From an optimization exercise on the open Yosys and OpenROAD flow, aimed at a short achievable clock period and few clock cycles; shortcuts taken in it are not production practice. At most, simulation tests tie the RTL to the original design; equivalence was not proved. Not every run is shown, and edits may drop behaviour that the tests do not exercise. Only the layout flow was run in runs 2, 4 and 5; the RTL was not checked for function there. Power and IR drop assume default switching activity.

$ cat flow/config.mk
export PLATFORM = sky130hd
export DESIGN_NAME = mips
export DESIGN_NICKNAME = mips
export VERILOG_FILES = /design/flow/design.v
export SDC_FILE = /design/flow/constraint.sdc
export NUM_CORES = 4
export LEC_CHECK = 0
export CAP_MARGIN = 20
export CORE_MARGIN = 2
export CORE_UTILIZATION = 40
export SLEW_MARGIN = 20
$ cat flow/constraint.sdc
create_clock -name core_clock -period 7.5 [get_ports {clk}]
set_input_delay 1.5000 -clock core_clock [delete_from_list [all_inputs] [get_ports {clk}]]
set_output_delay 1.5000 -clock core_clock [all_outputs]
set_load 0.01 [all_outputs]
$ cat flow/design.v
`timescale 1ns/1ps
module mips(input         clk, reset,
            output [31:0] pc,
            input  [31:0] instr,
            output        memwrite,
            output [31:0] memaddr,
            output [31:0] memwritedata,
            input  [31:0] memreaddata);
  wire shift16, zeroext;
  wire [31:0] instrD;
  wire [31:0] pcplusF, pcplusD, pcplusE, pcbranch;
  wire [31:0] rd0, rd1, rd0D, rd1D, rd0E, rd1E;
  wire [31:0] immD, immE;
  wire regwriteD, regwriteE, regwriteM, regwriteW;
  wire memtoregD, memtoregE, memtoregM, memtoregW;
  wire branch, branchD, branchE;
  wire bneD, bneE;
  wire memwriteD, memwriteE, memwriteM;
  wire [31:0] regdataW;
  wire [3:0] aluopD, aluopE;
  wire [1:0] regdstD, regdstE;
  wire jump, jumpR;
  wire [31:0] aluoutE, aluoutM, aluoutW;
  wire [31:0] writedataE, writedataM;
  wire [31:0] bmuxo, jmuxo;
  wire [31:0] pcS;
  wire [4:0] writeregE, writeregM, writeregW;
  wire [1:0] alusrcAD, alusrcBD, alusrcAE, alusrcBE;
  wire [4:0] rsD, rsE, rtE, rdE;
  wire forwardAD, forwardBD;
  wire [1:0] forwardAE, forwardBE;
  wire [31:0] readdataM, readdataW;
  wire flushE, flushD, stallD, stallF;
  assign rsD = (alusrcAD != 2'b00) ? 5'b0 : instrD[25:21];
  forward_unit fu(.rsD(rsD), .rtD(instrD[20:16]), .rsE(rsE), .rtE(rtE),
                  .writeregM(writeregM), .regwriteM(regwriteM),
                  .writeregW(writeregW), .regwriteW(regwriteW),
                  .forwardAD(forwardAD), .forwardAE(forwardAE),
                  .forwardBD(forwardBD), .forwardBE(forwardBE));
  hazard_unit hu(.rsD(instrD[25:21]), .rtD(instrD[20:16]), .rtE(rtE),
                 .memtoregE(memtoregE), .branch(branch),
                 .jump(jump), .jumpR(jumpR),
                 .regwriteE(regwriteE), .writeregE(writeregE),
                 .regwriteM(regwriteM), .writeregM(writeregM),
                 .stallF(stallF), .stallD(stallD), .flushD(flushD), .flushE(flushE));
  mux2 #(32) Jmux(
    .d0       (pcplusF),
    .d1       ({pcplusD[31:28], instrD[25:0], 2'b00}),
    .s        (jump),
    .y        (jmuxo));
  mux2 #(32) JRmux(
    .d0       (jmuxo),
    .d1       (rd0D),
    .s        (jumpR),
    .y        (bmuxo));
  mux2 #(32) Bmux(
    .d0       (bmuxo),
    .d1       (pcbranch),
    .s        (branch),
    .y        (pcS));
  start_fetch sf(.clk(clk),
                 .reset(reset), .stallF(stallF),
                 .pcS(pcS), .pcF(pc));
  adder pcplus(.a (pc), .b (32'b100), .y (pcplusF));
  fetch_decode fd(.clk(clk), .reset(reset),
                  .stallD  (stallD),
                  .flushD  (flushD),
                  .instrF  (instr),
                  .instrD  (instrD),
                  .pcF     (pcplusF),
                  .pcD     (pcplusD));
  controller c(.op         (instrD[31:26]),
               .funct      (instrD[5:0]),
               .jump       (jump),
               .jumpR      (jumpR),
               .shift16    (shift16),
               .zeroext    (zeroext),
               .regwrite   (regwriteD),
               .memtoreg   (memtoregD),
               .memwrite   (memwriteD),
               .branch     (branchD),
               .bne        (bneD),
               .alucontrol (aluopD),
               .alusrcB    (alusrcBD),
               .alusrcA    (alusrcAD),
               .regdst     (regdstD));
  regfile rf(
    .clk     (clk),
    .we      (regwriteW),
    .ra1     (instrD[25:21]),
    .ra2     (instrD[20:16]),
    .wa      (writeregW),
    .wd      (regdataW),
    .rd1     (rd0),
    .rd2     (rd1));
  wire [31:0] tmp_immD, ext_immD;
  sign_ext signext(
    .a       (instrD[15:0]),
    .y       (tmp_immD));
  mux2 #(32) immzsel(
    .d0      (tmp_immD),
    .d1      ({16'b0, instrD[15:0]}),
    .s       (zeroext),
    .y       (ext_immD));
  mux2 #(32) immdsel(
    .d0      (ext_immD),
    .d1      ({instrD[15:0], 16'b0}),
    .s       (shift16),
    .y       (immD));
  wire [31:0] rdtmp;
  mux4 #(32) rdsrc(
    .d0       (rd0),
    .d1       (32'b0),
    .d2       (32'b0),
    .d3       (32'b0),
    .s        (alusrcAD),
    .y        (rdtmp));
  mux2 #(32) rdsrc0(
    .d0       (rdtmp),
    .d1       (regdataW),
    .s        (forwardAD),
    .y        (rd0D));
  mux2 #(32) rdsrc1(
    .d0       (rd1),
    .d1       (regdataW),
    .s        (forwardBD),
    .y        (rd1D));
  decode_execute de(.clk(clk), .flushE(flushE),
                    .reset(reset),
                    .pcD(pcplusD), .pcE(pcplusE),
                    .immD(immD), .immE(immE),
                    .rsD(rsD), .rsE(rsE),
                    .rtD(instrD[20:16]), .rtE(rtE),
                    .rdD(instrD[15:11]), .rdE(rdE),
                    .rd0D(rd0D), .rd0E(rd0E),
                    .rd1D(rd1D), .rd1E(rd1E),
                    .regwriteD(regwriteD), .regwriteE(regwriteE),
                    .memtoregD(memtoregD), .memtoregE(memtoregE),
                    .memwriteD(memwriteD), .memwriteE(memwriteE),
                    .branchD(branchD), .branchE(branchE),
                    .aluopD(aluopD), .aluopE(aluopE),
                    .alusrcBD(alusrcBD), .alusrcBE(alusrcBE),
                    .regdstD(regdstD), .regdstE(regdstE),
                    .bneD(bneD), .bneE(bneE));
  wire [31:0] srca, srcb;
  mux3 #(32) rd0e(
    .d0   (rd0E),
    .d1   (regdataW),
    .d2   (aluoutM),
    .s    (forwardAE),
    .y    (srca));
  mux3 #(32) rd1e(
    .d0   (rd1E),
    .d1   (regdataW),
    .d2   (aluoutM),
    .s    (forwardBE),
    .y    (writedataE));
  mux3 #(32) rd1ee(
    .d0   (writedataE),
    .d1   (immE),
    .d2   (pcplusE),
    .s    (alusrcBE),
    .y    (srcb));
  alu alu(
    .a       (srca),
    .b       (srcb),
    .alucont (aluopE),
    .result  (aluoutE));
  assign branch = branchE & (bneE ? (aluoutE != 32'b0) : (aluoutE == 32'b0));
  mux4 #(5) wreg(
    .d0   (rtE),
    .d1   (rdE),
    .d2   (5'b11111),
    .d3   (5'b0),
    .s    (regdstE),
    .y    (writeregE));
  adder pcadd(.a (pcplusE), .b ({immE[29:0], 2'b00}), .y (pcbranch));
  execute_memory em(.clk(clk),
                    .reset(reset),
                    .writeregE(writeregE), .writeregM(writeregM),
                    .writedataE(writedataE), .writedataM(writedataM),
                    .aluoutE(aluoutE), .aluoutM(aluoutM),
                    .memwriteE(memwriteE), .memwriteM(memwriteM),
                    .memtoregE(memtoregE), .memtoregM(memtoregM),
                    .regwriteE(regwriteE), .regwriteM(regwriteM));
  assign memwrite = memwriteM;
  assign memaddr = aluoutM;
  assign memwritedata = writedataM;
  assign readdataM = memreaddata;
  memory_wb mw(.clk(clk),
               .reset(reset),
               .regwriteM(regwriteM), .regwriteW(regwriteW),
               .memtoregM(memtoregM), .memtoregW(memtoregW),
               .readdataM(readdataM), .readdataW(readdataW),
               .aluoutM(aluoutM), .aluoutW(aluoutW),
               .writeregM(writeregM), .writeregW(writeregW));
  mux2 #(32) lastmux(
    .d0  (aluoutW),
    .d1  (readdataW),
    .s   (memtoregW),
    .y   (regdataW));
endmodule
module controller(input  [5:0] op, funct,
                  output [3:0] alucontrol,
                  output [1:0] regdst,
                  output [1:0] alusrcA, alusrcB,
                  output       jump, jumpR, regwrite, memtoreg, memwrite,
                  output       branch, bne, shift16, zeroext);
  wire [2:0] aluop;
  maindec md(
    .op       (op),
    .memtoreg (memtoreg),
    .memwrite (memwrite),
    .branch   (branch),
    .bne      (bne),
    .alusrcA  (alusrcA),
    .alusrc   (alusrcB),
    .regdst   (regdst),
    .regwrite (regwrite),
    .jump     (jump),
    .aluop    (aluop),
    .shift16  (shift16),
    .zeroext  (zeroext));
  aludec ad(
    .funct      (funct),
    .aluop      (aluop),
    .jumpR      (jumpR),
    .alucontrol (alucontrol));
endmodule
module maindec(input  [5:0] op,
               output       memtoreg, memwrite,
               output       branch, bne,
               output [1:0] alusrcA,
               output [1:0] alusrc,
               output [1:0] regdst,
               output       regwrite, jump, shift16, zeroext,
               output [2:0] aluop);
  reg [16:0] controls;
  assign {shift16, zeroext, regwrite, regdst, alusrcA, alusrc, branch, bne,
          memwrite, memtoreg, jump, aluop} = controls;
  always @(*)
    case(op)
      6'b000000: controls = 17'b00101000000000100;  
      6'b100011: controls = 17'b00100000100010000;  
      6'b101011: controls = 17'b00000000100100000;  
      6'b000100: controls = 17'b00000000010000001;  
      6'b000101: controls = 17'b00000000011000001;  
      6'b001000,
      6'b001001: controls = 17'b00100000100000000;  
      6'b001010: controls = 17'b00100000100000011;  
      6'b001011: controls = 17'b00100000100000101;  
      6'b001101: controls = 17'b01100000100000010;  
      6'b001111: controls = 17'b10100000100000000;  
      6'b000010: controls = 17'b00000000000001000;  
      6'b000011: controls = 17'b00110011000001000;  
      default:   controls = 17'b00000000000000000;  
    endcase
endmodule
module aludec(input      [5:0] funct,
              input      [2:0] aluop,
              output     jumpR,
              output     [3:0] alucontrol);
  reg [4:0] controls;
  assign {jumpR, alucontrol} = controls;
  always @(*)
    case(aluop)
      3'b000: controls = 5'b00010;   
      3'b001: controls = 5'b00110;   
      3'b010: controls = 5'b00001;   
      3'b011: controls = 5'b01111;   
      3'b101: controls = 5'b00111;   
      3'b100: case(funct)            
          6'b100000,
          6'b100001: controls = 5'b00010;  
          6'b100010,
          6'b100011: controls = 5'b00110;  
          6'b100100: controls = 5'b00000;  
          6'b100101: controls = 5'b00001;  
          6'b001000: controls = 5'b10000;  
          6'b101010: controls = 5'b01111;  
          6'b101011: controls = 5'b00111;  
          default:   controls = 5'b00000;  
        endcase
      default: controls = 5'b00000;
    endcase
endmodule
`timescale 1ns/1ps
module forward_unit (input [4:0] rsD, rtD, rsE, rtE,
                     input regwriteM, regwriteW,
                     input [4:0] writeregM, writeregW,
                     output forwardAD,
                     output forwardBD,
                     output [1:0] forwardAE,
                     output [1:0] forwardBE);
  wire hitM = regwriteM && (writeregM != 5'b0);
  wire hitW = regwriteW && (writeregW != 5'b0);
  assign forwardAE = (hitM && rsE == writeregM) ? 2'b10 :
                     (hitW && rsE == writeregW) ? 2'b01 : 2'b00;
  assign forwardBE = (hitM && rtE == writeregM) ? 2'b10 :
                     (hitW && rtE == writeregW) ? 2'b01 : 2'b00;
  assign forwardAD = hitW && (rsD == writeregW);
  assign forwardBD = hitW && (rtD == writeregW);
endmodule
module hazard_unit (input [4:0] rsD, rtD, rtE,
                    input memtoregE, branch, jump, jumpR,
                    input regwriteE, regwriteM,
                    input [4:0] writeregE, writeregM,
                    output stallF, stallD, flushD, flushE);
  wire lwstall = memtoregE && ((rtE == rsD) || (rtE == rtD));
  wire jrstall = jumpR && ((regwriteE && writeregE != 5'b0 && writeregE == rsD) ||
                           (regwriteM && writeregM != 5'b0 && writeregM == rsD));
  wire stall = (lwstall || jrstall) && !branch;
  assign stallF = stall;
  assign stallD = stall;
  assign flushE = stall || branch;
  assign flushD = branch || ((jump || jumpR) && !stall);
endmodule
module start_fetch(input clk,
                   input reset, stallF,
                   input [31:0] pcS,
                   output reg [31:0] pcF);
  always @(posedge clk)
  begin
    if(reset) pcF <= 32'b0;
    else if (stallF) pcF <= pcF;
    else pcF <= pcS;
  end
endmodule
module fetch_decode(input clk,
                    input reset,
                    input stallD, flushD,
                    input [31:0] pcF,
                    input [31:0] instrF,
                    output reg [31:0] pcD,
                    output reg [31:0] instrD);
  always @(posedge clk)
  begin
    if (reset || flushD) begin
      instrD <= 32'b0;
      pcD <= 32'b0;
    end
    else if (stallD) begin
      instrD <= instrD;
      pcD <= pcD;
    end
    else begin
      instrD <= instrF;
      pcD <= pcF;
    end
  end
endmodule
module decode_execute(input clk,
                      input reset, flushE,
                      input [31:0] pcD, output reg [31:0] pcE,
                      input [31:0] immD, output reg [31:0] immE,
                      input [4:0] rsD, output reg [4:0] rsE,
                      input [4:0] rtD, output reg [4:0] rtE,
                      input [4:0] rdD, output reg [4:0] rdE,
                      input [31:0] rd0D, output reg [31:0] rd0E,
                      input [31:0] rd1D, output reg [31:0] rd1E,
                      input regwriteD, output reg regwriteE,
                      input memtoregD, output reg memtoregE,
                      input memwriteD, output reg memwriteE,
                      input branchD, output reg branchE,
                      input [3:0] aluopD, output reg [3:0] aluopE,
                      input [1:0] alusrcBD, output reg [1:0] alusrcBE,
                      input [1:0] regdstD, output reg [1:0] regdstE,
                      input bneD, output reg bneE);
  always @(posedge clk)
  begin
    if (reset || flushE) begin
      pcE <= 32'b0;
      immE <= 32'b0;
      rsE <= 5'b0;
      rtE <= 5'b0;
      rdE <= 5'b0;
      rd0E <= 32'b0;
      rd1E <= 32'b0;
      regwriteE <= 1'b0;
      memtoregE <= 1'b0;
      memwriteE <= 1'b0;
      branchE <= 1'b0;
      aluopE <= 4'b0;
      alusrcBE <= 2'b0;
      regdstE <= 2'b0;
      bneE <= 1'b0;
    end
    else begin
      pcE <= pcD;
      immE <= immD;
      rsE <= rsD;
      rtE <= rtD;
      rdE <= rdD;
      rd0E <= rd0D;
      rd1E <= rd1D;
      regwriteE <= regwriteD;
      memtoregE <= memtoregD;
      memwriteE <= memwriteD;
      branchE <= branchD;
      aluopE <= aluopD;
      alusrcBE <= alusrcBD;
      regdstE <= regdstD;
      bneE <= bneD;
    end
  end
endmodule
module execute_memory(input clk,
                      input reset,
                      input [4:0] writeregE, output reg [4:0] writeregM,
                      input [31:0] writedataE, output reg [31:0] writedataM,
                      input [31:0] aluoutE, output reg [31:0] aluoutM,
                      input memwriteE, output reg memwriteM,
                      input memtoregE, output reg memtoregM,
                      input regwriteE, output reg regwriteM);
  always @(posedge clk)
  begin
    if (reset) begin
      writeregM <= 5'b0;
      writedataM <= 32'b0;
      aluoutM <= 32'b0;
      memwriteM <= 1'b0;
      memtoregM <= 1'b0;
      regwriteM <= 1'b0;
    end
    else begin
      writeregM <= writeregE;
      writedataM <= writedataE;
      aluoutM <= aluoutE;
      memwriteM <= memwriteE;
      memtoregM <= memtoregE;
      regwriteM <= regwriteE;
    end
  end
endmodule
module memory_wb(input clk,
                 input reset,
                 input regwriteM, output reg regwriteW,
                 input memtoregM, output reg memtoregW,
                 input [31:0] readdataM, output reg [31:0] readdataW,
                 input [31:0] aluoutM, output reg [31:0] aluoutW,
                 input [4:0] writeregM, output reg [4:0] writeregW);
  always @(posedge clk)
  begin
    if (reset) begin
      regwriteW <= 1'b0;
      memtoregW <= 1'b0;
      readdataW <= 32'b0;
      aluoutW <= 32'b0;
      writeregW <= 5'b0;
    end
    else begin
      regwriteW <= regwriteM;
      memtoregW <= memtoregM;
      readdataW <= readdataM;
      aluoutW <= aluoutM;
      writeregW <= writeregM;
    end
  end
endmodule
module regfile(input         clk,
               input         we,
               input  [4:0]  ra1, ra2, wa,
               input  [31:0] wd,
               output [31:0] rd1, rd2);
  reg [31:0] rf[31:0];
  always @(posedge clk)
    if (we) rf[wa] <= wd;
  assign rd1 = (ra1 != 0) ? rf[ra1] : 0;
  assign rd2 = (ra2 != 0) ? rf[ra2] : 0;
endmodule
module alu(input [31:0] a, b,
           input [3:0] alucont,
           output reg [31:0] result);
  wire [31:0] b2;
  wire sltu, slt;
  wire [32:0] sum;
  assign b2 = alucont[2] ? ~b : b;
  assign sum[32:0] = a + b2 + alucont[2];
  assign sltu = ~sum[32];
  assign slt = (a[31] != b[31]) ? a[31] : sum[31];
  always@(*)
    case(alucont[1:0])
      2'b00: result = a & b;
      2'b01: result = a | b;
      2'b10: result = sum[31:0];
      2'b11: result = {31'b0, alucont[3] ? slt : sltu};
    endcase
endmodule
module adder(input [31:0] a, b,
             output [31:0] y);
  assign y = a + b;
endmodule
module sign_ext(input [15:0] a,
                output [31:0] y);
  assign y = {{16{a[15]}}, a[15:0]};
endmodule
module mux2 #(parameter WIDTH = 8)
             (input  [WIDTH-1:0] d0, d1,
              input              s,
              output [WIDTH-1:0] y);
  assign y = s ? d1 : d0;
endmodule
module mux3 #(parameter WIDTH = 8)
              (input [WIDTH-1:0] d0, d1, d2,
               input [1:0] s,
               output reg [WIDTH-1:0] y);
  always @(*)
    case (s)
      2'b00: y = d0;
      2'b01: y = d1;
      default: y = d2;
    endcase
endmodule
module mux4 #(parameter WIDTH = 8)
              (input [WIDTH-1:0] d0, d1, d2, d3,
               input [1:0] s,
               output reg [WIDTH-1:0] y);
  always @(*)
    case (s)
      2'b00: y = d0;
      2'b01: y = d1;
      2'b10: y = d2;
      2'b11: y = d3;
    endcase
endmodule
$ cat flow/run.sh
#!/bin/bash
# synth_recipe.tcl (not shown) runs the flow's synth.tcl, then flattens the netlist and writes it again
# the make line also repeats each setting of config.mk as NAME=value (left out here)
make -C /OpenROAD-flow-scripts/flow DESIGN_CONFIG=/design/flow/config.mk WORK_HOME=/design/flow/orfs CLKGATE_MAP_FILE= SYNTH_SCRIPT=/design/flow/synth_recipe.tcl finish
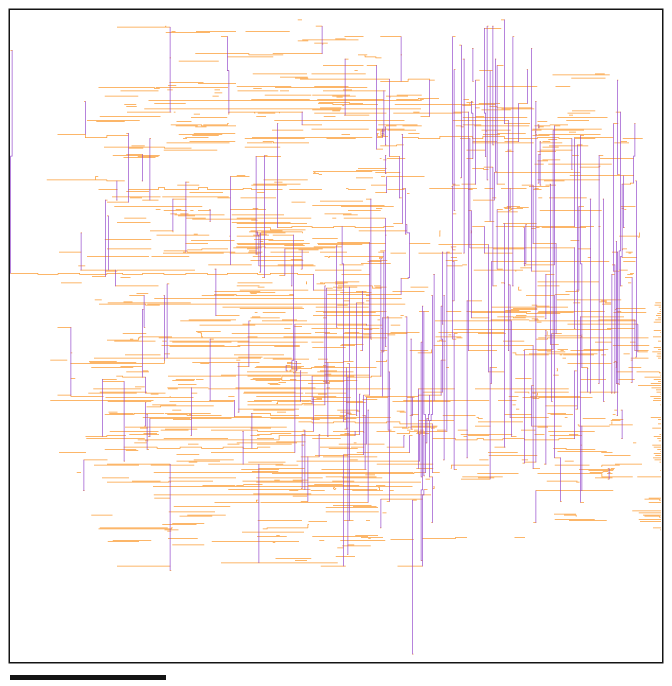
Figure 1: run 1, wiring by layer.
Scale bar: 100 um. Only two layers are drawn.
Key: orange = M3 [wire length 21.2 mm]; purple = M4 [wire length 11800 um]

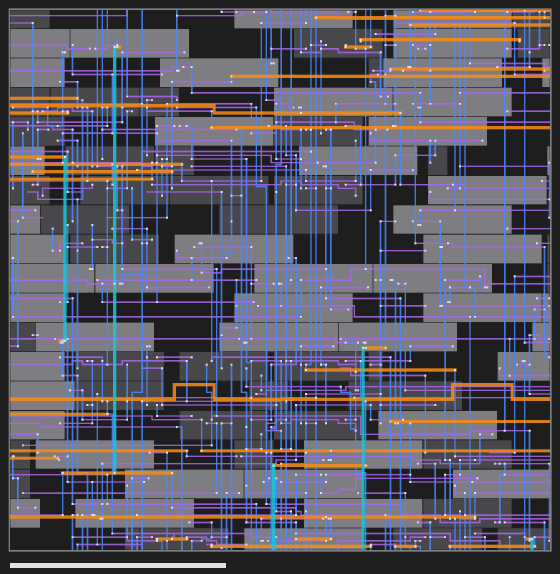
Figure 2: run 1, layout detail.
Scale bar: 20 um. Window x 80 to 130, y 289 to 339 um. Cells in grey, sequential cells in the stronger grey; small squares are vias.
Key: blue = M2; purple = M1; orange = M3; cyan = M4
67 logic cells have their middle in the window. Sequential cells in the window: 35. Most frequent: edfxtp_1 (35), mux4_2 (20), mux2i_1 (4). Netlist names of flops here include `rf.rf` (35).

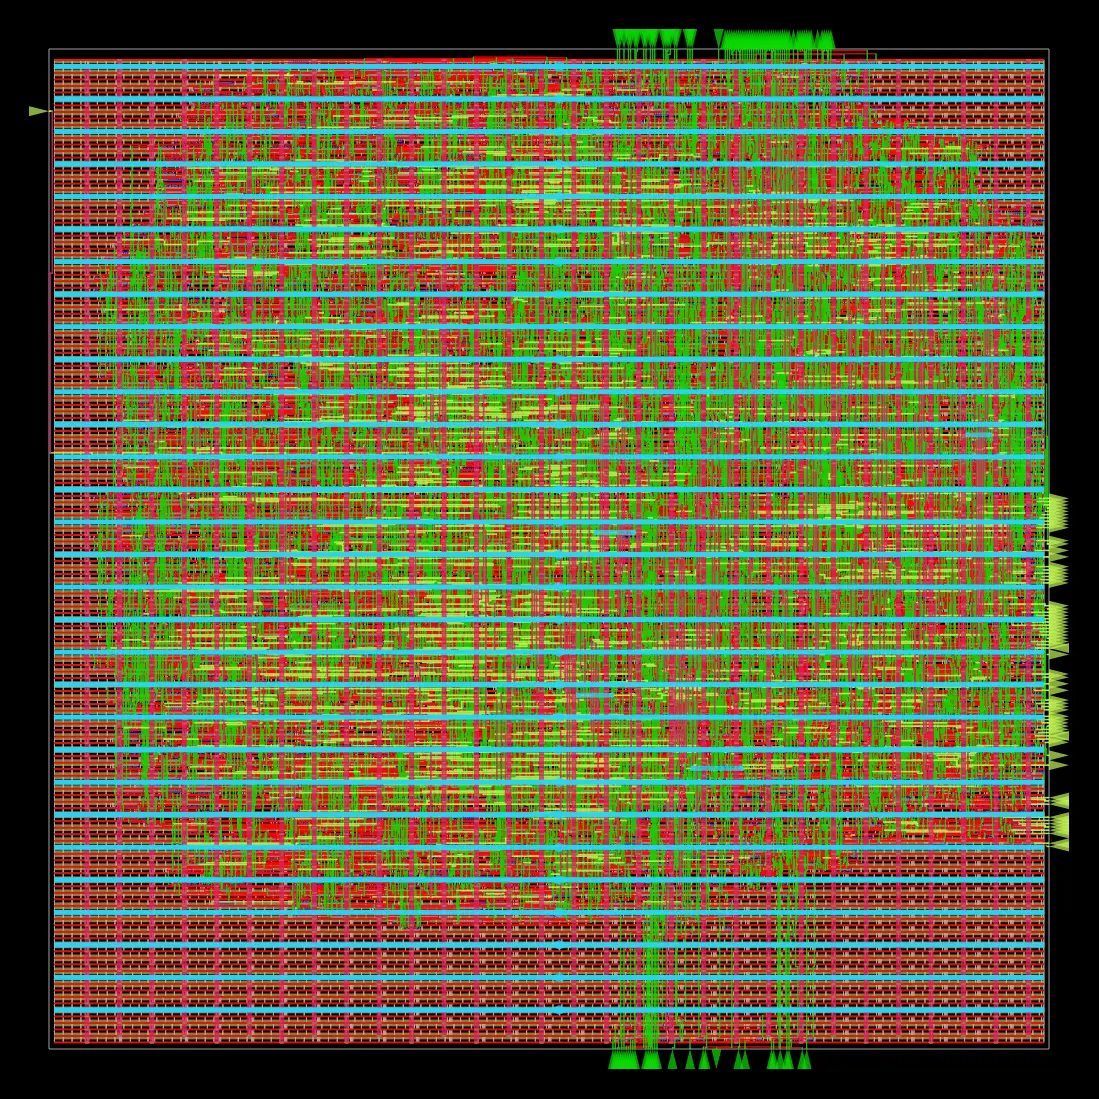
Figure 3: run 1, top view of the die.
die span in y: 418 um
die area: 175000 um2
count of non-filler cells in the finished layout: 7361
ports placed on the boundary: 163

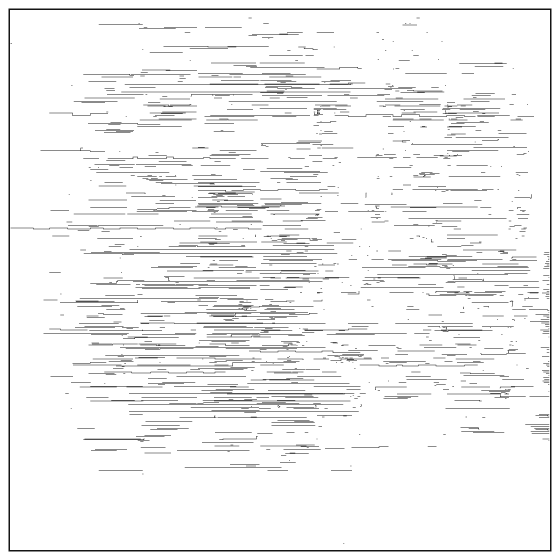
Figure 4: run 1, signal wires on met3.
The wires run mostly horizontal. The longest straight run is 178 um.
global-route track usage on met3: 5.34%
DRT Wirelength: 235000 um
Via Count: 45400

[run 1: report_power, final]
group	total [mW]	switching (mW)	internal (mW)
clock network	7.59	3.30	4.28
logic	2.48	1.41	1.07
registers	8.87	0.195	8.67
total	18.9	4.91	14.0
[run 1: cell usage after synthesis (16+ instances only)]
| library cell | instances | area [um2] |
|---|---|---|
| sky130_fd_sc_hd__mux2_2 | 22 | 248 |
| sky130_fd_sc_hd__o31ai_1 | 17 | 128 |
| sky130_fd_sc_hd__dfxtp_1 | 418 | 8370 |
| sky130_fd_sc_hd__nor3_1 | 63 | 315 |
| sky130_fd_sc_hd__nand2_1 | 201 | 754 |
| sky130_fd_sc_hd__inv_1 | 142 | 533 |
| sky130_fd_sc_hd__and3_1 | 21 | 131 |
| sky130_fd_sc_hd__a21o_1 | 24 | 180 |
| sky130_fd_sc_hd__buf_1 | 81 | 304 |
| sky130_fd_sc_hd__or3_1 | 16 | 100 |
| sky130_fd_sc_hd__nand4_1 | 24 | 150 |
| sky130_fd_sc_hd__o22a_1 | 62 | 543 |
| sky130_fd_sc_hd__and2_1 | 43 | 269 |
| sky130_fd_sc_hd__maj3_1 | 18 | 180 |
| sky130_fd_sc_hd__nor2b_1 | 76 | 475 |
| sky130_fd_sc_hd__o21ai_0 | 149 | 746 |
| sky130_fd_sc_hd__xor2_1 | 64 | 561 |
| sky130_fd_sc_hd__mux4_2 | 640 | 14400 |
| sky130_fd_sc_hd__a21oi_1 | 199 | 996 |
| sky130_fd_sc_hd__o21a_1 | 18 | 135 |
| sky130_fd_sc_hd__buf_2 | 23 | 115 |
| sky130_fd_sc_hd__clkbuf_1 | 221 | 830 |
| sky130_fd_sc_hd__nand3_1 | 69 | 345 |
| sky130_fd_sc_hd__ha_1 | 67 | 838 |
| sky130_fd_sc_hd__a31oi_1 | 17 | 106 |
| sky130_fd_sc_hd__mux2i_1 | 141 | 1410 |
| sky130_fd_sc_hd__edfxtp_1 | 1024 | 30700 |
| sky130_fd_sc_hd__xnor2_1 | 74 | 648 |
| sky130_fd_sc_hd__nor2_1 | 455 | 1710 |
| sky130_fd_sc_hd__a211oi_1 | 53 | 398 |
| sky130_fd_sc_hd__o211ai_1 | 21 | 158 |
[run 1: per-layer routing]
layer	wire length [um]	track usage (%)	vias to the layer above
li1	-	-	19000
met1	92700	35.9	23600
met2	109000	42.1	2293
met3	21200	5.34	499
met4	11800	11.9	8
met5	58	0	-
==> reports/results.ini, run 1 <==
[place]
gpl_wtd_cong = 0.975
placedCellCount = 7069
place.detailed.hpwl_um = 150000
io_buffers = 162
placed_cell_area_um2 = 74900
detailedPlace.worstSlack_ns = -0.202

[setup_path]
criticalPathCategory = register to register
critical-path-slowest-cell = sky130_fd_sc_hd__or4_4
crit_fanout = 16
critical_path.endpoint = c.md.controls[14]
timing.rr.end = c.md.controls[14]
r2r-start = mw.writeregW[2]
crit_cells = 31
critical_path.top_delay_family = simple AND/OR/NAND/NOR gates
timing.reg2reg.worst_path_depth = 31
worst_setup_path_start_kind = register
timing.critical_path.buf_inv = 6
timing.critical_path.to_type = register
critical_path.startpoint = mw.writeregW[2]
cell_repeated_most_along_the_worst_path = sky130_fd_sc_hd__buf_4
worst_ep_required_time_ns = 8.23
cp.arrival_ns = 7.92
critical_path.max_stage_delay_ns = 0.58
worst-r2r-setup-slack_ns = 0.31

[clock_tree]
tritoncts = yes
cts_setup_buffers = 1
clk_transition_reported_paths_ns = 0.06
clock-sinks = 1442
cts.htree.levels = 4
cts_root_buffer = sky130_fd_sc_hd__clkbuf_16
cts_hold_buf = 0
clock_tree.buffer_depth = 3
cts_repair_resize_count = 5
cts_buffers = 153
clock_latency_ns = 0.83

[final_layout]
bufAreaShareNonClock_pct = 5.73
sequential_cell_total = 1442
finalNetCount = 5149
nMultiInputCombCells = 2746
layout.cells.largest_class = registers
fin_util_pct = 47.2
area_delta_synth_final_pct = 17.0
clock_buffers = 200
sequential_cell_area_um2 = 39200
most-common-layout-cells = sky130_fd_sc_hd__edfxtp_1 (1024), sky130_fd_sc_hd__mux4_2 (640), sky130_fd_sc_hd__nor2_1 (417)
seq_area_share_pct = 48.8
nNonClkInverters = 145
final.fill_count = 14600
multi_input_comb_area_um2 = 28100
finish.instance_area_um2 = 80200
antennaDiodeCount = 5
share_of_cell_area_taken_by_multi_input_logic_gates_pct = 35.0
largest_reg_flops = 1024
drive_gt1_share_pct = 26.7
layout.clock.cell_area_share_pct = 6.27
non_clock_buffer_count = 526
mostFrequentLayoutCell = sky130_fd_sc_hd__edfxtp_1
largest-register = rf.rf

[yosys]
yosys.area_share.adder_pct = 1.58
post_synthesis_sequential_element_count = 1442
yosysWarnings = 12
postSynthCellCount = 4665
ys.flop_type = sky130_fd_sc_hd__edfxtp_1
synthXorXnorAreaFrac_pct = 1.76
ys_seq_area_share_pct = 57.1
share_of_the_synthesized_area_in_compound_gates_ao_oa_aoi_oai_pct = 6.51
synth.distinct_cells = 97
synth.net_count = 4800
synth.area.mux_share_pct = 23.4
netlist_area_um2 = 68600
simple_gate_fraction_of_synth_area_pct = 6.94
combinational_family_with_the_most_area_after_synthesis = multiplexers
synth-async-reset-ratio_pct = 0
synth_area_per_cell_um2 = 14.7
synth_enable_flop_cells = 1024

[detailed_routing]
post-route-drc-count = 0
drtIter0Drc = 5710
avgRoutedWirePerCell_um = 31.9
first_pass_iters = 6
postRouteAntennaNets = 0
route.detailed.vias_per_inst = 6.17

[power_and_ir_drop]
power_per_cell_area_nw_per_um2 = 236
vdd_drop_max_uv = 177
power_mw = 18.9
power.static_leakage_nw = 27.0

[hold_path]
worst_min_delay_path_startpoint = c.md.controls[7]
min_delay_path_depth = 2
hold_path_end = de.branchE
worstHoldPathType = register to register

[floorplanning]
placementRows = 151
fp.dieW_um = 418
core-area_um2 = 170000
floorplan.initialDensity_pct = 40.4
tap_cells = 2218

[status]
status = timing/DRC/antenna clean

[timing]
finalMaxSlewViolations = 0
tns_ns = 0
finalSetupViolations = 0
transition_time_at_the_pin_with_the_least_slew_margin_ns = 1.08
skew_ns = 0.0351
min_period_over_period_pct = 95.9
max-slew-margin-rel_pct = 27.4
worst_slack_ns = 0.306
final.hold.worst_slack_ns = 0.412
post_route_minimum_period_ns = 7.19
rsz_0062_raised_after_global_routing = false
fmax_mhz = 139
hold_violations = 0

[global_route]
grt_pass1_vias = 44600
grtUsageTotal_pct = 26.7
largest_net_degree_at_the_start_of_global_routing = 110
grt_overflow = 0
initial_antenna_violation_count = 8
wire_length_of_the_first_global_routing_pass_um = 332000

[run]
max_cap_violations = 0

Testbench counts for the RTL of run 1, summed over its fixed seeds: cycles 22,749.
Figure 5. Metal 2 (run 1).
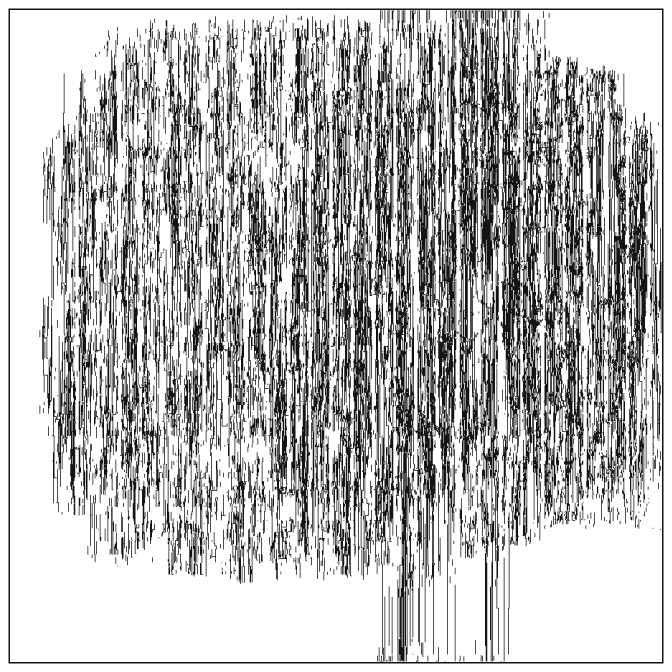

## Run 2: files that changed since run 1, shown whole
==> flow/design.v <==
`timescale 1ns/1ps
module mips(input         clk, reset,
            output [31:0] pc,
            input  [31:0] instr,
            output        memwrite,
            output [31:0] memaddr,
            output [31:0] memwritedata,
            input  [31:0] memreaddata);
  reg  [31:0] pcF;
  reg  [31:0] rasF;        
  reg  [31:0] rasC;        
  reg  [31:0] instrD;
  reg  [31:0] pc4D;        
  reg  [31:0] btgtD;       
  reg  [31:0] rasD;        
  reg         predTD;      
  reg  [31:0] aE, bE, wdE;
  reg  [31:0] altE;        
  reg         fwdAE, fwdBE, fwdWE;
  reg         subE;
  reg  [3:0]  selE;        
  reg         sltsE;       
  reg         brE, bneE, predTE, jrE, jalE;
  reg         regwriteE, memtoregE, memwriteE;
  reg  [4:0]  wrE;
  reg  [31:0] aluoutM, wdM;
  reg         regwriteM, memtoregM, memwriteM;
  reg  [4:0]  wrM;
  reg  [31:0] resW;
  reg         regwriteW;
  reg  [4:0]  wrW;
  wire        redirect;    
  wire [31:0] redirpc;
  wire        stall;       
  assign pc = pcF;
  wire [5:0] opF = instr[31:26];
  wire isJF   = (opF == 6'b000010);
  wire isJALF = (opF == 6'b000011);
  wire isBEQF = (opF == 6'b000100);
  wire isBNEF = (opF == 6'b000101);
  wire isJRF  = (opF == 6'b000000) && (instr[5:0] == 6'b001000);
  wire rseqF  = (instr[25:21] == instr[20:16]);
  wire predTF = (isBEQF & rseqF) | (isBNEF & ~rseqF);
  wire [29:0] pcinc;
  pfx_add #(30) incf(.a(pcF[31:2]), .b(30'b0), .cin(1'b1), .s(pcinc), .cout());
  wire [31:0] pc4F = {pcinc, pcF[1:0]};
  wire [15:0] blo;
  wire        bc;
  pfx_add #(16) badd(.a(pcF[17:2]), .b(instr[15:0]), .cin(1'b1), .s(blo), .cout(bc));
  wire [13:0] bhi0 = pcF[31:18];
  wire [13:0] bhip, bhim;
  pfx_add #(14) hip(.a(bhi0), .b(14'b0), .cin(1'b1), .s(bhip), .cout());
  pfx_add #(14) him(.a(bhi0), .b(14'h3fff), .cin(1'b0), .s(bhim), .cout());
  wire [13:0] bhi = instr[15] ? (bc ? bhi0 : bhim) : (bc ? bhip : bhi0);
  wire [31:0] btgtF = {bhi, blo, pcF[1:0]};
  wire [31:0] jtgtF = {pc4F[31:28], instr[25:0], 2'b00};
  wire [31:0] npcF = (isJF | isJALF) ? jtgtF :
                     predTF          ? btgtF :
                     isJRF           ? rasF  : pc4F;
  always @(posedge clk) begin
    if (reset)         pcF <= 32'b0;
    else if (redirect) pcF <= redirpc;
    else if (!stall)   pcF <= npcF;
  end
  always @(posedge clk) begin
    if (reset) begin
      rasF <= 32'b0;
      rasC <= 32'b0;
    end else begin
      if (redirect)    rasF <= rasC;
      else if (isJALF) rasF <= pc4F;
      if (jalE)        rasC <= bE;
    end
  end
  always @(posedge clk) begin
    if (reset || redirect) begin
      instrD <= 32'b0;
      predTD <= 1'b0;
    end else if (!stall) begin
      instrD <= instr;
      predTD <= predTF;
    end
    if (!stall) begin
      pc4D  <= pc4F;
      btgtD <= btgtF;
      rasD  <= rasF;
    end
  end
  wire [5:0]  op = instrD[31:26];
  wire [5:0]  fn = instrD[5:0];
  wire [4:0]  rs = instrD[25:21];
  wire [4:0]  rt = instrD[20:16];
  wire [4:0]  rd = instrD[15:11];
  wire [15:0] imm = instrD[15:0];
  wire isR    = (op == 6'b000000);
  wire rAdd   = isR & ((fn == 6'b100000) | (fn == 6'b100001));
  wire rSub   = isR & ((fn == 6'b100010) | (fn == 6'b100011));
  wire rAnd   = isR & (fn == 6'b100100);
  wire rOr    = isR & (fn == 6'b100101);
  wire rSlt   = isR & (fn == 6'b101010);
  wire rSltu  = isR & (fn == 6'b101011);
  wire isJR   = isR & (fn == 6'b001000);
  wire rAlu   = rAdd | rSub | rAnd | rOr | rSlt | rSltu;
  wire isAddi = (op == 6'b001000) | (op == 6'b001001);
  wire isSlti = (op == 6'b001010);
  wire isSltiu= (op == 6'b001011);
  wire isOri  = (op == 6'b001101);
  wire isLui  = (op == 6'b001111);
  wire isLw   = (op == 6'b100011);
  wire isSw   = (op == 6'b101011);
  wire isBeq  = (op == 6'b000100);
  wire isBne  = (op == 6'b000101);
  wire isJal  = (op == 6'b000011);
  wire isBr   = isBeq | isBne;
  wire iAlu   = isAddi | isSlti | isSltiu | isOri | isLui | isLw;
  wire [4:0] wrD = rAlu ? rd : isJal ? 5'd31 : rt;
  wire regwriteD = (rAlu | iAlu | isJal) & (wrD != 5'b0);
  wire usesA  = rAlu | isAddi | isSlti | isSltiu | isOri | isLw | isSw | isBr | isJR;
  wire usesBr = rAlu | isBr;           
  wire usesRt = usesBr | isSw;
  wire [31:0] rf1, rf2;
  regfile rf(.clk(clk), .we(regwriteW), .ra1(rs), .ra2(rt), .wa(wrW),
             .wd(resW), .rd1(rf1), .rd2(rf2));
  wire [31:0] resM = memtoregM ? memreaddata : aluoutM;
  wire fMs = regwriteM && (wrM == rs);
  wire fWs = regwriteW && (wrW == rs);
  wire fMt = regwriteM && (wrM == rt);
  wire fWt = regwriteW && (wrW == rt);
  wire [31:0] rsv = fMs ? resM : fWs ? resW : rf1;
  wire [31:0] rtv = fMt ? resM : fWt ? resW : rf2;
  wire fEs = regwriteE && (wrE == rs);
  wire fEt = regwriteE && (wrE == rt);
  assign stall = memtoregE && ((usesA && fEs) || (usesRt && fEt));
  wire [31:0] sextD = {{16{imm[15]}}, imm};
  wire [31:0] aD = (isLui | isJal) ? 32'b0 : rsv;
  wire [31:0] bD = usesBr ? rtv :
                   isJR   ? rasD :
                   isLui  ? {imm, 16'b0} :
                   isJal  ? pc4D :
                   isOri  ? {16'b0, imm} : sextD;
  wire subD  = rSub | rSlt | rSltu | isSlti | isSltiu;
  wire sltD  = rSlt | rSltu | isSlti | isSltiu;
  wire [3:0] selD = {sltD, rOr | isOri, rAnd, ~(sltD | rOr | isOri | rAnd)};
  always @(posedge clk) begin
    if (reset || redirect || stall) begin
      regwriteE <= 1'b0;
      memtoregE <= 1'b0;
      memwriteE <= 1'b0;
      brE       <= 1'b0;
      jrE       <= 1'b0;
      jalE      <= 1'b0;
    end else begin
      regwriteE <= regwriteD;
      memtoregE <= isLw;
      memwriteE <= isSw;
      brE       <= isBr;
      jrE       <= isJR;
      jalE      <= isJal;
    end
    aE     <= aD;
    bE     <= bD;
    wdE    <= rtv;
    altE   <= predTD ? pc4D : btgtD;
    fwdAE  <= usesA & fEs;
    fwdBE  <= usesBr & fEt;
    fwdWE  <= isSw & fEt;
    subE   <= subD;
    selE   <= selD;
    sltsE  <= rSlt | isSlti;
    bneE   <= isBne;
    predTE <= predTD;
    wrE    <= wrD;
  end
  wire [31:0] srca = fwdAE ? aluoutM : aE;
  wire [31:0] srcb = fwdBE ? aluoutM : bE;
  wire [31:0] wdX  = fwdWE ? aluoutM : wdE;
  wire [31:0] sum;
  wire        cout;
  pfx_add #(32) alu(.a(srca), .b(srcb ^ {32{subE}}), .cin(subE), .s(sum), .cout(cout));
  wire lt = sltsE ? ((srca[31] ^ srcb[31]) ? srca[31] : sum[31]) : ~cout;
  wire [31:0] aluoutE = ({32{selE[0]}} & sum) |
                        ({32{selE[1]}} & (srca & srcb)) |
                        ({32{selE[2]}} & (srca | srcb)) |
                        {31'b0, selE[3] & lt};
  wire eq = (srca == srcb);
  wire takenE = bneE ? ~eq : eq;
  assign redirect = (brE & (takenE ^ predTE)) | (jrE & ~eq);
  assign redirpc  = jrE ? srca : altE;
  always @(posedge clk) begin
    if (reset) begin
      regwriteM <= 1'b0;
      memtoregM <= 1'b0;
      memwriteM <= 1'b0;
    end else begin
      regwriteM <= regwriteE;
      memtoregM <= memtoregE;
      memwriteM <= memwriteE;
    end
    aluoutM <= aluoutE;
    wdM     <= wdX;
    wrM     <= wrE;
  end
  assign memwrite     = memwriteM;
  assign memaddr      = aluoutM;
  assign memwritedata = wdM;
  always @(posedge clk) begin
    if (reset) regwriteW <= 1'b0;
    else       regwriteW <= regwriteM;
    resW <= resM;
    wrW  <= wrM;
  end
endmodule
`timescale 1ns/1ps
module pfx_add #(parameter W = 32)
                (input  [W-1:0] a, b,
                 input          cin,
                 output [W-1:0] s,
                 output         cout);
  localparam L = $clog2(W);
  wire [W-1:0] p0 = a ^ b;
  wire [W-1:0] g0 = a & b;
  wire [W-1:0] gl [0:L];
  wire [W-1:0] pl [0:L];
  assign gl[0] = {g0[W-1:1], g0[0] | (p0[0] & cin)};
  assign pl[0] = p0;
  genvar k, i;
  generate
    for (k = 0; k < L; k = k + 1) begin : lvl
      for (i = 0; i < W; i = i + 1) begin : bitk
        if (i >= (1 << k)) begin : comb
          assign gl[k+1][i] = gl[k][i] | (pl[k][i] & gl[k][i - (1 << k)]);
          assign pl[k+1][i] = pl[k][i] & pl[k][i - (1 << k)];
        end else begin : pass
          assign gl[k+1][i] = gl[k][i];
          assign pl[k+1][i] = pl[k][i];
        end
      end
    end
  endgenerate
  wire [W:0] c = {gl[L], cin};
  assign s = p0 ^ c[W-1:0];
  assign cout = c[W];
endmodule
module regfile(input         clk,
               input         we,
               input  [4:0]  ra1, ra2, wa,
               input  [31:0] wd,
               output [31:0] rd1, rd2);
  reg [31:0] rf[31:0];
  always @(posedge clk)
    if (we) rf[wa] <= wd;
  assign rd1 = (ra1 != 0) ? rf[ra1] : 32'b0;
  assign rd2 = (ra2 != 0) ? rf[ra2] : 32'b0;
endmodule
==> flow/config.mk <==
export PLATFORM = sky130hd
export DESIGN_NAME = mips
export DESIGN_NICKNAME = mips
export VERILOG_FILES = /design/flow/design.v
export SDC_FILE = /design/flow/constraint.sdc
export NUM_CORES = 4
export LEC_CHECK = 0
export ABC_CLOCK_PERIOD_IN_PS = 3000
export CAP_MARGIN = 20
export CORE_MARGIN = 2
export CORE_UTILIZATION = 40
export SETUP_SLACK_MARGIN = 4.5
export SLEW_MARGIN = 20
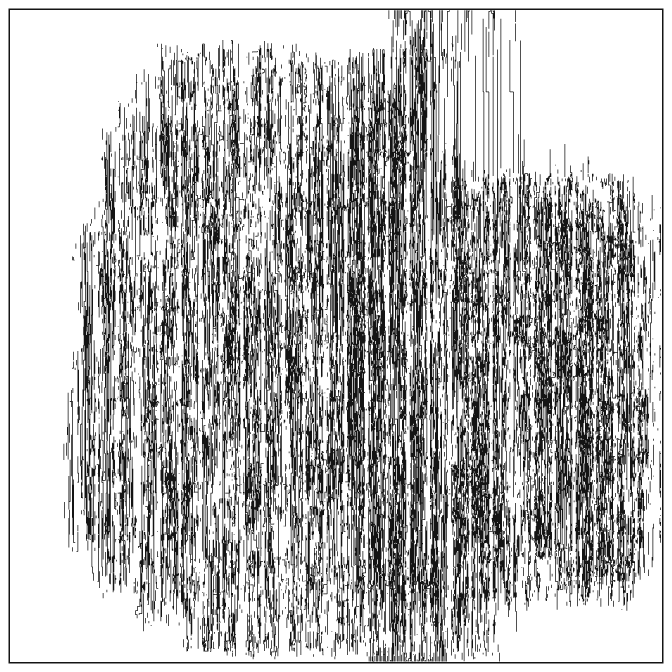
Figure 6: run 2, metal 2.
The layer holds 46% of the routed length. The layer carries 115 mm of wire. The wires run mostly vertical. The longest straight run is 134 um.
Via Count: 47200
grt met2 use: 41.7%
DRT Wirelength: 249000 um

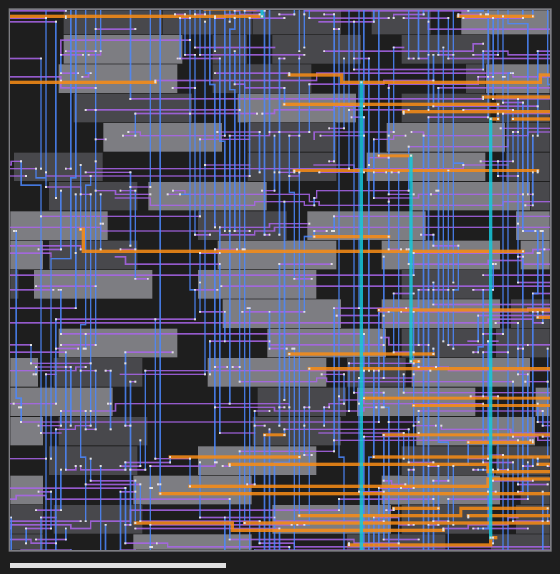
Figure 7: run 2, layout detail.
Scale bar: 20 um. Window x 82 to 132, y 295 to 345 um. Cells in grey, sequential cells in the stronger grey; small squares are vias.
Key: cyan = M4; orange = M3; purple = M1; blue = M2
Sequential cells in the window: 30. Netlist names of flops here include `rf.rf` (30). Most frequent: edfxtp_1 (30), mux4_2 (22), clkbuf_16 (5). 63 logic cells have their middle in the window.

==> reports/results.ini, run 2 <==
[power_and_ir_drop]
vdd_drop_max_uv = 180  ; was 177 uV
pwr-share-clk_pct = 34.9  ; was 40.1%
share_seq_of_total_power_pct = 49.0  ; was 46.8%
switchingPower_mw = 6.44  ; was 4.91 mW
internal_power_mw = 16.3  ; was 14.0 mW
net_switching_fraction_of_the_power_pct = 28.3  ; was 25.9%
power.static_leakage_nw = 30.2  ; was 27.0 nW
power_per_cell_area_nw_per_um2 = 252  ; was 236 nW/um2
power_frac_comb_pct = 16.0  ; was 13.1%
power_mw = 22.7  ; was 18.9 mW

[setup_path]
crit_fanout = 2  ; was 16
criticalPathCategory = input pin to register  ; was register to register
timing.critical_path.to_type = register  ; unchanged
worst_ep_required_time_ns = 8.21  ; was 8.23 ns
worst_setup_path_start_kind = input pin  ; was register
cp.arrival_ns = 4.35  ; was 7.92 ns

[yosys]
yosysWarnings = 6  ; was 12
netlist.top_cell.by_area = sky130_fd_sc_hd__edfxtp_1  ; unchanged
netlist_area_um2 = 71300  ; was 68600 um2
ys_top_cells_by_area = sky130_fd_sc_hd__edfxtp_1 (47%), sky130_fd_sc_hd__mux4_2 (20%), sky130_fd_sc_hd__dfxtp_1 (11%), sky130_fd_sc_hd__mux2i_1 (2.5%), sky130_fd_sc_hd__ha_1 (2.0%)  ; was sky130_fd_sc_hd__edfxtp_1 (45%), sky130_fd_sc_hd__mux4_2 (21%), sky130_fd_sc_hd__dfxtp_1 (12%), sky130_fd_sc_hd__nor2_1 (2.5%), sky130_fd_sc_hd__mux2i_1 (2.1%)
synth_enable_flop_cells = 1118  ; was 1024
post_synthesis_sequential_element_count = 1517  ; was 1442
ys_seq_area_share_pct = 58.3  ; was 57.1%
yosysTopAreaCellShare_pct = 47.1  ; was 44.8%
postSynthCellCount = 4548  ; was 4665
synth_area_per_cell_um2 = 15.7  ; was 14.7 um2
ys.flop_type = sky130_fd_sc_hd__edfxtp_1  ; unchanged
synth.distinct_cells = 73  ; was 97
synth-async-reset-ratio_pct = 0  ; unchanged
synth.cells.most_frequent = sky130_fd_sc_hd__edfxtp_1 (1118), sky130_fd_sc_hd__mux4_2 (640), sky130_fd_sc_hd__dfxtp_1 (399)  ; was sky130_fd_sc_hd__edfxtp_1 (1024), sky130_fd_sc_hd__mux4_2 (640), sky130_fd_sc_hd__nor2_1 (455)
synth.net_count = 4730  ; was 4800
synth.most_common_cell = sky130_fd_sc_hd__edfxtp_1  ; unchanged

[timing]
post_route_minimum_period_ns = 3.64  ; was 7.19 ns
final.hold.worst_slack_ns = 0.399  ; was 0.412 ns
max-slew-margin-rel_pct = 24.2  ; was 27.4%
min_period_over_period_pct = 48.5  ; was 95.9%
transition_time_at_the_pin_with_the_least_slew_margin_ns = 1.13  ; was 1.08 ns
finalMaxSlewViolations = 0  ; unchanged
rsz_0062_raised_after_global_routing = true  ; was false
tns_ns = 0  ; unchanged
fmax_mhz = 275  ; was 139 MHz
hold_violations = 0  ; unchanged
skew_ns = 0.0377  ; was 0.0351 ns
worst_slack_ns = 3.86  ; was 0.306 ns
finalSetupViolations = 0  ; unchanged

[floorplanning]
placementRows = 154  ; was 151
fp.dieW_um = 426  ; was 418 um
core-area_um2 = 177000  ; was 170000 um2
floorplan.initialDensity_pct = 40.4  ; about the same
fp.dieH_um = 426  ; was 418 um
ioPinCount = 163  ; unchanged
floorplan.die_area_um2 = 182000  ; was 175000 um2

[detailed_routing]
drtIter0Drc = 6234  ; was 5710
route.detailed.vias_per_inst = 6.29  ; was 6.17
first_pass_iters = 6  ; unchanged
postRouteAntennaNets = 0  ; unchanged
post-route-drc-count = 0  ; unchanged

[status]
status = timing/DRC/antenna clean  ; unchanged

[clock_tree]
tritoncts = yes  ; unchanged
cts.htree.levels = 4  ; unchanged
clock_tree.buffer_depth = 3  ; unchanged
clk_transition_reported_paths_ns = 0.06  ; about the same
cts_root_buffer = sky130_fd_sc_hd__clkbuf_16  ; unchanged
clock_latency_ns = 0.82  ; was 0.83 ns
cts_hold_buf = 0  ; unchanged
cts_repair_resize_count = 860  ; was 5
cts_buffers = 162  ; was 153
clock-sinks = 1517  ; was 1442
cts_setup_buffers = 245  ; was 1

[place]
detailedPlace.worstSlack_ns = 1.96  ; was -0.202 ns
io_buffers = 162  ; unchanged
gpl_wtd_cong = 0.901  ; was 0.975
place.detailed.hpwl_um = 137000  ; was 150000 um

[final_layout]
area_delta_synth_final_pct = 26.4  ; was 17.0%
most-common-layout-cells = sky130_fd_sc_hd__edfxtp_1 (1118), sky130_fd_sc_hd__mux4_2 (640), sky130_fd_sc_hd__dfxtp_1 (291)  ; was sky130_fd_sc_hd__edfxtp_1 (1024), sky130_fd_sc_hd__mux4_2 (640), sky130_fd_sc_hd__nor2_1 (417)
largest_reg_flops = 1024  ; unchanged
finalNetCount = 5211  ; was 5149
drive_gt1_share_pct = 41.3  ; was 26.7%
largest-register = rf.rf  ; unchanged
mostFrequentLayoutCell = sky130_fd_sc_hd__edfxtp_1  ; unchanged
fin_util_pct = 51.0  ; was 47.2%

[global_route]
wire_length_of_the_first_global_routing_pass_um = 345000  ; was 332000 um
grt_overflow = 0  ; unchanged
initial_antenna_violation_count = 4  ; was 8
grt_pass1_vias = 46400  ; was 44600
largest_net_degree_at_the_start_of_global_routing = 84  ; was 110

[hold_path]
worstHoldPathType = register to register  ; unchanged

[run]
max_cap_violations = 0  ; unchanged

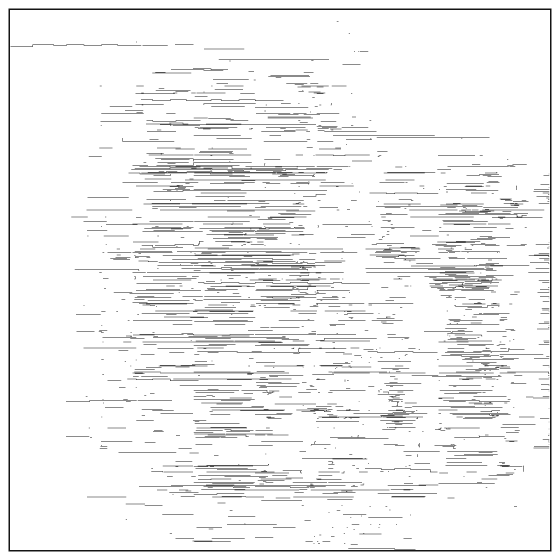
Figure 8: run 2, signal wires on met3.
The layer carries 23.4 mm of wire. The longest straight run is 155 um. The layer holds 9.4% of the routed length.

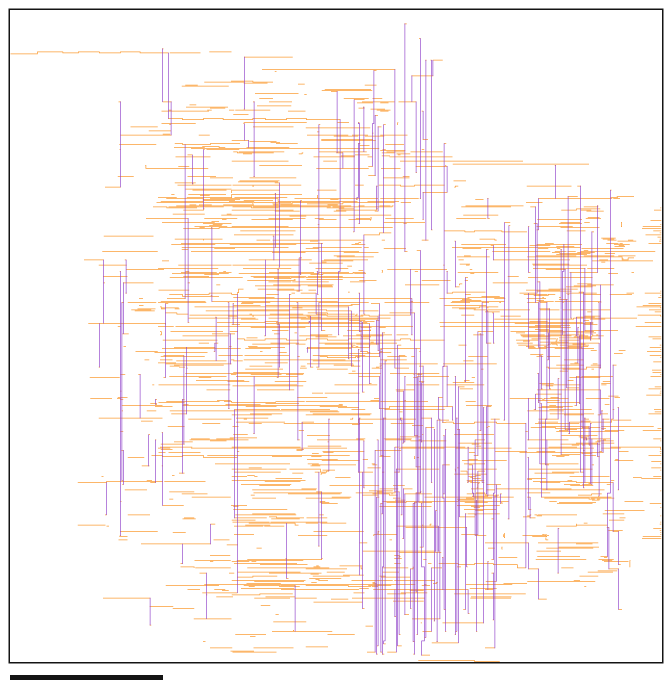
Figure 9: run 2, wiring by layer.
Scale bar: 100 um. Only two layers are drawn.
Key: purple = M4 [wire length 14200 um]; orange = M3 [wire length 23.4 mm]
routed length per placed instance: 33.2 um
overall track demand over capacity in global routing: 26.7%

## run 2: path summary, 6_finish.rpt
check	startpoint	end	slack [ns]	cells past startpoint
worst max-delay path	instr[0]	pcF[21]	3.86	16
worst min-delay path	wrM[0]	wrW[0]	0.40	0
worst max register to register	fwdBE	aluoutM[0]	3.90	14
worst min register to register	wrM[0]	wrW[0]	0.40	0
## run 2: cell families after synthesis
group,share of synthesized area (%)
AO/OA/AOI/OAI,6.24
XOR/XNOR,1.82
adder cells (fa/ha/maj),2.06
buffers and inverters,2.81
flip-flops,58.3
multiplexers,24.3
AND/OR/NAND/NOR,4.50
## run 2: power groups by stage
stage                     logic [mW]  clock network [mW]  registers [mW]
after floorplan                 1.50                   0            10.9
after global placement          2.56                   0            11.3
after detailed placement        2.58                   0            11.3
after CTS                       3.36                8.03            11.1
after global routing            3.82                8.36            11.2
final                           3.65                7.95            11.1
## run 2: worst max-delay path, cell delays in order
cell and delay (ns):
sky130_fd_sc_hd__buf_12 0.11, sky130_fd_sc_hd__inv_12 0.04, sky130_fd_sc_hd__ha_4 0.12, sky130_fd_sc_hd__inv_2 0.03, sky130_fd_sc_hd__fa_2 0.33, sky130_fd_sc_hd__a21o_1 0.20, sky130_fd_sc_hd__a21oi_2 0.17, sky130_fd_sc_hd__o21ai_2 0.09
sky130_fd_sc_hd__a31o_2 0.29, sky130_fd_sc_hd__a22oi_2 0.24, sky130_fd_sc_hd__buf_6 0.16, sky130_fd_sc_hd__mux2_4 0.31, sky130_fd_sc_hd__xor2_2 0.16, sky130_fd_sc_hd__a221oi_2 0.26, sky130_fd_sc_hd__a211oi_2 0.11, sky130_fd_sc_hd__o21a_1 0.23
## run 2: per-stage QoR
step,cells,cell area (um2)
after CTS,7396,87100
after global routing,7501,90100
after floorplan,4548,72000
final,7503,90100
after detailed placement,6806,76000
after global placement,6806,76000
## run 2: cell type report
| class | count | area [um2] |
|---|---|---|
| fill | 14200 | 86600 |
| clock inverter | 81 | 771 |
| multi-input combinational | 2557 | 31700 |
| sequential | 1517 | 41900 |
| timing repair buffer | 654 | 7900 |
| antenna | 2 | 5.00 |
| inverter | 137 | 539 |
| tap | 2340 | 2930 |
| clock buffer | 215 | 4380 |
## run 2: routing by layer
layer | GRT usage (%) | part of all wire, %
met1 | 36.0 | 38
met2 | 41.7 | 46
met3 | 4.83 | 9.4
met4 | 13.3 | 5.7
met5 | 0 | 0.011
## Run 3: what changed since run 2
--- a/flow/design.v
+++ b/flow/design.v
@@ -44,3 +44,3 @@
   wire [29:0] pcinc;
-  pfx_add #(30) incf(.a(pcF[31:2]), .b(30'b0), .cin(1'b1), .s(pcinc), .cout());
+  pfx_add #(30, 5) incf(.a(pcF[31:2]), .b(30'b0), .cin(1'b1), .s(pcinc), .cout());
   wire [31:0] pc4F = {pcinc, pcF[1:0]};
@@ -48,7 +48,7 @@
   wire        bc;
-  pfx_add #(16) badd(.a(pcF[17:2]), .b(instr[15:0]), .cin(1'b1), .s(blo), .cout(bc));
+  pfx_add #(16, 4) badd(.a(pcF[17:2]), .b(instr[15:0]), .cin(1'b1), .s(blo), .cout(bc));
   wire [13:0] bhi0 = pcF[31:18];
   wire [13:0] bhip, bhim;
-  pfx_add #(14) hip(.a(bhi0), .b(14'b0), .cin(1'b1), .s(bhip), .cout());
-  pfx_add #(14) him(.a(bhi0), .b(14'h3fff), .cin(1'b0), .s(bhim), .cout());
+  pfx_add #(14, 4) hip(.a(bhi0), .b(14'b0), .cin(1'b1), .s(bhip), .cout());
+  pfx_add #(14, 4) him(.a(bhi0), .b(14'h3fff), .cin(1'b0), .s(bhim), .cout());
   wire [13:0] bhi = instr[15] ? (bc ? bhi0 : bhim) : (bc ? bhip : bhi0);
@@ -178,3 +178,3 @@
   wire        cout;
-  pfx_add #(32) alu(.a(srca), .b(srcb ^ {32{subE}}), .cin(subE), .s(sum), .cout(cout));
+  pfx_add #(32, 5) alu(.a(srca), .b(srcb ^ {32{subE}}), .cin(subE), .s(sum), .cout(cout));
   wire lt = sltsE ? ((srca[31] ^ srcb[31]) ? srca[31] : sum[31]) : ~cout;
@@ -213,3 +213,3 @@
 `timescale 1ns/1ps
-module pfx_add #(parameter W = 32)
+module pfx_add #(parameter W = 32, parameter L = 5)    
                 (input  [W-1:0] a, b,
@@ -218,3 +218,2 @@
                  output         cout);
-  localparam L = $clog2(W);
   wire [W-1:0] p0 = a ^ b;
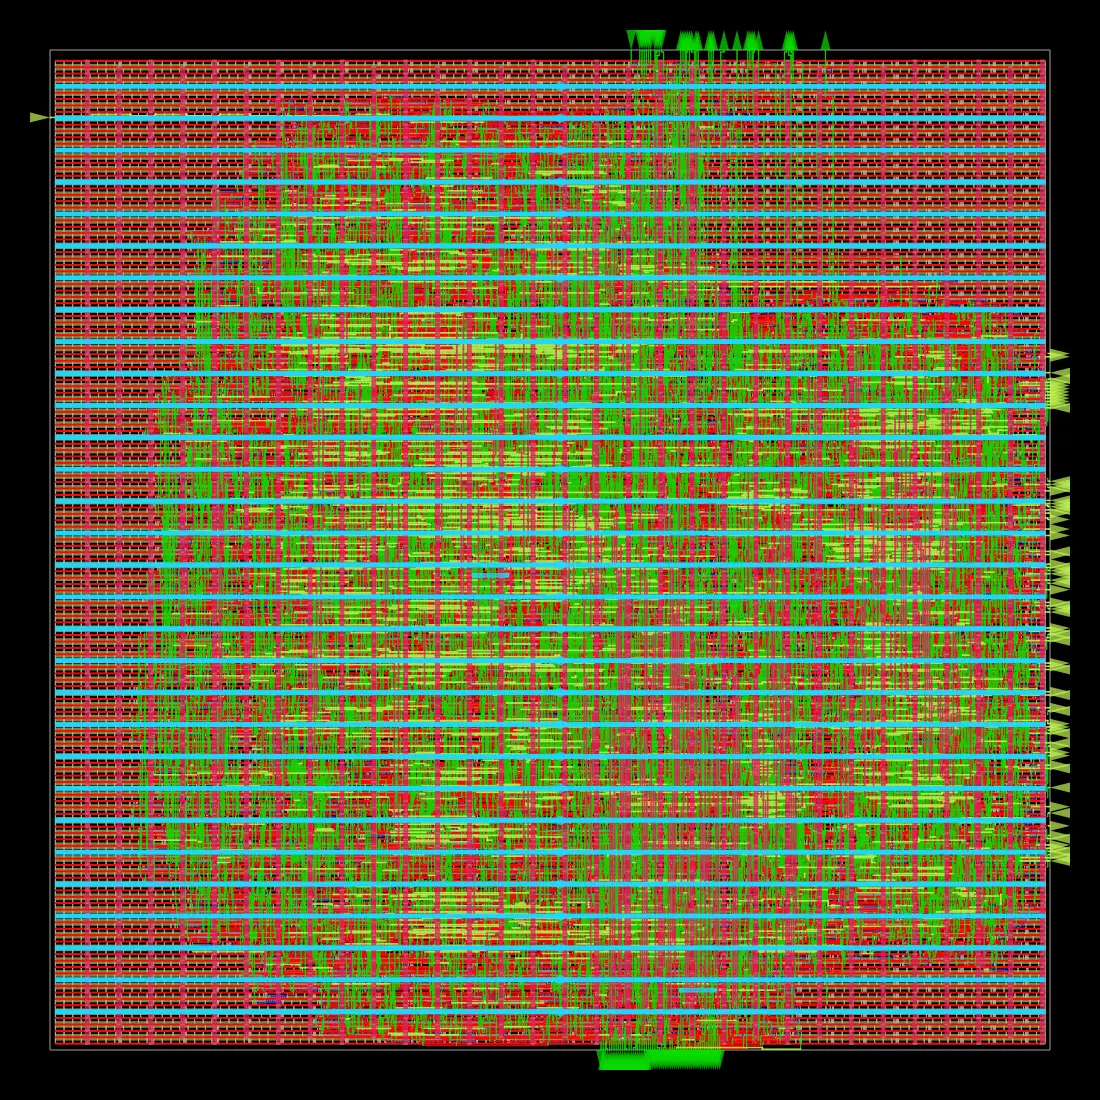
Figure 10: run 3, top view of the die.
std cell rows: 154
x dimension of the die: 426 um
final cell utilization of the core: 51.0%

==> reports/results.ini, run 3 <==
[yosys]
synth.most_common_cell = sky130_fd_sc_hd__edfxtp_1  ; unchanged
synth_enable_flop_cells = 1118  ; unchanged
synth_area_per_cell_um2 = 15.7  ; unchanged
post_synthesis_sequential_element_count = 1517  ; unchanged
yosysWarnings = 6  ; unchanged
synth.distinct_cells = 73  ; unchanged
synth.net_count = 4730  ; unchanged
yosysTopAreaCellShare_pct = 47.1  ; unchanged
ys_top_cells_by_area = sky130_fd_sc_hd__edfxtp_1 (47%), sky130_fd_sc_hd__mux4_2 (20%), sky130_fd_sc_hd__dfxtp_1 (11%), sky130_fd_sc_hd__mux2i_1 (2.5%), sky130_fd_sc_hd__ha_1 (2.0%)  ; unchanged
postSynthCellCount = 4548  ; unchanged
synth-async-reset-ratio_pct = 0  ; unchanged
netlist_area_um2 = 71300  ; unchanged
ys_seq_area_share_pct = 58.3  ; unchanged
synth.cells.most_frequent = sky130_fd_sc_hd__edfxtp_1 (1118), sky130_fd_sc_hd__mux4_2 (640), sky130_fd_sc_hd__dfxtp_1 (399)  ; unchanged
netlist.top_cell.by_area = sky130_fd_sc_hd__edfxtp_1  ; unchanged

[power_and_ir_drop]
vdd_drop_max_uv = 180  ; unchanged
power_combinational_mw = 3.65  ; about the same
pwr-share-clk_pct = 34.9  ; about the same
sequentialPower_mw = 11.1  ; about the same
share_seq_of_total_power_pct = 49.0  ; about the same
dominant_power_group = sequential cells  ; unchanged
switchingPower_mw = 6.44  ; unchanged
power_frac_comb_pct = 16.0  ; about the same
power.static_leakage_nw = 30.2  ; unchanged
power_dissipated_in_the_clock_network_mw = 7.95  ; about the same
internal_power_mw = 16.3  ; unchanged
net_switching_fraction_of_the_power_pct = 28.3  ; unchanged
power_per_cell_area_nw_per_um2 = 252  ; unchanged

[final_layout]
mostFrequentLayoutCell = sky130_fd_sc_hd__edfxtp_1  ; unchanged
largest_reg_flops = 1024  ; unchanged
most-common-layout-cells = sky130_fd_sc_hd__edfxtp_1 (1118), sky130_fd_sc_hd__mux4_2 (640), sky130_fd_sc_hd__dfxtp_1 (291)  ; unchanged
area_delta_synth_final_pct = 26.4  ; unchanged
final.fill_count = 14200  ; unchanged
finalNetCount = 5211  ; unchanged
instances_no_fill = 7503  ; unchanged
finish.instance_area_um2 = 90100  ; unchanged
largest-register = rf.rf  ; unchanged

[clock_tree]
clock_tree.buffer_depth = 3  ; unchanged
clk_transition_reported_paths_ns = 0.06  ; about the same
cts_hold_buf = 0  ; unchanged
cts_buffers = 162  ; unchanged
tritoncts = yes  ; unchanged
clock_latency_ns = 0.82  ; about the same

[timing]
transition_time_at_the_pin_with_the_least_slew_margin_ns = 1.13  ; unchanged
rsz_0062_raised_after_global_routing = true  ; unchanged
post_route_minimum_period_ns = 3.64  ; unchanged
hold_violations = 0  ; unchanged
finalMaxSlewViolations = 0  ; unchanged
worst_slack_ns = 3.86  ; unchanged
min_period_over_period_pct = 48.5  ; unchanged
tns_ns = 0  ; unchanged
fmax_mhz = 275  ; unchanged
finalSetupViolations = 0  ; unchanged
skew_ns = 0.0377  ; unchanged
max-slew-margin-rel_pct = 24.2  ; unchanged

[detailed_routing]
avgRoutedWirePerCell_um = 33.2  ; unchanged
via_count = 47200  ; unchanged
wl_um = 249000  ; unchanged
postRouteAntennaNets = 0  ; unchanged
drtIter0Drc = 6234  ; unchanged
first_pass_iters = 6  ; unchanged
route.detailed.vias_per_inst = 6.29  ; unchanged

[hold_path]
worst_min_delay_path_startpoint = wrM[0]  ; unchanged
worstHoldPathType = register to register  ; unchanged
min_delay_path_depth = 0  ; unchanged

[status]
status = timing/DRC/antenna clean  ; unchanged

[place]
io_buffers = 162  ; unchanged
placedCellCount = 6806  ; unchanged
gpl_wtd_cong = 0.901  ; unchanged
placed_cell_area_um2 = 76000  ; unchanged
place.detailed.hpwl_um = 137000  ; unchanged
detailedPlace.worstSlack_ns = 1.96  ; unchanged

[run]
max_cap_violations = 0  ; unchanged

[setup_path]
worst-r2r-setup-slack_ns = 3.90  ; about the same
timing.rr.end = aluoutM[0]  ; unchanged
cp.arrival_ns = 4.35  ; about the same
timing.reg2reg.worst_path_depth = 14  ; unchanged
worst_ep_required_time_ns = 8.21  ; about the same
criticalPathCategory = input pin to register  ; unchanged
r2r-start = fwdBE  ; unchanged
timing.critical_path.to_type = register  ; unchanged
crit_fanout = 2  ; unchanged

[global_route]
grtUsageTotal_pct = 26.7  ; unchanged
wire_length_of_the_first_global_routing_pass_um = 345000  ; unchanged
initial_antenna_violation_count = 4  ; unchanged

[floorplanning]
core-area_um2 = 177000  ; unchanged
floorplan.initialDensity_pct = 40.4  ; unchanged
ioPinCount = 163  ; unchanged

Testbench counts for the RTL of run 3, summed over its fixed seeds: cycles 19,042.
run 3: cell counts after synthesis:
No cell type changed its count.
run 3: how the worst max path moves through the flow:
stage / depth (start not counted) / to / from
floorplan: 14 / pcF[21] / instr[0]
global placement: 16 / pcF[21] / instr[0]
detailed placement: 16 / pcF[21] / instr[0]
CTS: 16 / pcF[21] / instr[0]
global route: 17 / aluoutM[27] / fwdBE
finish: 16 / pcF[21] / instr[0]
run 3: cells by family (layout without fill, tap and decap cells):
logic type,count (synthesis),in the layout,share of synthesized area (%)
buffers and inverters,477,1087,2.81
flip-flops,1517,1517,58.3
multiplexers,918,920,24.3
XOR/XNOR,148,148,1.82
AND/OR/NAND/NOR,720,721,4.50
AO/OA/AOI/OAI,652,652,6.24
adder cells (fa/ha/maj),116,116,2.06
other,0,2,0
run 3: repair_timing:
| item | 4_1_cts | 5_1_grt |
|---|---|---|
| setup buffers | 245 | 89 |
| pin swaps | 118 | 116 |
| resized for setup | 860 | 351 |
| setup endpoints to repair | 668 | 360 |
| gates cloned | 49 | 16 |
run 3: worst max-delay path, stage by stage:
cell	delay, ns
sky130_fd_sc_hd__buf_12	0.11
sky130_fd_sc_hd__inv_12	0.04
sky130_fd_sc_hd__ha_4	0.12
sky130_fd_sc_hd__inv_2	0.03
sky130_fd_sc_hd__fa_2	0.33
sky130_fd_sc_hd__a21o_1	0.20
sky130_fd_sc_hd__a21oi_2	0.17
sky130_fd_sc_hd__o21ai_2	0.09
sky130_fd_sc_hd__a31o_2	0.29
sky130_fd_sc_hd__a22oi_2	0.24
sky130_fd_sc_hd__buf_6	0.16
sky130_fd_sc_hd__mux2_4	0.31
sky130_fd_sc_hd__xor2_2	0.16
sky130_fd_sc_hd__a221oi_2	0.26
sky130_fd_sc_hd__a211oi_2	0.11
sky130_fd_sc_hd__o21a_1	0.23
run 3: final cells by class:
class	count	area, um2	area share [%]
Antenna cell	2	5.00	0.00555
Clock buffer	215	4380	4.86
Clock inverter	81	771	0.855
Inverter	137	539	0.599
Multi-Input combinational cell	2557	31700	35.2
Sequential cell	1517	41900	46.5
Tap cell	2340	2930	3.25
Timing Repair Buffer	654	7900	8.77
run 3: layer usage:
metal / wire length, um / global-route usage, %
met3: 23400 / 4.83
met1: 95600 / 36.0
met5: 27 / 0
met2: 115000 / 41.7
met4: 14200 / 13.3
## Run 4: what changed since run 3
--- a/flow/design.v
+++ b/flow/design.v
@@ -18,3 +18,2 @@
   reg  [31:0] altE;        
-  reg         fwdAE, fwdBE, fwdWE;
   reg         subE;
@@ -31,2 +30,3 @@
   reg  [4:0]  wrW;
+  wire [31:0] aluoutE;
   wire        redirect;    
@@ -46,10 +46,16 @@
   wire [31:0] pc4F = {pcinc, pcF[1:0]};
+  wire        cinc = &pcF[17:2];
   wire [15:0] blo;
   wire        bc;
-  pfx_add #(16, 4) badd(.a(pcF[17:2]), .b(instr[15:0]), .cin(1'b1), .s(blo), .cout(bc));
-  wire [13:0] bhi0 = pcF[31:18];
-  wire [13:0] bhip, bhim;
-  pfx_add #(14, 4) hip(.a(bhi0), .b(14'b0), .cin(1'b1), .s(bhip), .cout());
-  pfx_add #(14, 4) him(.a(bhi0), .b(14'h3fff), .cin(1'b0), .s(bhim), .cout());
-  wire [13:0] bhi = instr[15] ? (bc ? bhi0 : bhim) : (bc ? bhip : bhi0);
+  pfx_add #(16, 4) badd(.a(pc4F[17:2]), .b(instr[15:0]), .cin(1'b0), .s(blo), .cout(bc));
+  wire [13:0] h0 = pcF[31:18];
+  wire [13:0] hp1, hp2, hm1;
+  pfx_add #(14, 4) ah1(.a(h0), .b(14'd1),    .cin(1'b0), .s(hp1), .cout());
+  pfx_add #(14, 4) ah2(.a(h0), .b(14'd2),    .cin(1'b0), .s(hp2), .cout());
+  pfx_add #(14, 4) ahm(.a(h0), .b(14'h3fff), .cin(1'b0), .s(hm1), .cout());
+  wire [13:0] hA  = cinc ? hp1 : h0;     
+  wire [13:0] hAp = cinc ? hp2 : hp1;    
+  wire [13:0] hAm = cinc ? h0  : hm1;    
+  wire [13:0] bhi = (bc & ~instr[15]) ? hAp :
+                    (~bc & instr[15]) ? hAm : hA;
   wire [31:0] btgtF = {bhi, blo, pcF[1:0]};
@@ -57,3 +63,2 @@
   wire [31:0] npcF = (isJF | isJALF) ? jtgtF :
-                     predTF          ? btgtF :
                      isJRF           ? rasF  : pc4F;
@@ -62,3 +67,5 @@
     else if (redirect) pcF <= redirpc;
-    else if (!stall)   pcF <= npcF;
+    else if (stall)    pcF <= pcF;
+    else if (predTF)   pcF <= btgtF;
+    else               pcF <= npcF;
   end
@@ -159,9 +166,6 @@
     end
-    aE     <= aD;
-    bE     <= bD;
-    wdE    <= rtv;
+    aE     <= (usesA & fEs)  ? aluoutE : aD;
+    bE     <= (usesBr & fEt) ? aluoutE : bD;
+    wdE    <= (isSw & fEt)   ? aluoutE : rtv;
     altE   <= predTD ? pc4D : btgtD;
-    fwdAE  <= usesA & fEs;
-    fwdBE  <= usesBr & fEt;
-    fwdWE  <= isSw & fEt;
     subE   <= subD;
@@ -173,5 +177,4 @@
   end
-  wire [31:0] srca = fwdAE ? aluoutM : aE;
-  wire [31:0] srcb = fwdBE ? aluoutM : bE;
-  wire [31:0] wdX  = fwdWE ? aluoutM : wdE;
+  wire [31:0] srca = aE;
+  wire [31:0] srcb = bE;
   wire [31:0] sum;
@@ -180,3 +183,3 @@
   wire lt = sltsE ? ((srca[31] ^ srcb[31]) ? srca[31] : sum[31]) : ~cout;
-  wire [31:0] aluoutE = ({32{selE[0]}} & sum) |
+  assign aluoutE = ({32{selE[0]}} & sum) |
                         ({32{selE[1]}} & (srca & srcb)) |
@@ -199,3 +202,3 @@
     aluoutM <= aluoutE;
-    wdM     <= wdX;
+    wdM     <= wdE;
     wrM     <= wrE;
==> reports/results.ini, run 4 <==
[yosys]
yosysTopAreaCellShare_pct = 46.5  ; was 47.1%
yosysWarnings = 6  ; unchanged
synth_area_per_cell_um2 = 15.0  ; was 15.7 um2
synth.net_count = 4990  ; was 4730
synth.distinct_cells = 97  ; was 73
netlist_area_um2 = 72200  ; was 71300 um2
ys_top_cells_by_area = sky130_fd_sc_hd__edfxtp_1 (46%), sky130_fd_sc_hd__mux4_2 (20%), sky130_fd_sc_hd__dfxtp_1 (11%), sky130_fd_sc_hd__ha_1 (2.0%), sky130_fd_sc_hd__mux2i_1 (2.0%)  ; was sky130_fd_sc_hd__edfxtp_1 (47%), sky130_fd_sc_hd__mux4_2 (20%), sky130_fd_sc_hd__dfxtp_1 (11%), sky130_fd_sc_hd__mux2i_1 (2.5%), sky130_fd_sc_hd__ha_1 (2.0%)
synth.most_common_cell = sky130_fd_sc_hd__edfxtp_1  ; unchanged
synth-async-reset-ratio_pct = 0  ; unchanged
ys_seq_area_share_pct = 57.5  ; was 58.3%
post_synthesis_sequential_element_count = 1514  ; was 1517
postSynthCellCount = 4805  ; was 4548
synth_enable_flop_cells = 1118  ; unchanged
synth.cells.most_frequent = sky130_fd_sc_hd__edfxtp_1 (1118), sky130_fd_sc_hd__mux4_2 (636), sky130_fd_sc_hd__dfxtp_1 (396)  ; was sky130_fd_sc_hd__edfxtp_1 (1118), sky130_fd_sc_hd__mux4_2 (640), sky130_fd_sc_hd__dfxtp_1 (399)
netlist.top_cell.by_area = sky130_fd_sc_hd__edfxtp_1  ; unchanged
ys.flop_type = sky130_fd_sc_hd__edfxtp_1  ; unchanged

[detailed_routing]
route.detailed.vias_per_inst = 6.40  ; was 6.29
wirelength_met1_um = 98100  ; was 95600 um
postRouteAntennaNets = 0  ; unchanged
avgRoutedWirePerCell_um = 33.0  ; was 33.2 um
met2_wirelength_um = 119000  ; was 115000 um
drtIter0Drc = 6527  ; was 6234
highest_signal_layer_in_the_routed_design = met5  ; unchanged
route.met3.wl_um = 23700  ; was 23400 um
first_pass_iters = 6  ; unchanged
post-route-drc-count = 0  ; unchanged

[final_layout]
largest-register = rf.rf  ; unchanged
most-common-layout-cells = sky130_fd_sc_hd__edfxtp_1 (1118), sky130_fd_sc_hd__mux4_2 (636), sky130_fd_sc_hd__buf_4 (277)  ; was sky130_fd_sc_hd__edfxtp_1 (1118), sky130_fd_sc_hd__mux4_2 (640), sky130_fd_sc_hd__dfxtp_1 (291)
finish.instance_area_um2 = 89800  ; was 90100 um2
clock_buffers = 196  ; was 215
instances_no_fill = 7716  ; was 7503
finalNetCount = 5406  ; was 5211
share_of_cell_area_taken_by_multi_input_logic_gates_pct = 35.8  ; was 35.2%
mostFrequentLayoutCell = sky130_fd_sc_hd__edfxtp_1  ; unchanged
fin_util_pct = 50.2  ; was 51.0%
drive_gt1_share_pct = 39.3  ; was 41.3%
multi_input_comb_area_um2 = 32200  ; was 31700 um2
final.fill_count = 14600  ; was 14200
nNonClkInverters = 150  ; was 137
sequential_cell_area_um2 = 41900  ; about the same
area_delta_synth_final_pct = 24.3  ; was 26.4%
antennaDiodeCount = 5  ; was 2
nMultiInputCombCells = 2790  ; was 2557
bufAreaShareNonClock_pct = 7.56  ; was 8.77%
seq_area_share_pct = 46.6  ; was 46.5%
layout.clock.cell_area_share_pct = 6.00  ; was 5.71%
non_clock_buffer_count = 603  ; was 654
largest_reg_flops = 1024  ; unchanged
layout.cells.largest_class = registers  ; unchanged
sequential_cell_total = 1514  ; was 1517

[clock_tree]
clock-sinks = 1514  ; was 1517
clk_transition_reported_paths_ns = 0.06  ; about the same
clock_tree.buffer_depth = 3  ; unchanged
clock_latency_ns = 0.83  ; was 0.82 ns
cts_root_buffer = sky130_fd_sc_hd__clkbuf_16  ; unchanged
cts.htree.levels = 4  ; unchanged
cts_hold_buf = 0  ; unchanged
tritoncts = yes  ; unchanged
cts_buffers = 162  ; unchanged

[global_route]
grt_pass1_vias = 48100  ; was 46400
initial_antenna_violation_count = 5  ; was 4
grt_overflow = 0  ; unchanged
grtUsageTotal_pct = 26.9  ; was 26.7%
grt.busiest_layer = met2  ; unchanged
use_met3_pct = 4.96  ; was 4.83%
gr-usage-met1_pct = 36.2  ; was 36.0%
wire_length_of_the_first_global_routing_pass_um = 357000  ; was 345000 um
largest_net_degree_at_the_start_of_global_routing = 76  ; was 84

[setup_path]
criticalPathCategory = input pin to register  ; unchanged
cp.arrival_ns = 4.31  ; was 4.35 ns
timing.critical_path.to_type = register  ; unchanged
worst_ep_required_time_ns = 8.16  ; was 8.21 ns
crit_fanout = 7  ; was 2
worst_setup_path_start_kind = input pin  ; unchanged

[status]
status = timing/DRC/antenna clean  ; unchanged

[hold_path]
worstHoldPathType = register to register  ; unchanged

[place]
gpl_wtd_cong = 1.00  ; was 0.901
placedCellCount = 7074  ; was 6806
placed_cell_area_um2 = 76900  ; was 76000 um2
place.detailed.hpwl_um = 149000  ; was 137000 um
io_buffers = 162  ; unchanged

[timing]
finalSetupViolations = 0  ; unchanged
transition_time_at_the_pin_with_the_least_slew_margin_ns = 1.26  ; was 1.13 ns
min_period_over_period_pct = 48.7  ; was 48.5%
tns_ns = 0  ; unchanged
finalMaxSlewViolations = 0  ; unchanged
max-slew-margin-rel_pct = 16.1  ; was 24.2%
rsz_0062_raised_after_global_routing = true  ; unchanged
fmax_mhz = 274  ; was 275 MHz
post_route_minimum_period_ns = 3.65  ; was 3.64 ns
skew_ns = 0.0322  ; was 0.0377 ns
hold_violations = 0  ; unchanged

[floorplanning]
core-area_um2 = 179000  ; was 177000 um2
floorplan.die_area_um2 = 184000  ; was 182000 um2
ioPinCount = 163  ; unchanged
floorplan.initialDensity_pct = 40.3  ; was 40.4%
tap_cells = 2355  ; was 2340
fp.dieW_um = 429  ; was 426 um
fp.dieH_um = 429  ; was 426 um
placementRows = 155  ; was 154

[run]
max_cap_violations = 0  ; unchanged

[power_and_ir_drop]
power_per_cell_area_nw_per_um2 = 255  ; was 252 nW/um2
vdd_drop_max_uv = 241  ; was 180 uV
power.static_leakage_nw = 30.1  ; was 30.2 nW

[run 4: cell count changes after synthesis, moves of 23 or more]
cell,before,now
sky130_fd_sc_hd__clkbuf_1,219,248
sky130_fd_sc_hd__o21ai_0,55,79
sky130_fd_sc_hd__o21ai_1,20,77
sky130_fd_sc_hd__xnor2_1,88,43
sky130_fd_sc_hd__mux2_2,98,71
sky130_fd_sc_hd__xor2_1,60,88
sky130_fd_sc_hd__nor2_1,268,293
sky130_fd_sc_hd__a221oi_1,14,37
sky130_fd_sc_hd__nand2_1,223,253
sky130_fd_sc_hd__a211oi_1,98,63
sky130_fd_sc_hd__a221oi_2,27,1
sky130_fd_sc_hd__mux2i_1,180,145
sky130_fd_sc_hd__a21oi_1,214,239
[run 4: cell families after synthesis]
logic type      share of synthesized area [%]
compound gates                           7.49
mux                                      23.0
buf+inv                                  2.82
fa+ha+maj                                2.10
xor+xnor                                 1.59
simple gates                             5.55
flops                                    57.5
[run 4: report_power, final]
group          switching (mW)  internal (mW)  total [mW]
sequential              0.980           10.1        11.1
combinational            2.01           1.60        3.61
clock                    3.51           4.66        8.17
[run 4: critical path, stage by stage]
cell and delay, ns:
sky130_fd_sc_hd__clkdlybuf4s50_1 0.58, sky130_fd_sc_hd__ha_2 0.37, sky130_fd_sc_hd__a211oi_2 0.29, sky130_fd_sc_hd__nor2_2 0.09, sky130_fd_sc_hd__a2111o_2 0.58, sky130_fd_sc_hd__nand2_4 0.15, sky130_fd_sc_hd__buf_4 0.12, sky130_fd_sc_hd__a21oi_2 0.04
sky130_fd_sc_hd__a41oi_1 0.25, sky130_fd_sc_hd__and4b_1 0.27, sky130_fd_sc_hd__o22ai_2 0.07
[run 4: worst paths after layout]
kind | cells past startpoint | endpoint | start | slack, ns
worst min register to register | 0 | wdM[10] | wdE[10] | 0.33
worst max-delay path | 11 | pcF[19] | instr[13] | 3.85
worst min-delay path | 0 | wdM[10] | wdE[10] | 0.33
worst max register to register | 17 | pcF[27] | pcF[2] | 3.86
[run 4: metrics by stage]
step	hold WS [ns]	setup slack, ns	power, mW
global placement	0.315	2.42	13.9
finish	0.327	3.85	22.9
global route	0.337	3.71	23.5
detailed placement	0.314	2.39	14.0
floorplan	0.310	3.55	12.4
CTS	0.329	3.92	22.6
[run 4: timing repair]
action                     CTS  global route
setup endpoints to repair  603           285
pin swaps                  149           119
cloned                      31             8
setup buffers              210            89
gates resized for setup    882           306
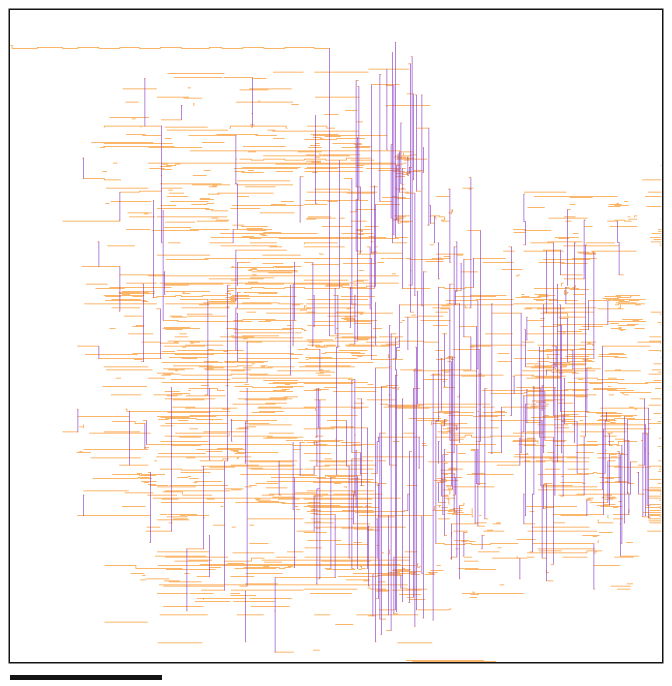
Figure 11: run 4, wiring by layer.
Scale bar: 100 um. Only two layers are drawn.
Key: purple = M4 [wire length 13900 um]; orange = M3 [wire length 23.7 mm]

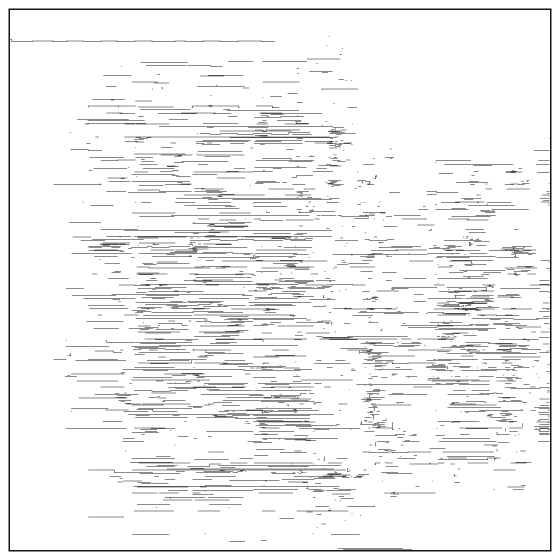
Figure 12: run 4, signal wires on met3.
The layer holds 9.3% of the routed length. The wires run mostly horizontal. The layer carries 23.7 mm of wire.

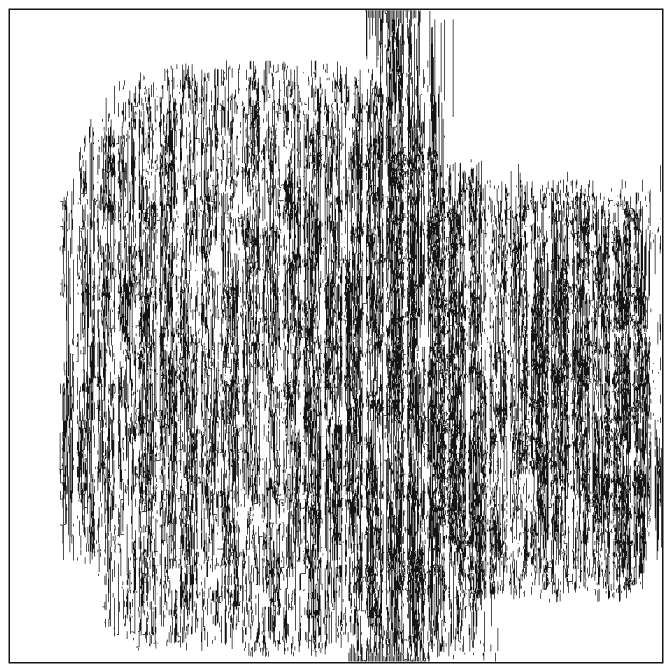
Figure 13: run 4, metal 2.
The longest straight run is 187 um. The layer carries 119 mm of wire. The layer holds 47% of the routed length.
Via Count: 49400
DRT Wirelength: 254000 um
grt met2 use: 42.5%

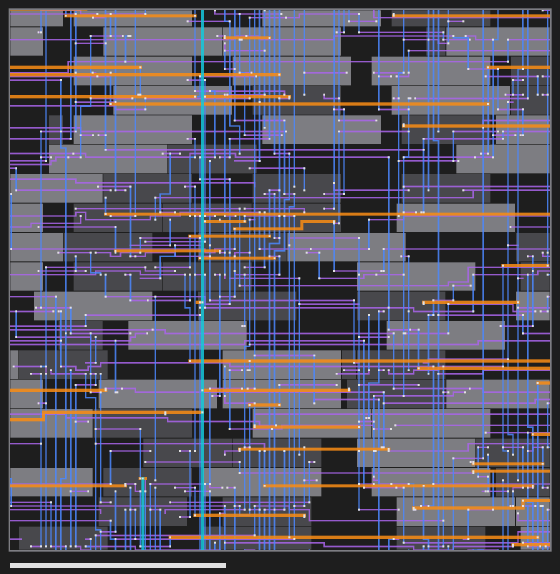
Figure 14: run 4, layout detail.
Scale bar: 20 um. Window x 82 to 132, y 297 to 347 um. Cells in grey, sequential cells in the stronger grey; small squares are vias.
Key: cyan = M4; blue = M2; orange = M3; purple = M1
Netlist names of flops here include `rf.rf` (33). Sequential cells in the window: 33. Most frequent: edfxtp_1 (33), mux4_2 (20), mux2i_4 (5). 67 logic cells have their middle in the window.

Figure 15. Top view of the die (run 4).
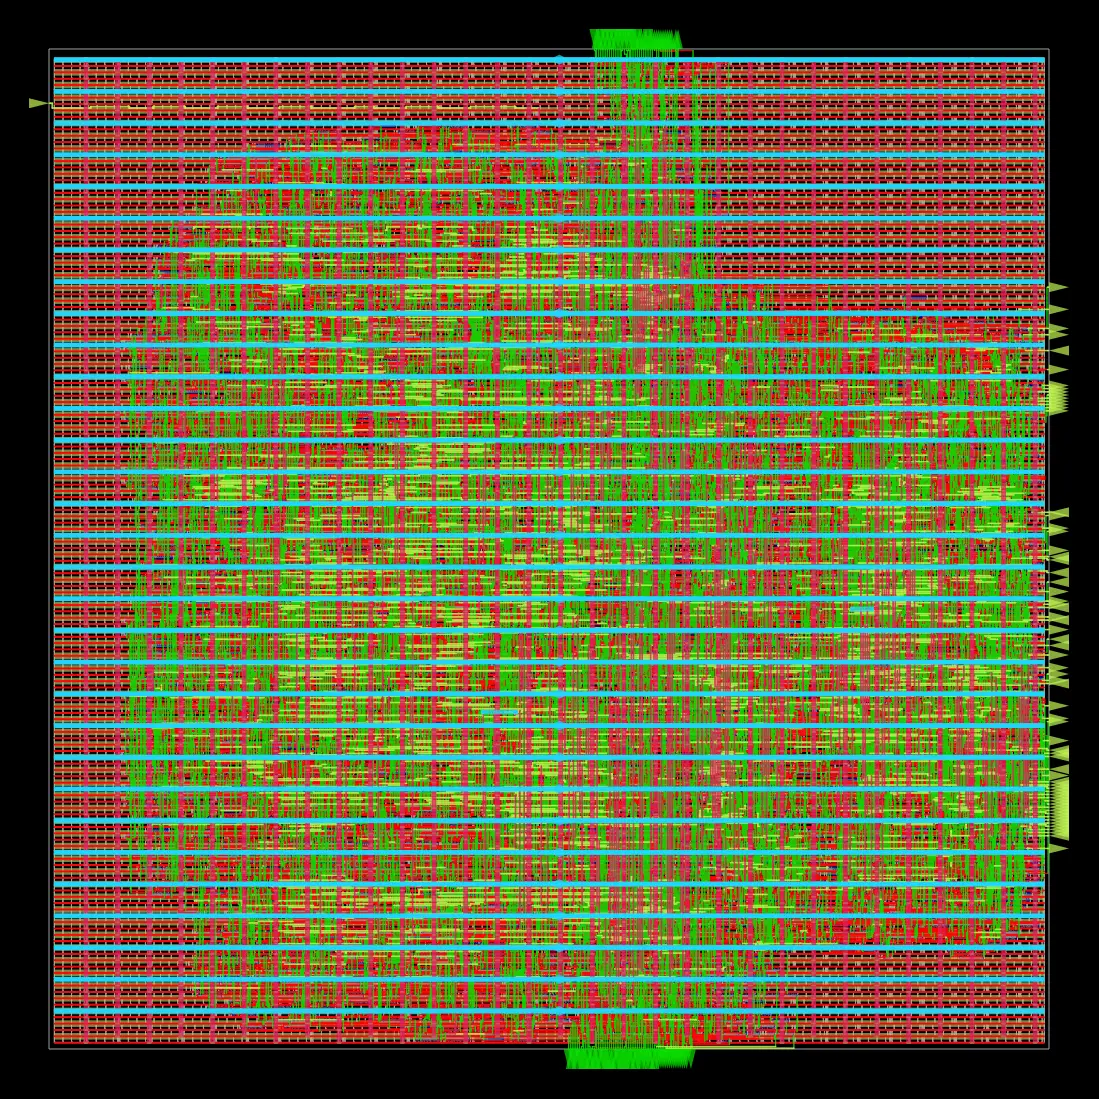

## Run 5: what changed since run 4
--- a/flow/design.v
+++ b/flow/design.v
@@ -16,3 +16,3 @@
   reg         predTD;      
-  reg  [31:0] aE, bE, wdE;
+  reg  [31:0] aE, bE, wdE;    
   reg  [31:0] altE;        
@@ -46,16 +46,11 @@
   wire [31:0] pc4F = {pcinc, pcF[1:0]};
-  wire        cinc = &pcF[17:2];
   wire [15:0] blo;
   wire        bc;
-  pfx_add #(16, 4) badd(.a(pc4F[17:2]), .b(instr[15:0]), .cin(1'b0), .s(blo), .cout(bc));
+  pfx_add #(16, 4) badd(.a(pcF[17:2]), .b(instr[15:0]), .cin(1'b1), .s(blo), .cout(bc));
   wire [13:0] h0 = pcF[31:18];
-  wire [13:0] hp1, hp2, hm1;
-  pfx_add #(14, 4) ah1(.a(h0), .b(14'd1),    .cin(1'b0), .s(hp1), .cout());
-  pfx_add #(14, 4) ah2(.a(h0), .b(14'd2),    .cin(1'b0), .s(hp2), .cout());
+  wire [13:0] hp1, hm1;
+  pfx_add #(14, 4) ahp(.a(h0), .b(14'd1),    .cin(1'b0), .s(hp1), .cout());
   pfx_add #(14, 4) ahm(.a(h0), .b(14'h3fff), .cin(1'b0), .s(hm1), .cout());
-  wire [13:0] hA  = cinc ? hp1 : h0;     
-  wire [13:0] hAp = cinc ? hp2 : hp1;    
-  wire [13:0] hAm = cinc ? h0  : hm1;    
-  wire [13:0] bhi = (bc & ~instr[15]) ? hAp :
-                    (~bc & instr[15]) ? hAm : hA;
+  wire [13:0] bhi = (bc & ~instr[15]) ? hp1 :
+                    (~bc & instr[15]) ? hm1 : h0;
   wire [31:0] btgtF = {bhi, blo, pcF[1:0]};
@@ -167,3 +162,3 @@
     aE     <= (usesA & fEs)  ? aluoutE : aD;
-    bE     <= (usesBr & fEt) ? aluoutE : bD;
+    bE     <= (usesBr & fEt) ? (aluoutE ^ {32{subD}}) : (bD ^ {32{subD}});
     wdE    <= (isSw & fEt)   ? aluoutE : rtv;
@@ -178,7 +173,7 @@
   wire [31:0] srca = aE;
-  wire [31:0] srcb = bE;
+  wire [31:0] srcb = bE;       
   wire [31:0] sum;
   wire        cout;
-  pfx_add #(32, 5) alu(.a(srca), .b(srcb ^ {32{subE}}), .cin(subE), .s(sum), .cout(cout));
-  wire lt = sltsE ? ((srca[31] ^ srcb[31]) ? srca[31] : sum[31]) : ~cout;
+  pfx_add #(32, 5) alu(.a(srca), .b(srcb), .cin(subE), .s(sum), .cout(cout));
+  wire lt = sltsE ? ((srca[31] ^ ~srcb[31]) ? srca[31] : sum[31]) : ~cout;
   assign aluoutE = ({32{selE[0]}} & sum) |
==> flow/flow/run.sh (new file) <==
#!/bin/bash
# Layout flow: the standard ORFS flow (standard.sh), run unchanged for
# synthesis, then from floorplan on with two changes:
#  - the port buffers are plain sky130_fd_sc_hd__buf_4 cells (buffer_ports
#    otherwise picks a clkdlybuf4s50 delay cell, about 0.5 ns slow), and
#  - the delay cells are added to the don't-use list, so timing repair does
#    not size buffers into them.
# Each step's full output goes to a log file of its own here.
set -euo pipefail

# the platform's own don't-use list
PLAT_CFG="$FLOW_HOME/platforms/$FLOW_PLATFORM/config.mk"
DU=$(awk '/^export DONT_USE_CELLS \+= *\\/{on=1; next} on{ line=$0; cont=sub(/\\[ \t]*$/, "", line); printf "%s ", line; if (!cont) on=0 }' "$PLAT_CFG" | xargs)
DLY="sky130_fd_sc_hd__clkdlybuf4s15_1 sky130_fd_sc_hd__clkdlybuf4s15_2 sky130_fd_sc_hd__clkdlybuf4s18_1 sky130_fd_sc_hd__clkdlybuf4s18_2 sky130_fd_sc_hd__clkdlybuf4s25_1 sky130_fd_sc_hd__clkdlybuf4s25_2 sky130_fd_sc_hd__clkdlybuf4s50_1 sky130_fd_sc_hd__clkdlybuf4s50_2 sky130_fd_sc_hd__dlygate4sd1_1 sky130_fd_sc_hd__dlygate4sd2_1 sky130_fd_sc_hd__dlygate4sd3_1 sky130_fd_sc_hd__dlymetal6s2s_1 sky130_fd_sc_hd__dlymetal6s4s_1 sky130_fd_sc_hd__dlymetal6s6s_1"
echo "platform don't-use: $DU" > flow_dont_use.log
echo "added: $DLY" >> flow_dont_use.log

# synthesis exactly as the standard flow makes it
bash standard.sh synth > flow_synth.log 2>&1

# the rest of the layout
bash standard.sh "DONT_USE_CELLS=$DU $DLY" \
  "BUFFER_PORTS_ARGS=-buffer_cell sky130_fd_sc_hd__buf_4" finish > flow_layout.log 2>&1
==> flow/standard.sh (new file) <==
#!/bin/bash
# synth_recipe.tcl (not shown) runs the flow's synth.tcl, then flattens the netlist and writes it again
# the make line also repeats each setting of config.mk as NAME=value (left out here)
make -C /OpenROAD-flow-scripts/flow DESIGN_CONFIG=/design/flow/config.mk WORK_HOME=/design/flow/orfs CLKGATE_MAP_FILE= SYNTH_SCRIPT=/design/flow/synth_recipe.tcl "${@:-finish}"
removed: flow/run.sh
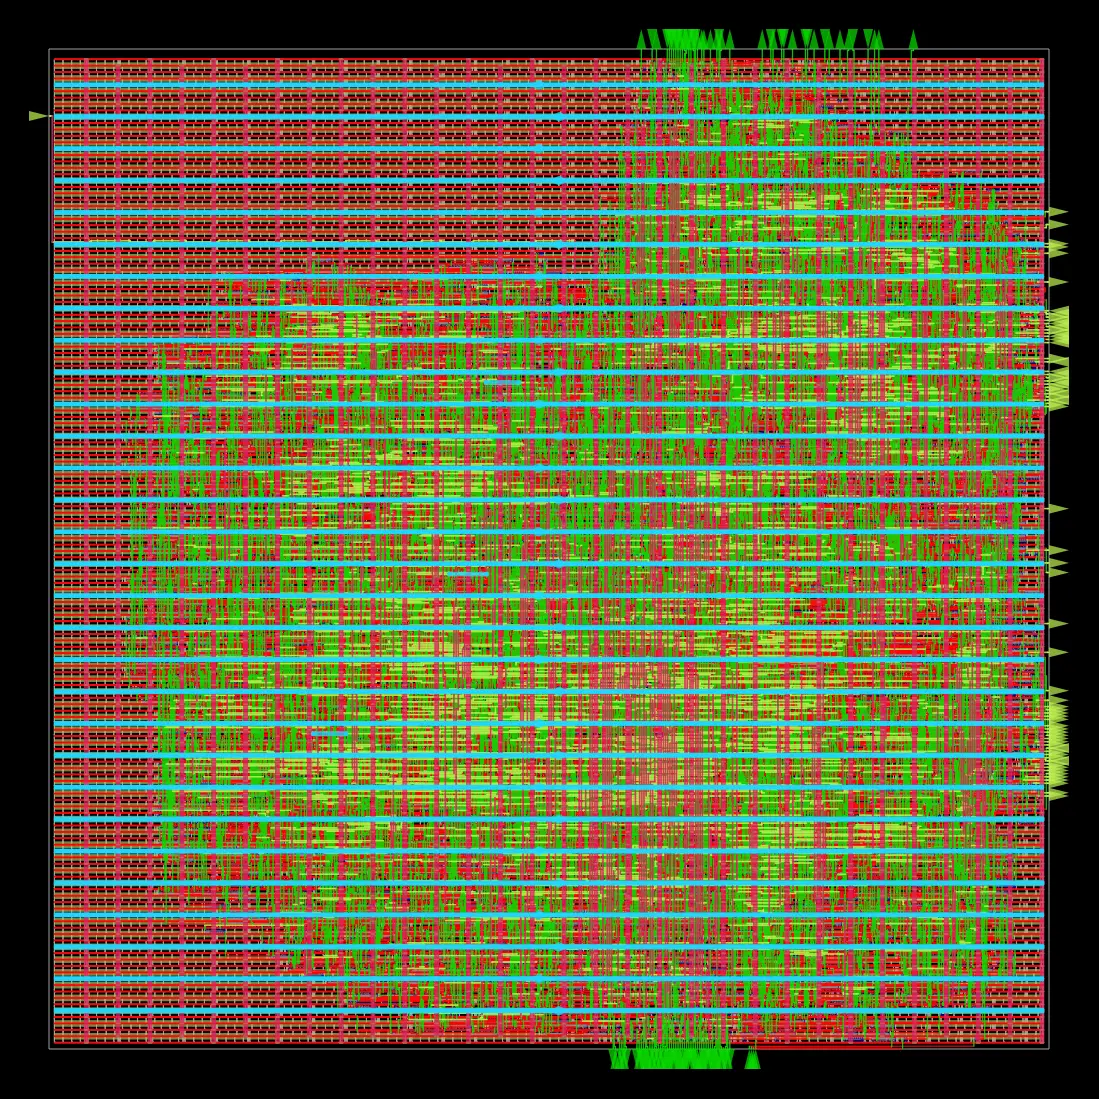
Figure 16: run 5, top view of the die.
die span in y: 426 um
DRT Wirelength: 264000 um
count of non-filler cells in the finished layout: 7752
final cell utilization of the core: 49.9%

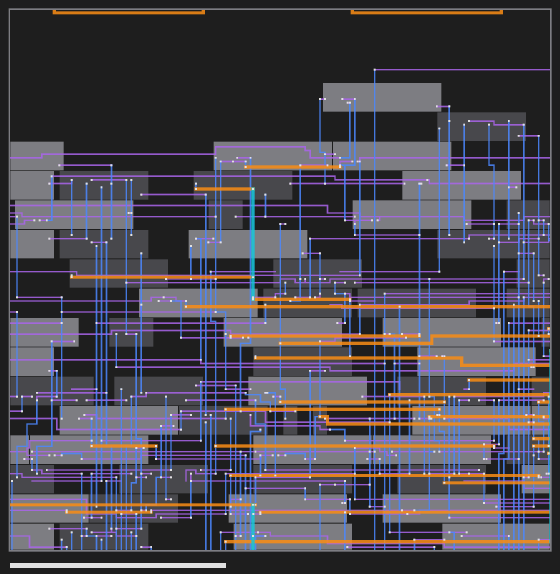
Figure 17: run 5, layout detail.
Scale bar: 20 um. Window x 81 to 131, y 294 to 344 um. Cells in grey, sequential cells in the stronger grey; small squares are vias.
Key: orange = M3; blue = M2; purple = M1; cyan = M4
Most frequent: edfxtp_1 (23), mux4_2 (14), clkbuf_16 (4). 46 logic cells have their middle in the window. Netlist names of flops here include `rf.rf` (23). Sequential cells in the window: 23.

==> reports/results.ini, run 5 <==
[power_and_ir_drop]
pwr-share-clk_pct = 35.6  ; was 35.7%
dominant_power_group = sequential cells  ; unchanged
sequentialPower_mw = 11.3  ; was 11.1 mW
vdd_drop_max_uv = 268  ; was 241 uV
share_seq_of_total_power_pct = 48.7  ; was 48.5%
power_per_cell_area_nw_per_um2 = 263  ; was 255 nW/um2
power_dissipated_in_the_clock_network_mw = 8.24  ; was 8.17 mW
power.static_leakage_nw = 29.7  ; was 30.1 nW
internal_power_mw = 16.5  ; was 16.4 mW
power_mw = 23.2  ; was 22.9 mW
power_combinational_mw = 3.63  ; was 3.61 mW
power_frac_comb_pct = 15.7  ; was 15.8%
switchingPower_mw = 6.68  ; was 6.51 mW
net_switching_fraction_of_the_power_pct = 28.9  ; was 28.5%

[final_layout]
bufAreaShareNonClock_pct = 7.47  ; was 7.56%
drive_gt1_share_pct = 39.2  ; was 39.3%
sequential_cell_area_um2 = 41800  ; was 41900 um2
sequential_cell_total = 1514  ; unchanged
layout.clock.cell_area_share_pct = 6.19  ; was 6.00%
multi_input_comb_area_um2 = 30800  ; was 32200 um2
layout.cells.largest_class = registers  ; unchanged
largest_reg_flops = 1024  ; unchanged
antennaDiodeCount = 4  ; was 5
seq_area_share_pct = 47.4  ; was 46.6%
non_clock_buffer_count = 737  ; was 603
final.fill_count = 14800  ; was 14600
nMultiInputCombCells = 2719  ; was 2790
share_of_cell_area_taken_by_multi_input_logic_gates_pct = 34.9  ; was 35.8%
nNonClkInverters = 144  ; was 150
area_delta_synth_final_pct = 23.7  ; was 24.3%
most-common-layout-cells = sky130_fd_sc_hd__edfxtp_1 (1118), sky130_fd_sc_hd__mux4_2 (637), sky130_fd_sc_hd__nor2_1 (334)  ; was sky130_fd_sc_hd__edfxtp_1 (1118), sky130_fd_sc_hd__mux4_2 (636), sky130_fd_sc_hd__buf_4 (277)
clock_buffers = 202  ; was 196
largest-register = rf.rf  ; unchanged
mostFrequentLayoutCell = sky130_fd_sc_hd__edfxtp_1  ; unchanged
finalNetCount = 5429  ; was 5406

[global_route]
wire_length_of_the_first_global_routing_pass_um = 360000  ; was 357000 um
initial_antenna_violation_count = 11  ; was 5
grtUsageTotal_pct = 28.1  ; was 26.9%
grt_pass1_vias = 47400  ; was 48100
largest_net_degree_at_the_start_of_global_routing = 78  ; was 76
grt_overflow = 0  ; unchanged

[yosys]
ys_seq_area_share_pct = 58.3  ; was 57.5%
synth-async-reset-ratio_pct = 0  ; unchanged
ys.flop_type = sky130_fd_sc_hd__edfxtp_1  ; unchanged
synth.cells.most_frequent = sky130_fd_sc_hd__edfxtp_1 (1118), sky130_fd_sc_hd__mux4_2 (637), sky130_fd_sc_hd__dfxtp_1 (396)  ; was sky130_fd_sc_hd__edfxtp_1 (1118), sky130_fd_sc_hd__mux4_2 (636), sky130_fd_sc_hd__dfxtp_1 (396)
netlist.top_cell.by_area = sky130_fd_sc_hd__edfxtp_1  ; unchanged
synth.most_common_cell = sky130_fd_sc_hd__edfxtp_1  ; unchanged
yosysWarnings = 6  ; unchanged
ys_top_cells_by_area = sky130_fd_sc_hd__edfxtp_1 (47%), sky130_fd_sc_hd__mux4_2 (20%), sky130_fd_sc_hd__dfxtp_1 (11%), sky130_fd_sc_hd__mux2i_1 (2.2%), sky130_fd_sc_hd__nor2_1 (2.0%)  ; was sky130_fd_sc_hd__edfxtp_1 (46%), sky130_fd_sc_hd__mux4_2 (20%), sky130_fd_sc_hd__dfxtp_1 (11%), sky130_fd_sc_hd__ha_1 (2.0%), sky130_fd_sc_hd__mux2i_1 (2.0%)
netlist_area_um2 = 71200  ; was 72200 um2
synth_enable_flop_cells = 1118  ; unchanged
synth.distinct_cells = 88  ; was 97
synth.net_count = 4880  ; was 4990
yosysTopAreaCellShare_pct = 47.1  ; was 46.5%
postSynthCellCount = 4727  ; was 4805
synth_area_per_cell_um2 = 15.1  ; was 15.0 um2
post_synthesis_sequential_element_count = 1514  ; unchanged

[clock_tree]
cts_buffers = 160  ; was 162
tritoncts = yes  ; unchanged
clock_latency_ns = 0.84  ; was 0.83 ns
clk_transition_reported_paths_ns = 0.06  ; about the same
cts_hold_buf = 0  ; unchanged
cts_root_buffer = sky130_fd_sc_hd__clkbuf_16  ; unchanged
clock-sinks = 1514  ; unchanged
clock_tree.buffer_depth = 3  ; unchanged
cts.htree.levels = 4  ; unchanged

[floorplanning]
floorplan.initialDensity_pct = 40.4  ; was 40.3%
tap_cells = 2340  ; was 2355
floorplan.die_area_um2 = 181000  ; was 184000 um2
ioPinCount = 163  ; unchanged
placementRows = 154  ; was 155
core-area_um2 = 176000  ; was 179000 um2
fp.dieW_um = 426  ; was 429 um

[detailed_routing]
post-route-drc-count = 0  ; unchanged
drtIter0Drc = 7068  ; was 6527
avgRoutedWirePerCell_um = 34.1  ; was 33.0 um
route.detailed.vias_per_inst = 6.41  ; was 6.40
postRouteAntennaNets = 0  ; unchanged
first_pass_iters = 6  ; unchanged
via_count = 49700  ; was 49400

[place]
io_buffers = 162  ; unchanged
place.detailed.hpwl_um = 153000  ; was 149000 um
gpl_wtd_cong = 0.966  ; was 1.00

[setup_path]
timing.critical_path.buf_inv = 0  ; was 2
critical_path.max_stage_delay_ns = 0.50  ; was 0.58 ns
critical-path-slowest-cell = sky130_fd_sc_hd__fa_2  ; was sky130_fd_sc_hd__clkdlybuf4s50_1
cp.arrival_ns = 4.54  ; was 4.31 ns
path_cells = fa_2, a211oi_4, o21ai_2, o211ai_1, a21o_1, a21oi_2, o211a_1, o21ai_2, a21oi_2, a211oi_2, fa_2, o221ai_4, nor3_2, a211oi_2, xor2_1  ; was clkdlybuf4s50_1, ha_2, a211oi_2, nor2_2, a2111o_2, nand2_4, buf_4, a21oi_2, a41oi_1, and4b_1, o22ai_2
worst_setup_path_start_kind = register  ; was input pin
critical_path.top_delay_family = compound AO/OA/AOI/OAI gates  ; unchanged
criticalPathCategory = register to register  ; was input pin to register
worst_ep_required_time_ns = 8.19  ; was 8.16 ns
crit_fanout = 2  ; was 7
timing.critical_path.to_type = register  ; unchanged

[timing]
max-slew-margin-rel_pct = 23.0  ; was 16.1%
finalMaxSlewViolations = 0  ; unchanged
skew_ns = 0.0493  ; was 0.0322 ns
min_period_over_period_pct = 51.3  ; was 48.7%
rsz_0062_raised_after_global_routing = true  ; unchanged
post_route_minimum_period_ns = 3.84  ; was 3.65 ns
final.hold.worst_slack_ns = 0.327  ; about the same
transition_time_at_the_pin_with_the_least_slew_margin_ns = 1.15  ; was 1.26 ns
finalSetupViolations = 0  ; unchanged
hold_violations = 0  ; unchanged
fmax_mhz = 260  ; was 274 MHz
tns_ns = 0  ; unchanged

[status]
status = timing/DRC/antenna clean  ; unchanged

[hold_path]
worstHoldPathType = register to register  ; unchanged

[run]
max_cap_violations = 0  ; unchanged

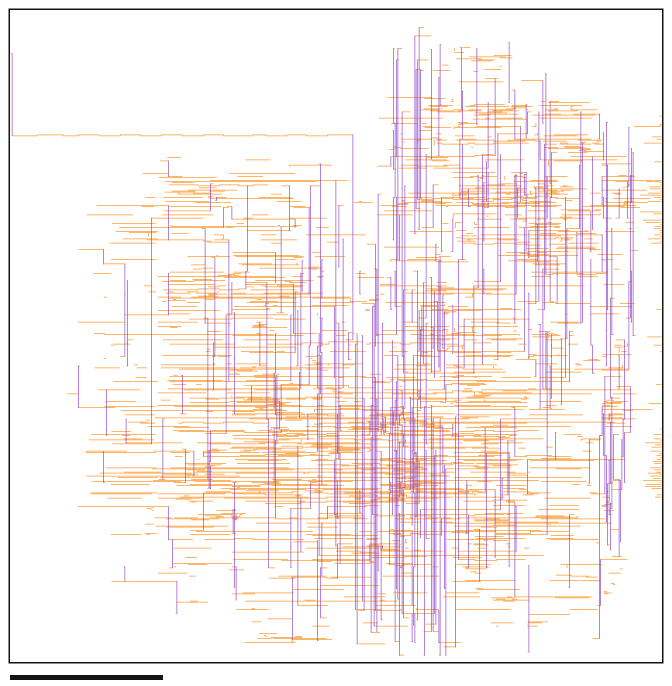
Figure 18: run 5, wiring by layer.
Scale bar: 100 um. Only two layers are drawn.
Key: orange = M3 [wire length 28.9 mm]; purple = M4 [wire length 18000 um]

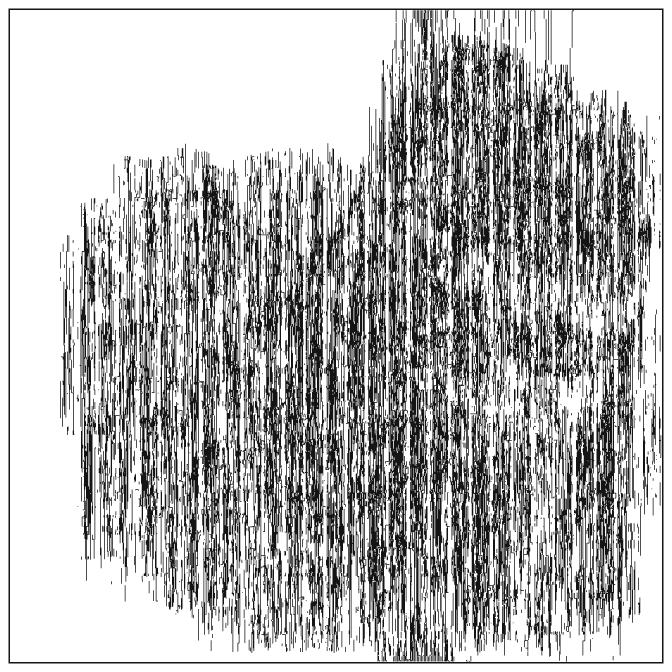
Figure 19: run 5, metal 2.
4890 nets have wire on it. The longest straight run is 138 um. The layer carries 121 mm of wire. The layer holds 46% of the routed length. The wires run mostly vertical.

run 5: changes by cell type after synthesis, sizes merged, moves of 14 or more:
cell / before / now
o211ai: 33 / 17
a31oi: 23 / 42
ha: 117 / 83
buf: 107 / 136
nand2: 253 / 231
o221ai: 26 / 9
o21ai: 156 / 104
nor3: 67 / 83
clkbuf: 248 / 221
nor2: 293 / 386
xnor2: 43 / 57
run 5: worst reg2reg max path, delay by kind of cell (launching register included):
family,cells,cell delay [ns]
AO/OA/AOI/OAI,11,2.29
flip-flops,1,0.35
XOR/XNOR,1,0.09
adder cells (fa/ha/maj),2,0.91
AND/OR/NAND/NOR,1,0.07
run 5: logic make-up (layout without fill, tap and decap cells):
logic type | count (synthesis) | count (layout) | synth area share, %
adders and majority gates | 87 | 87 | 1.57
muxes | 868 | 870 | 23.5
DFF | 1514 | 1514 | 58.3
xor gates and xnor gates | 134 | 134 | 1.65
other | 0 | 4 | 0
AOI/OAI and AO/OA | 709 | 711 | 6.44
and+or+nand+nor | 914 | 917 | 5.76
buffers and inverters | 501 | 1175 | 2.80
run 5: timing repair:
item,4_1_cts,5_1_grt
gates cloned,32,23
pin swaps,104,130
buffers inserted,226,188
resized for setup,603,390
setup endpoints to repair,889,327
run 5: worst paths after layout:
kind | startpoint | to | slack (ns) | depth (start not counted)
hold reg to reg | wdE[7] | wdM[7] | 0.33 | 0
hold / removal | wdE[7] | wdM[7] | 0.33 | 0
setup reg to reg | bE[0] | bE[31] | 3.66 | 15
setup / recovery | bE[0] | bE[31] | 3.66 | 15
run 5: per-stage QoR:
step | util [%] | worst slack [ns] | area (um2) | std cells
2_1_floorplan | - | 3.83 | 71600 | 4727
3_3_place_gp | 42.6 | 2.87 | 75300 | 6984
3_5_place_dp | 42.7 | 2.79 | 75300 | 6985
4_1_cts | 48.2 | 3.86 | 85100 | 7537
5_1_grt | 49.9 | 3.62 | 88100 | 7749
6_report | 49.9 | 3.66 | 88100 | 7752
run 5: layer usage:
| layer | track usage (%) | up-vias | wire length [um] |
|---|---|---|---|
| met1 | 36.4 | 25700 | 96300 |
| met2 | 44.1 | 3291 | 121000 |
| met5 | 0 | - | 43 |
| li1 | - | 19900 | - |
| met3 | 6.08 | 732 | 28900 |
| met4 | 15.6 | 6 | 18000 |

==> static timing again, ports no longer ideal <==
Ports are ideal in the flow. The routed layouts listed here were re-timed in OpenROAD. Step 1 sets driving cells, clkbuf_16 on the clock port and buf_2 on the other inputs (assumed; they add their load-dependent delay and slew). Step 2 also shifts input and output timing later by t, the mid clock arrival at the registers, as if the neighbouring blocks saw the same clock. a / b / c = ideal / step 1 / step 2; a / b = the first two.
| run | shift t [ns] | slack for setup (ns) | worst setup path after step 2 | clock arrival spread, ns |
|---|---|---|---|---|
| run 1 | 0.885 | 0.306 / 0.306 / 0.306 | register to register | 0.036 / 0.037 |
| run 2 | 0.892 | 3.864 / 3.899 / 3.007 | input to register | 0.038 / 0.038 |
| run 3 | 0.892 | 3.864 / 3.899 / 3.007 | input to register | 0.038 / 0.038 |
| run 4 | 0.899 | 3.851 / 3.860 / 3.001 | input to register | 0.034 / 0.033 |
| run 5 | 0.894 | 3.655 / 3.655 / 3.252 | input to register | 0.051 / 0.052 |
After both steps every run listed still meets setup and hold.
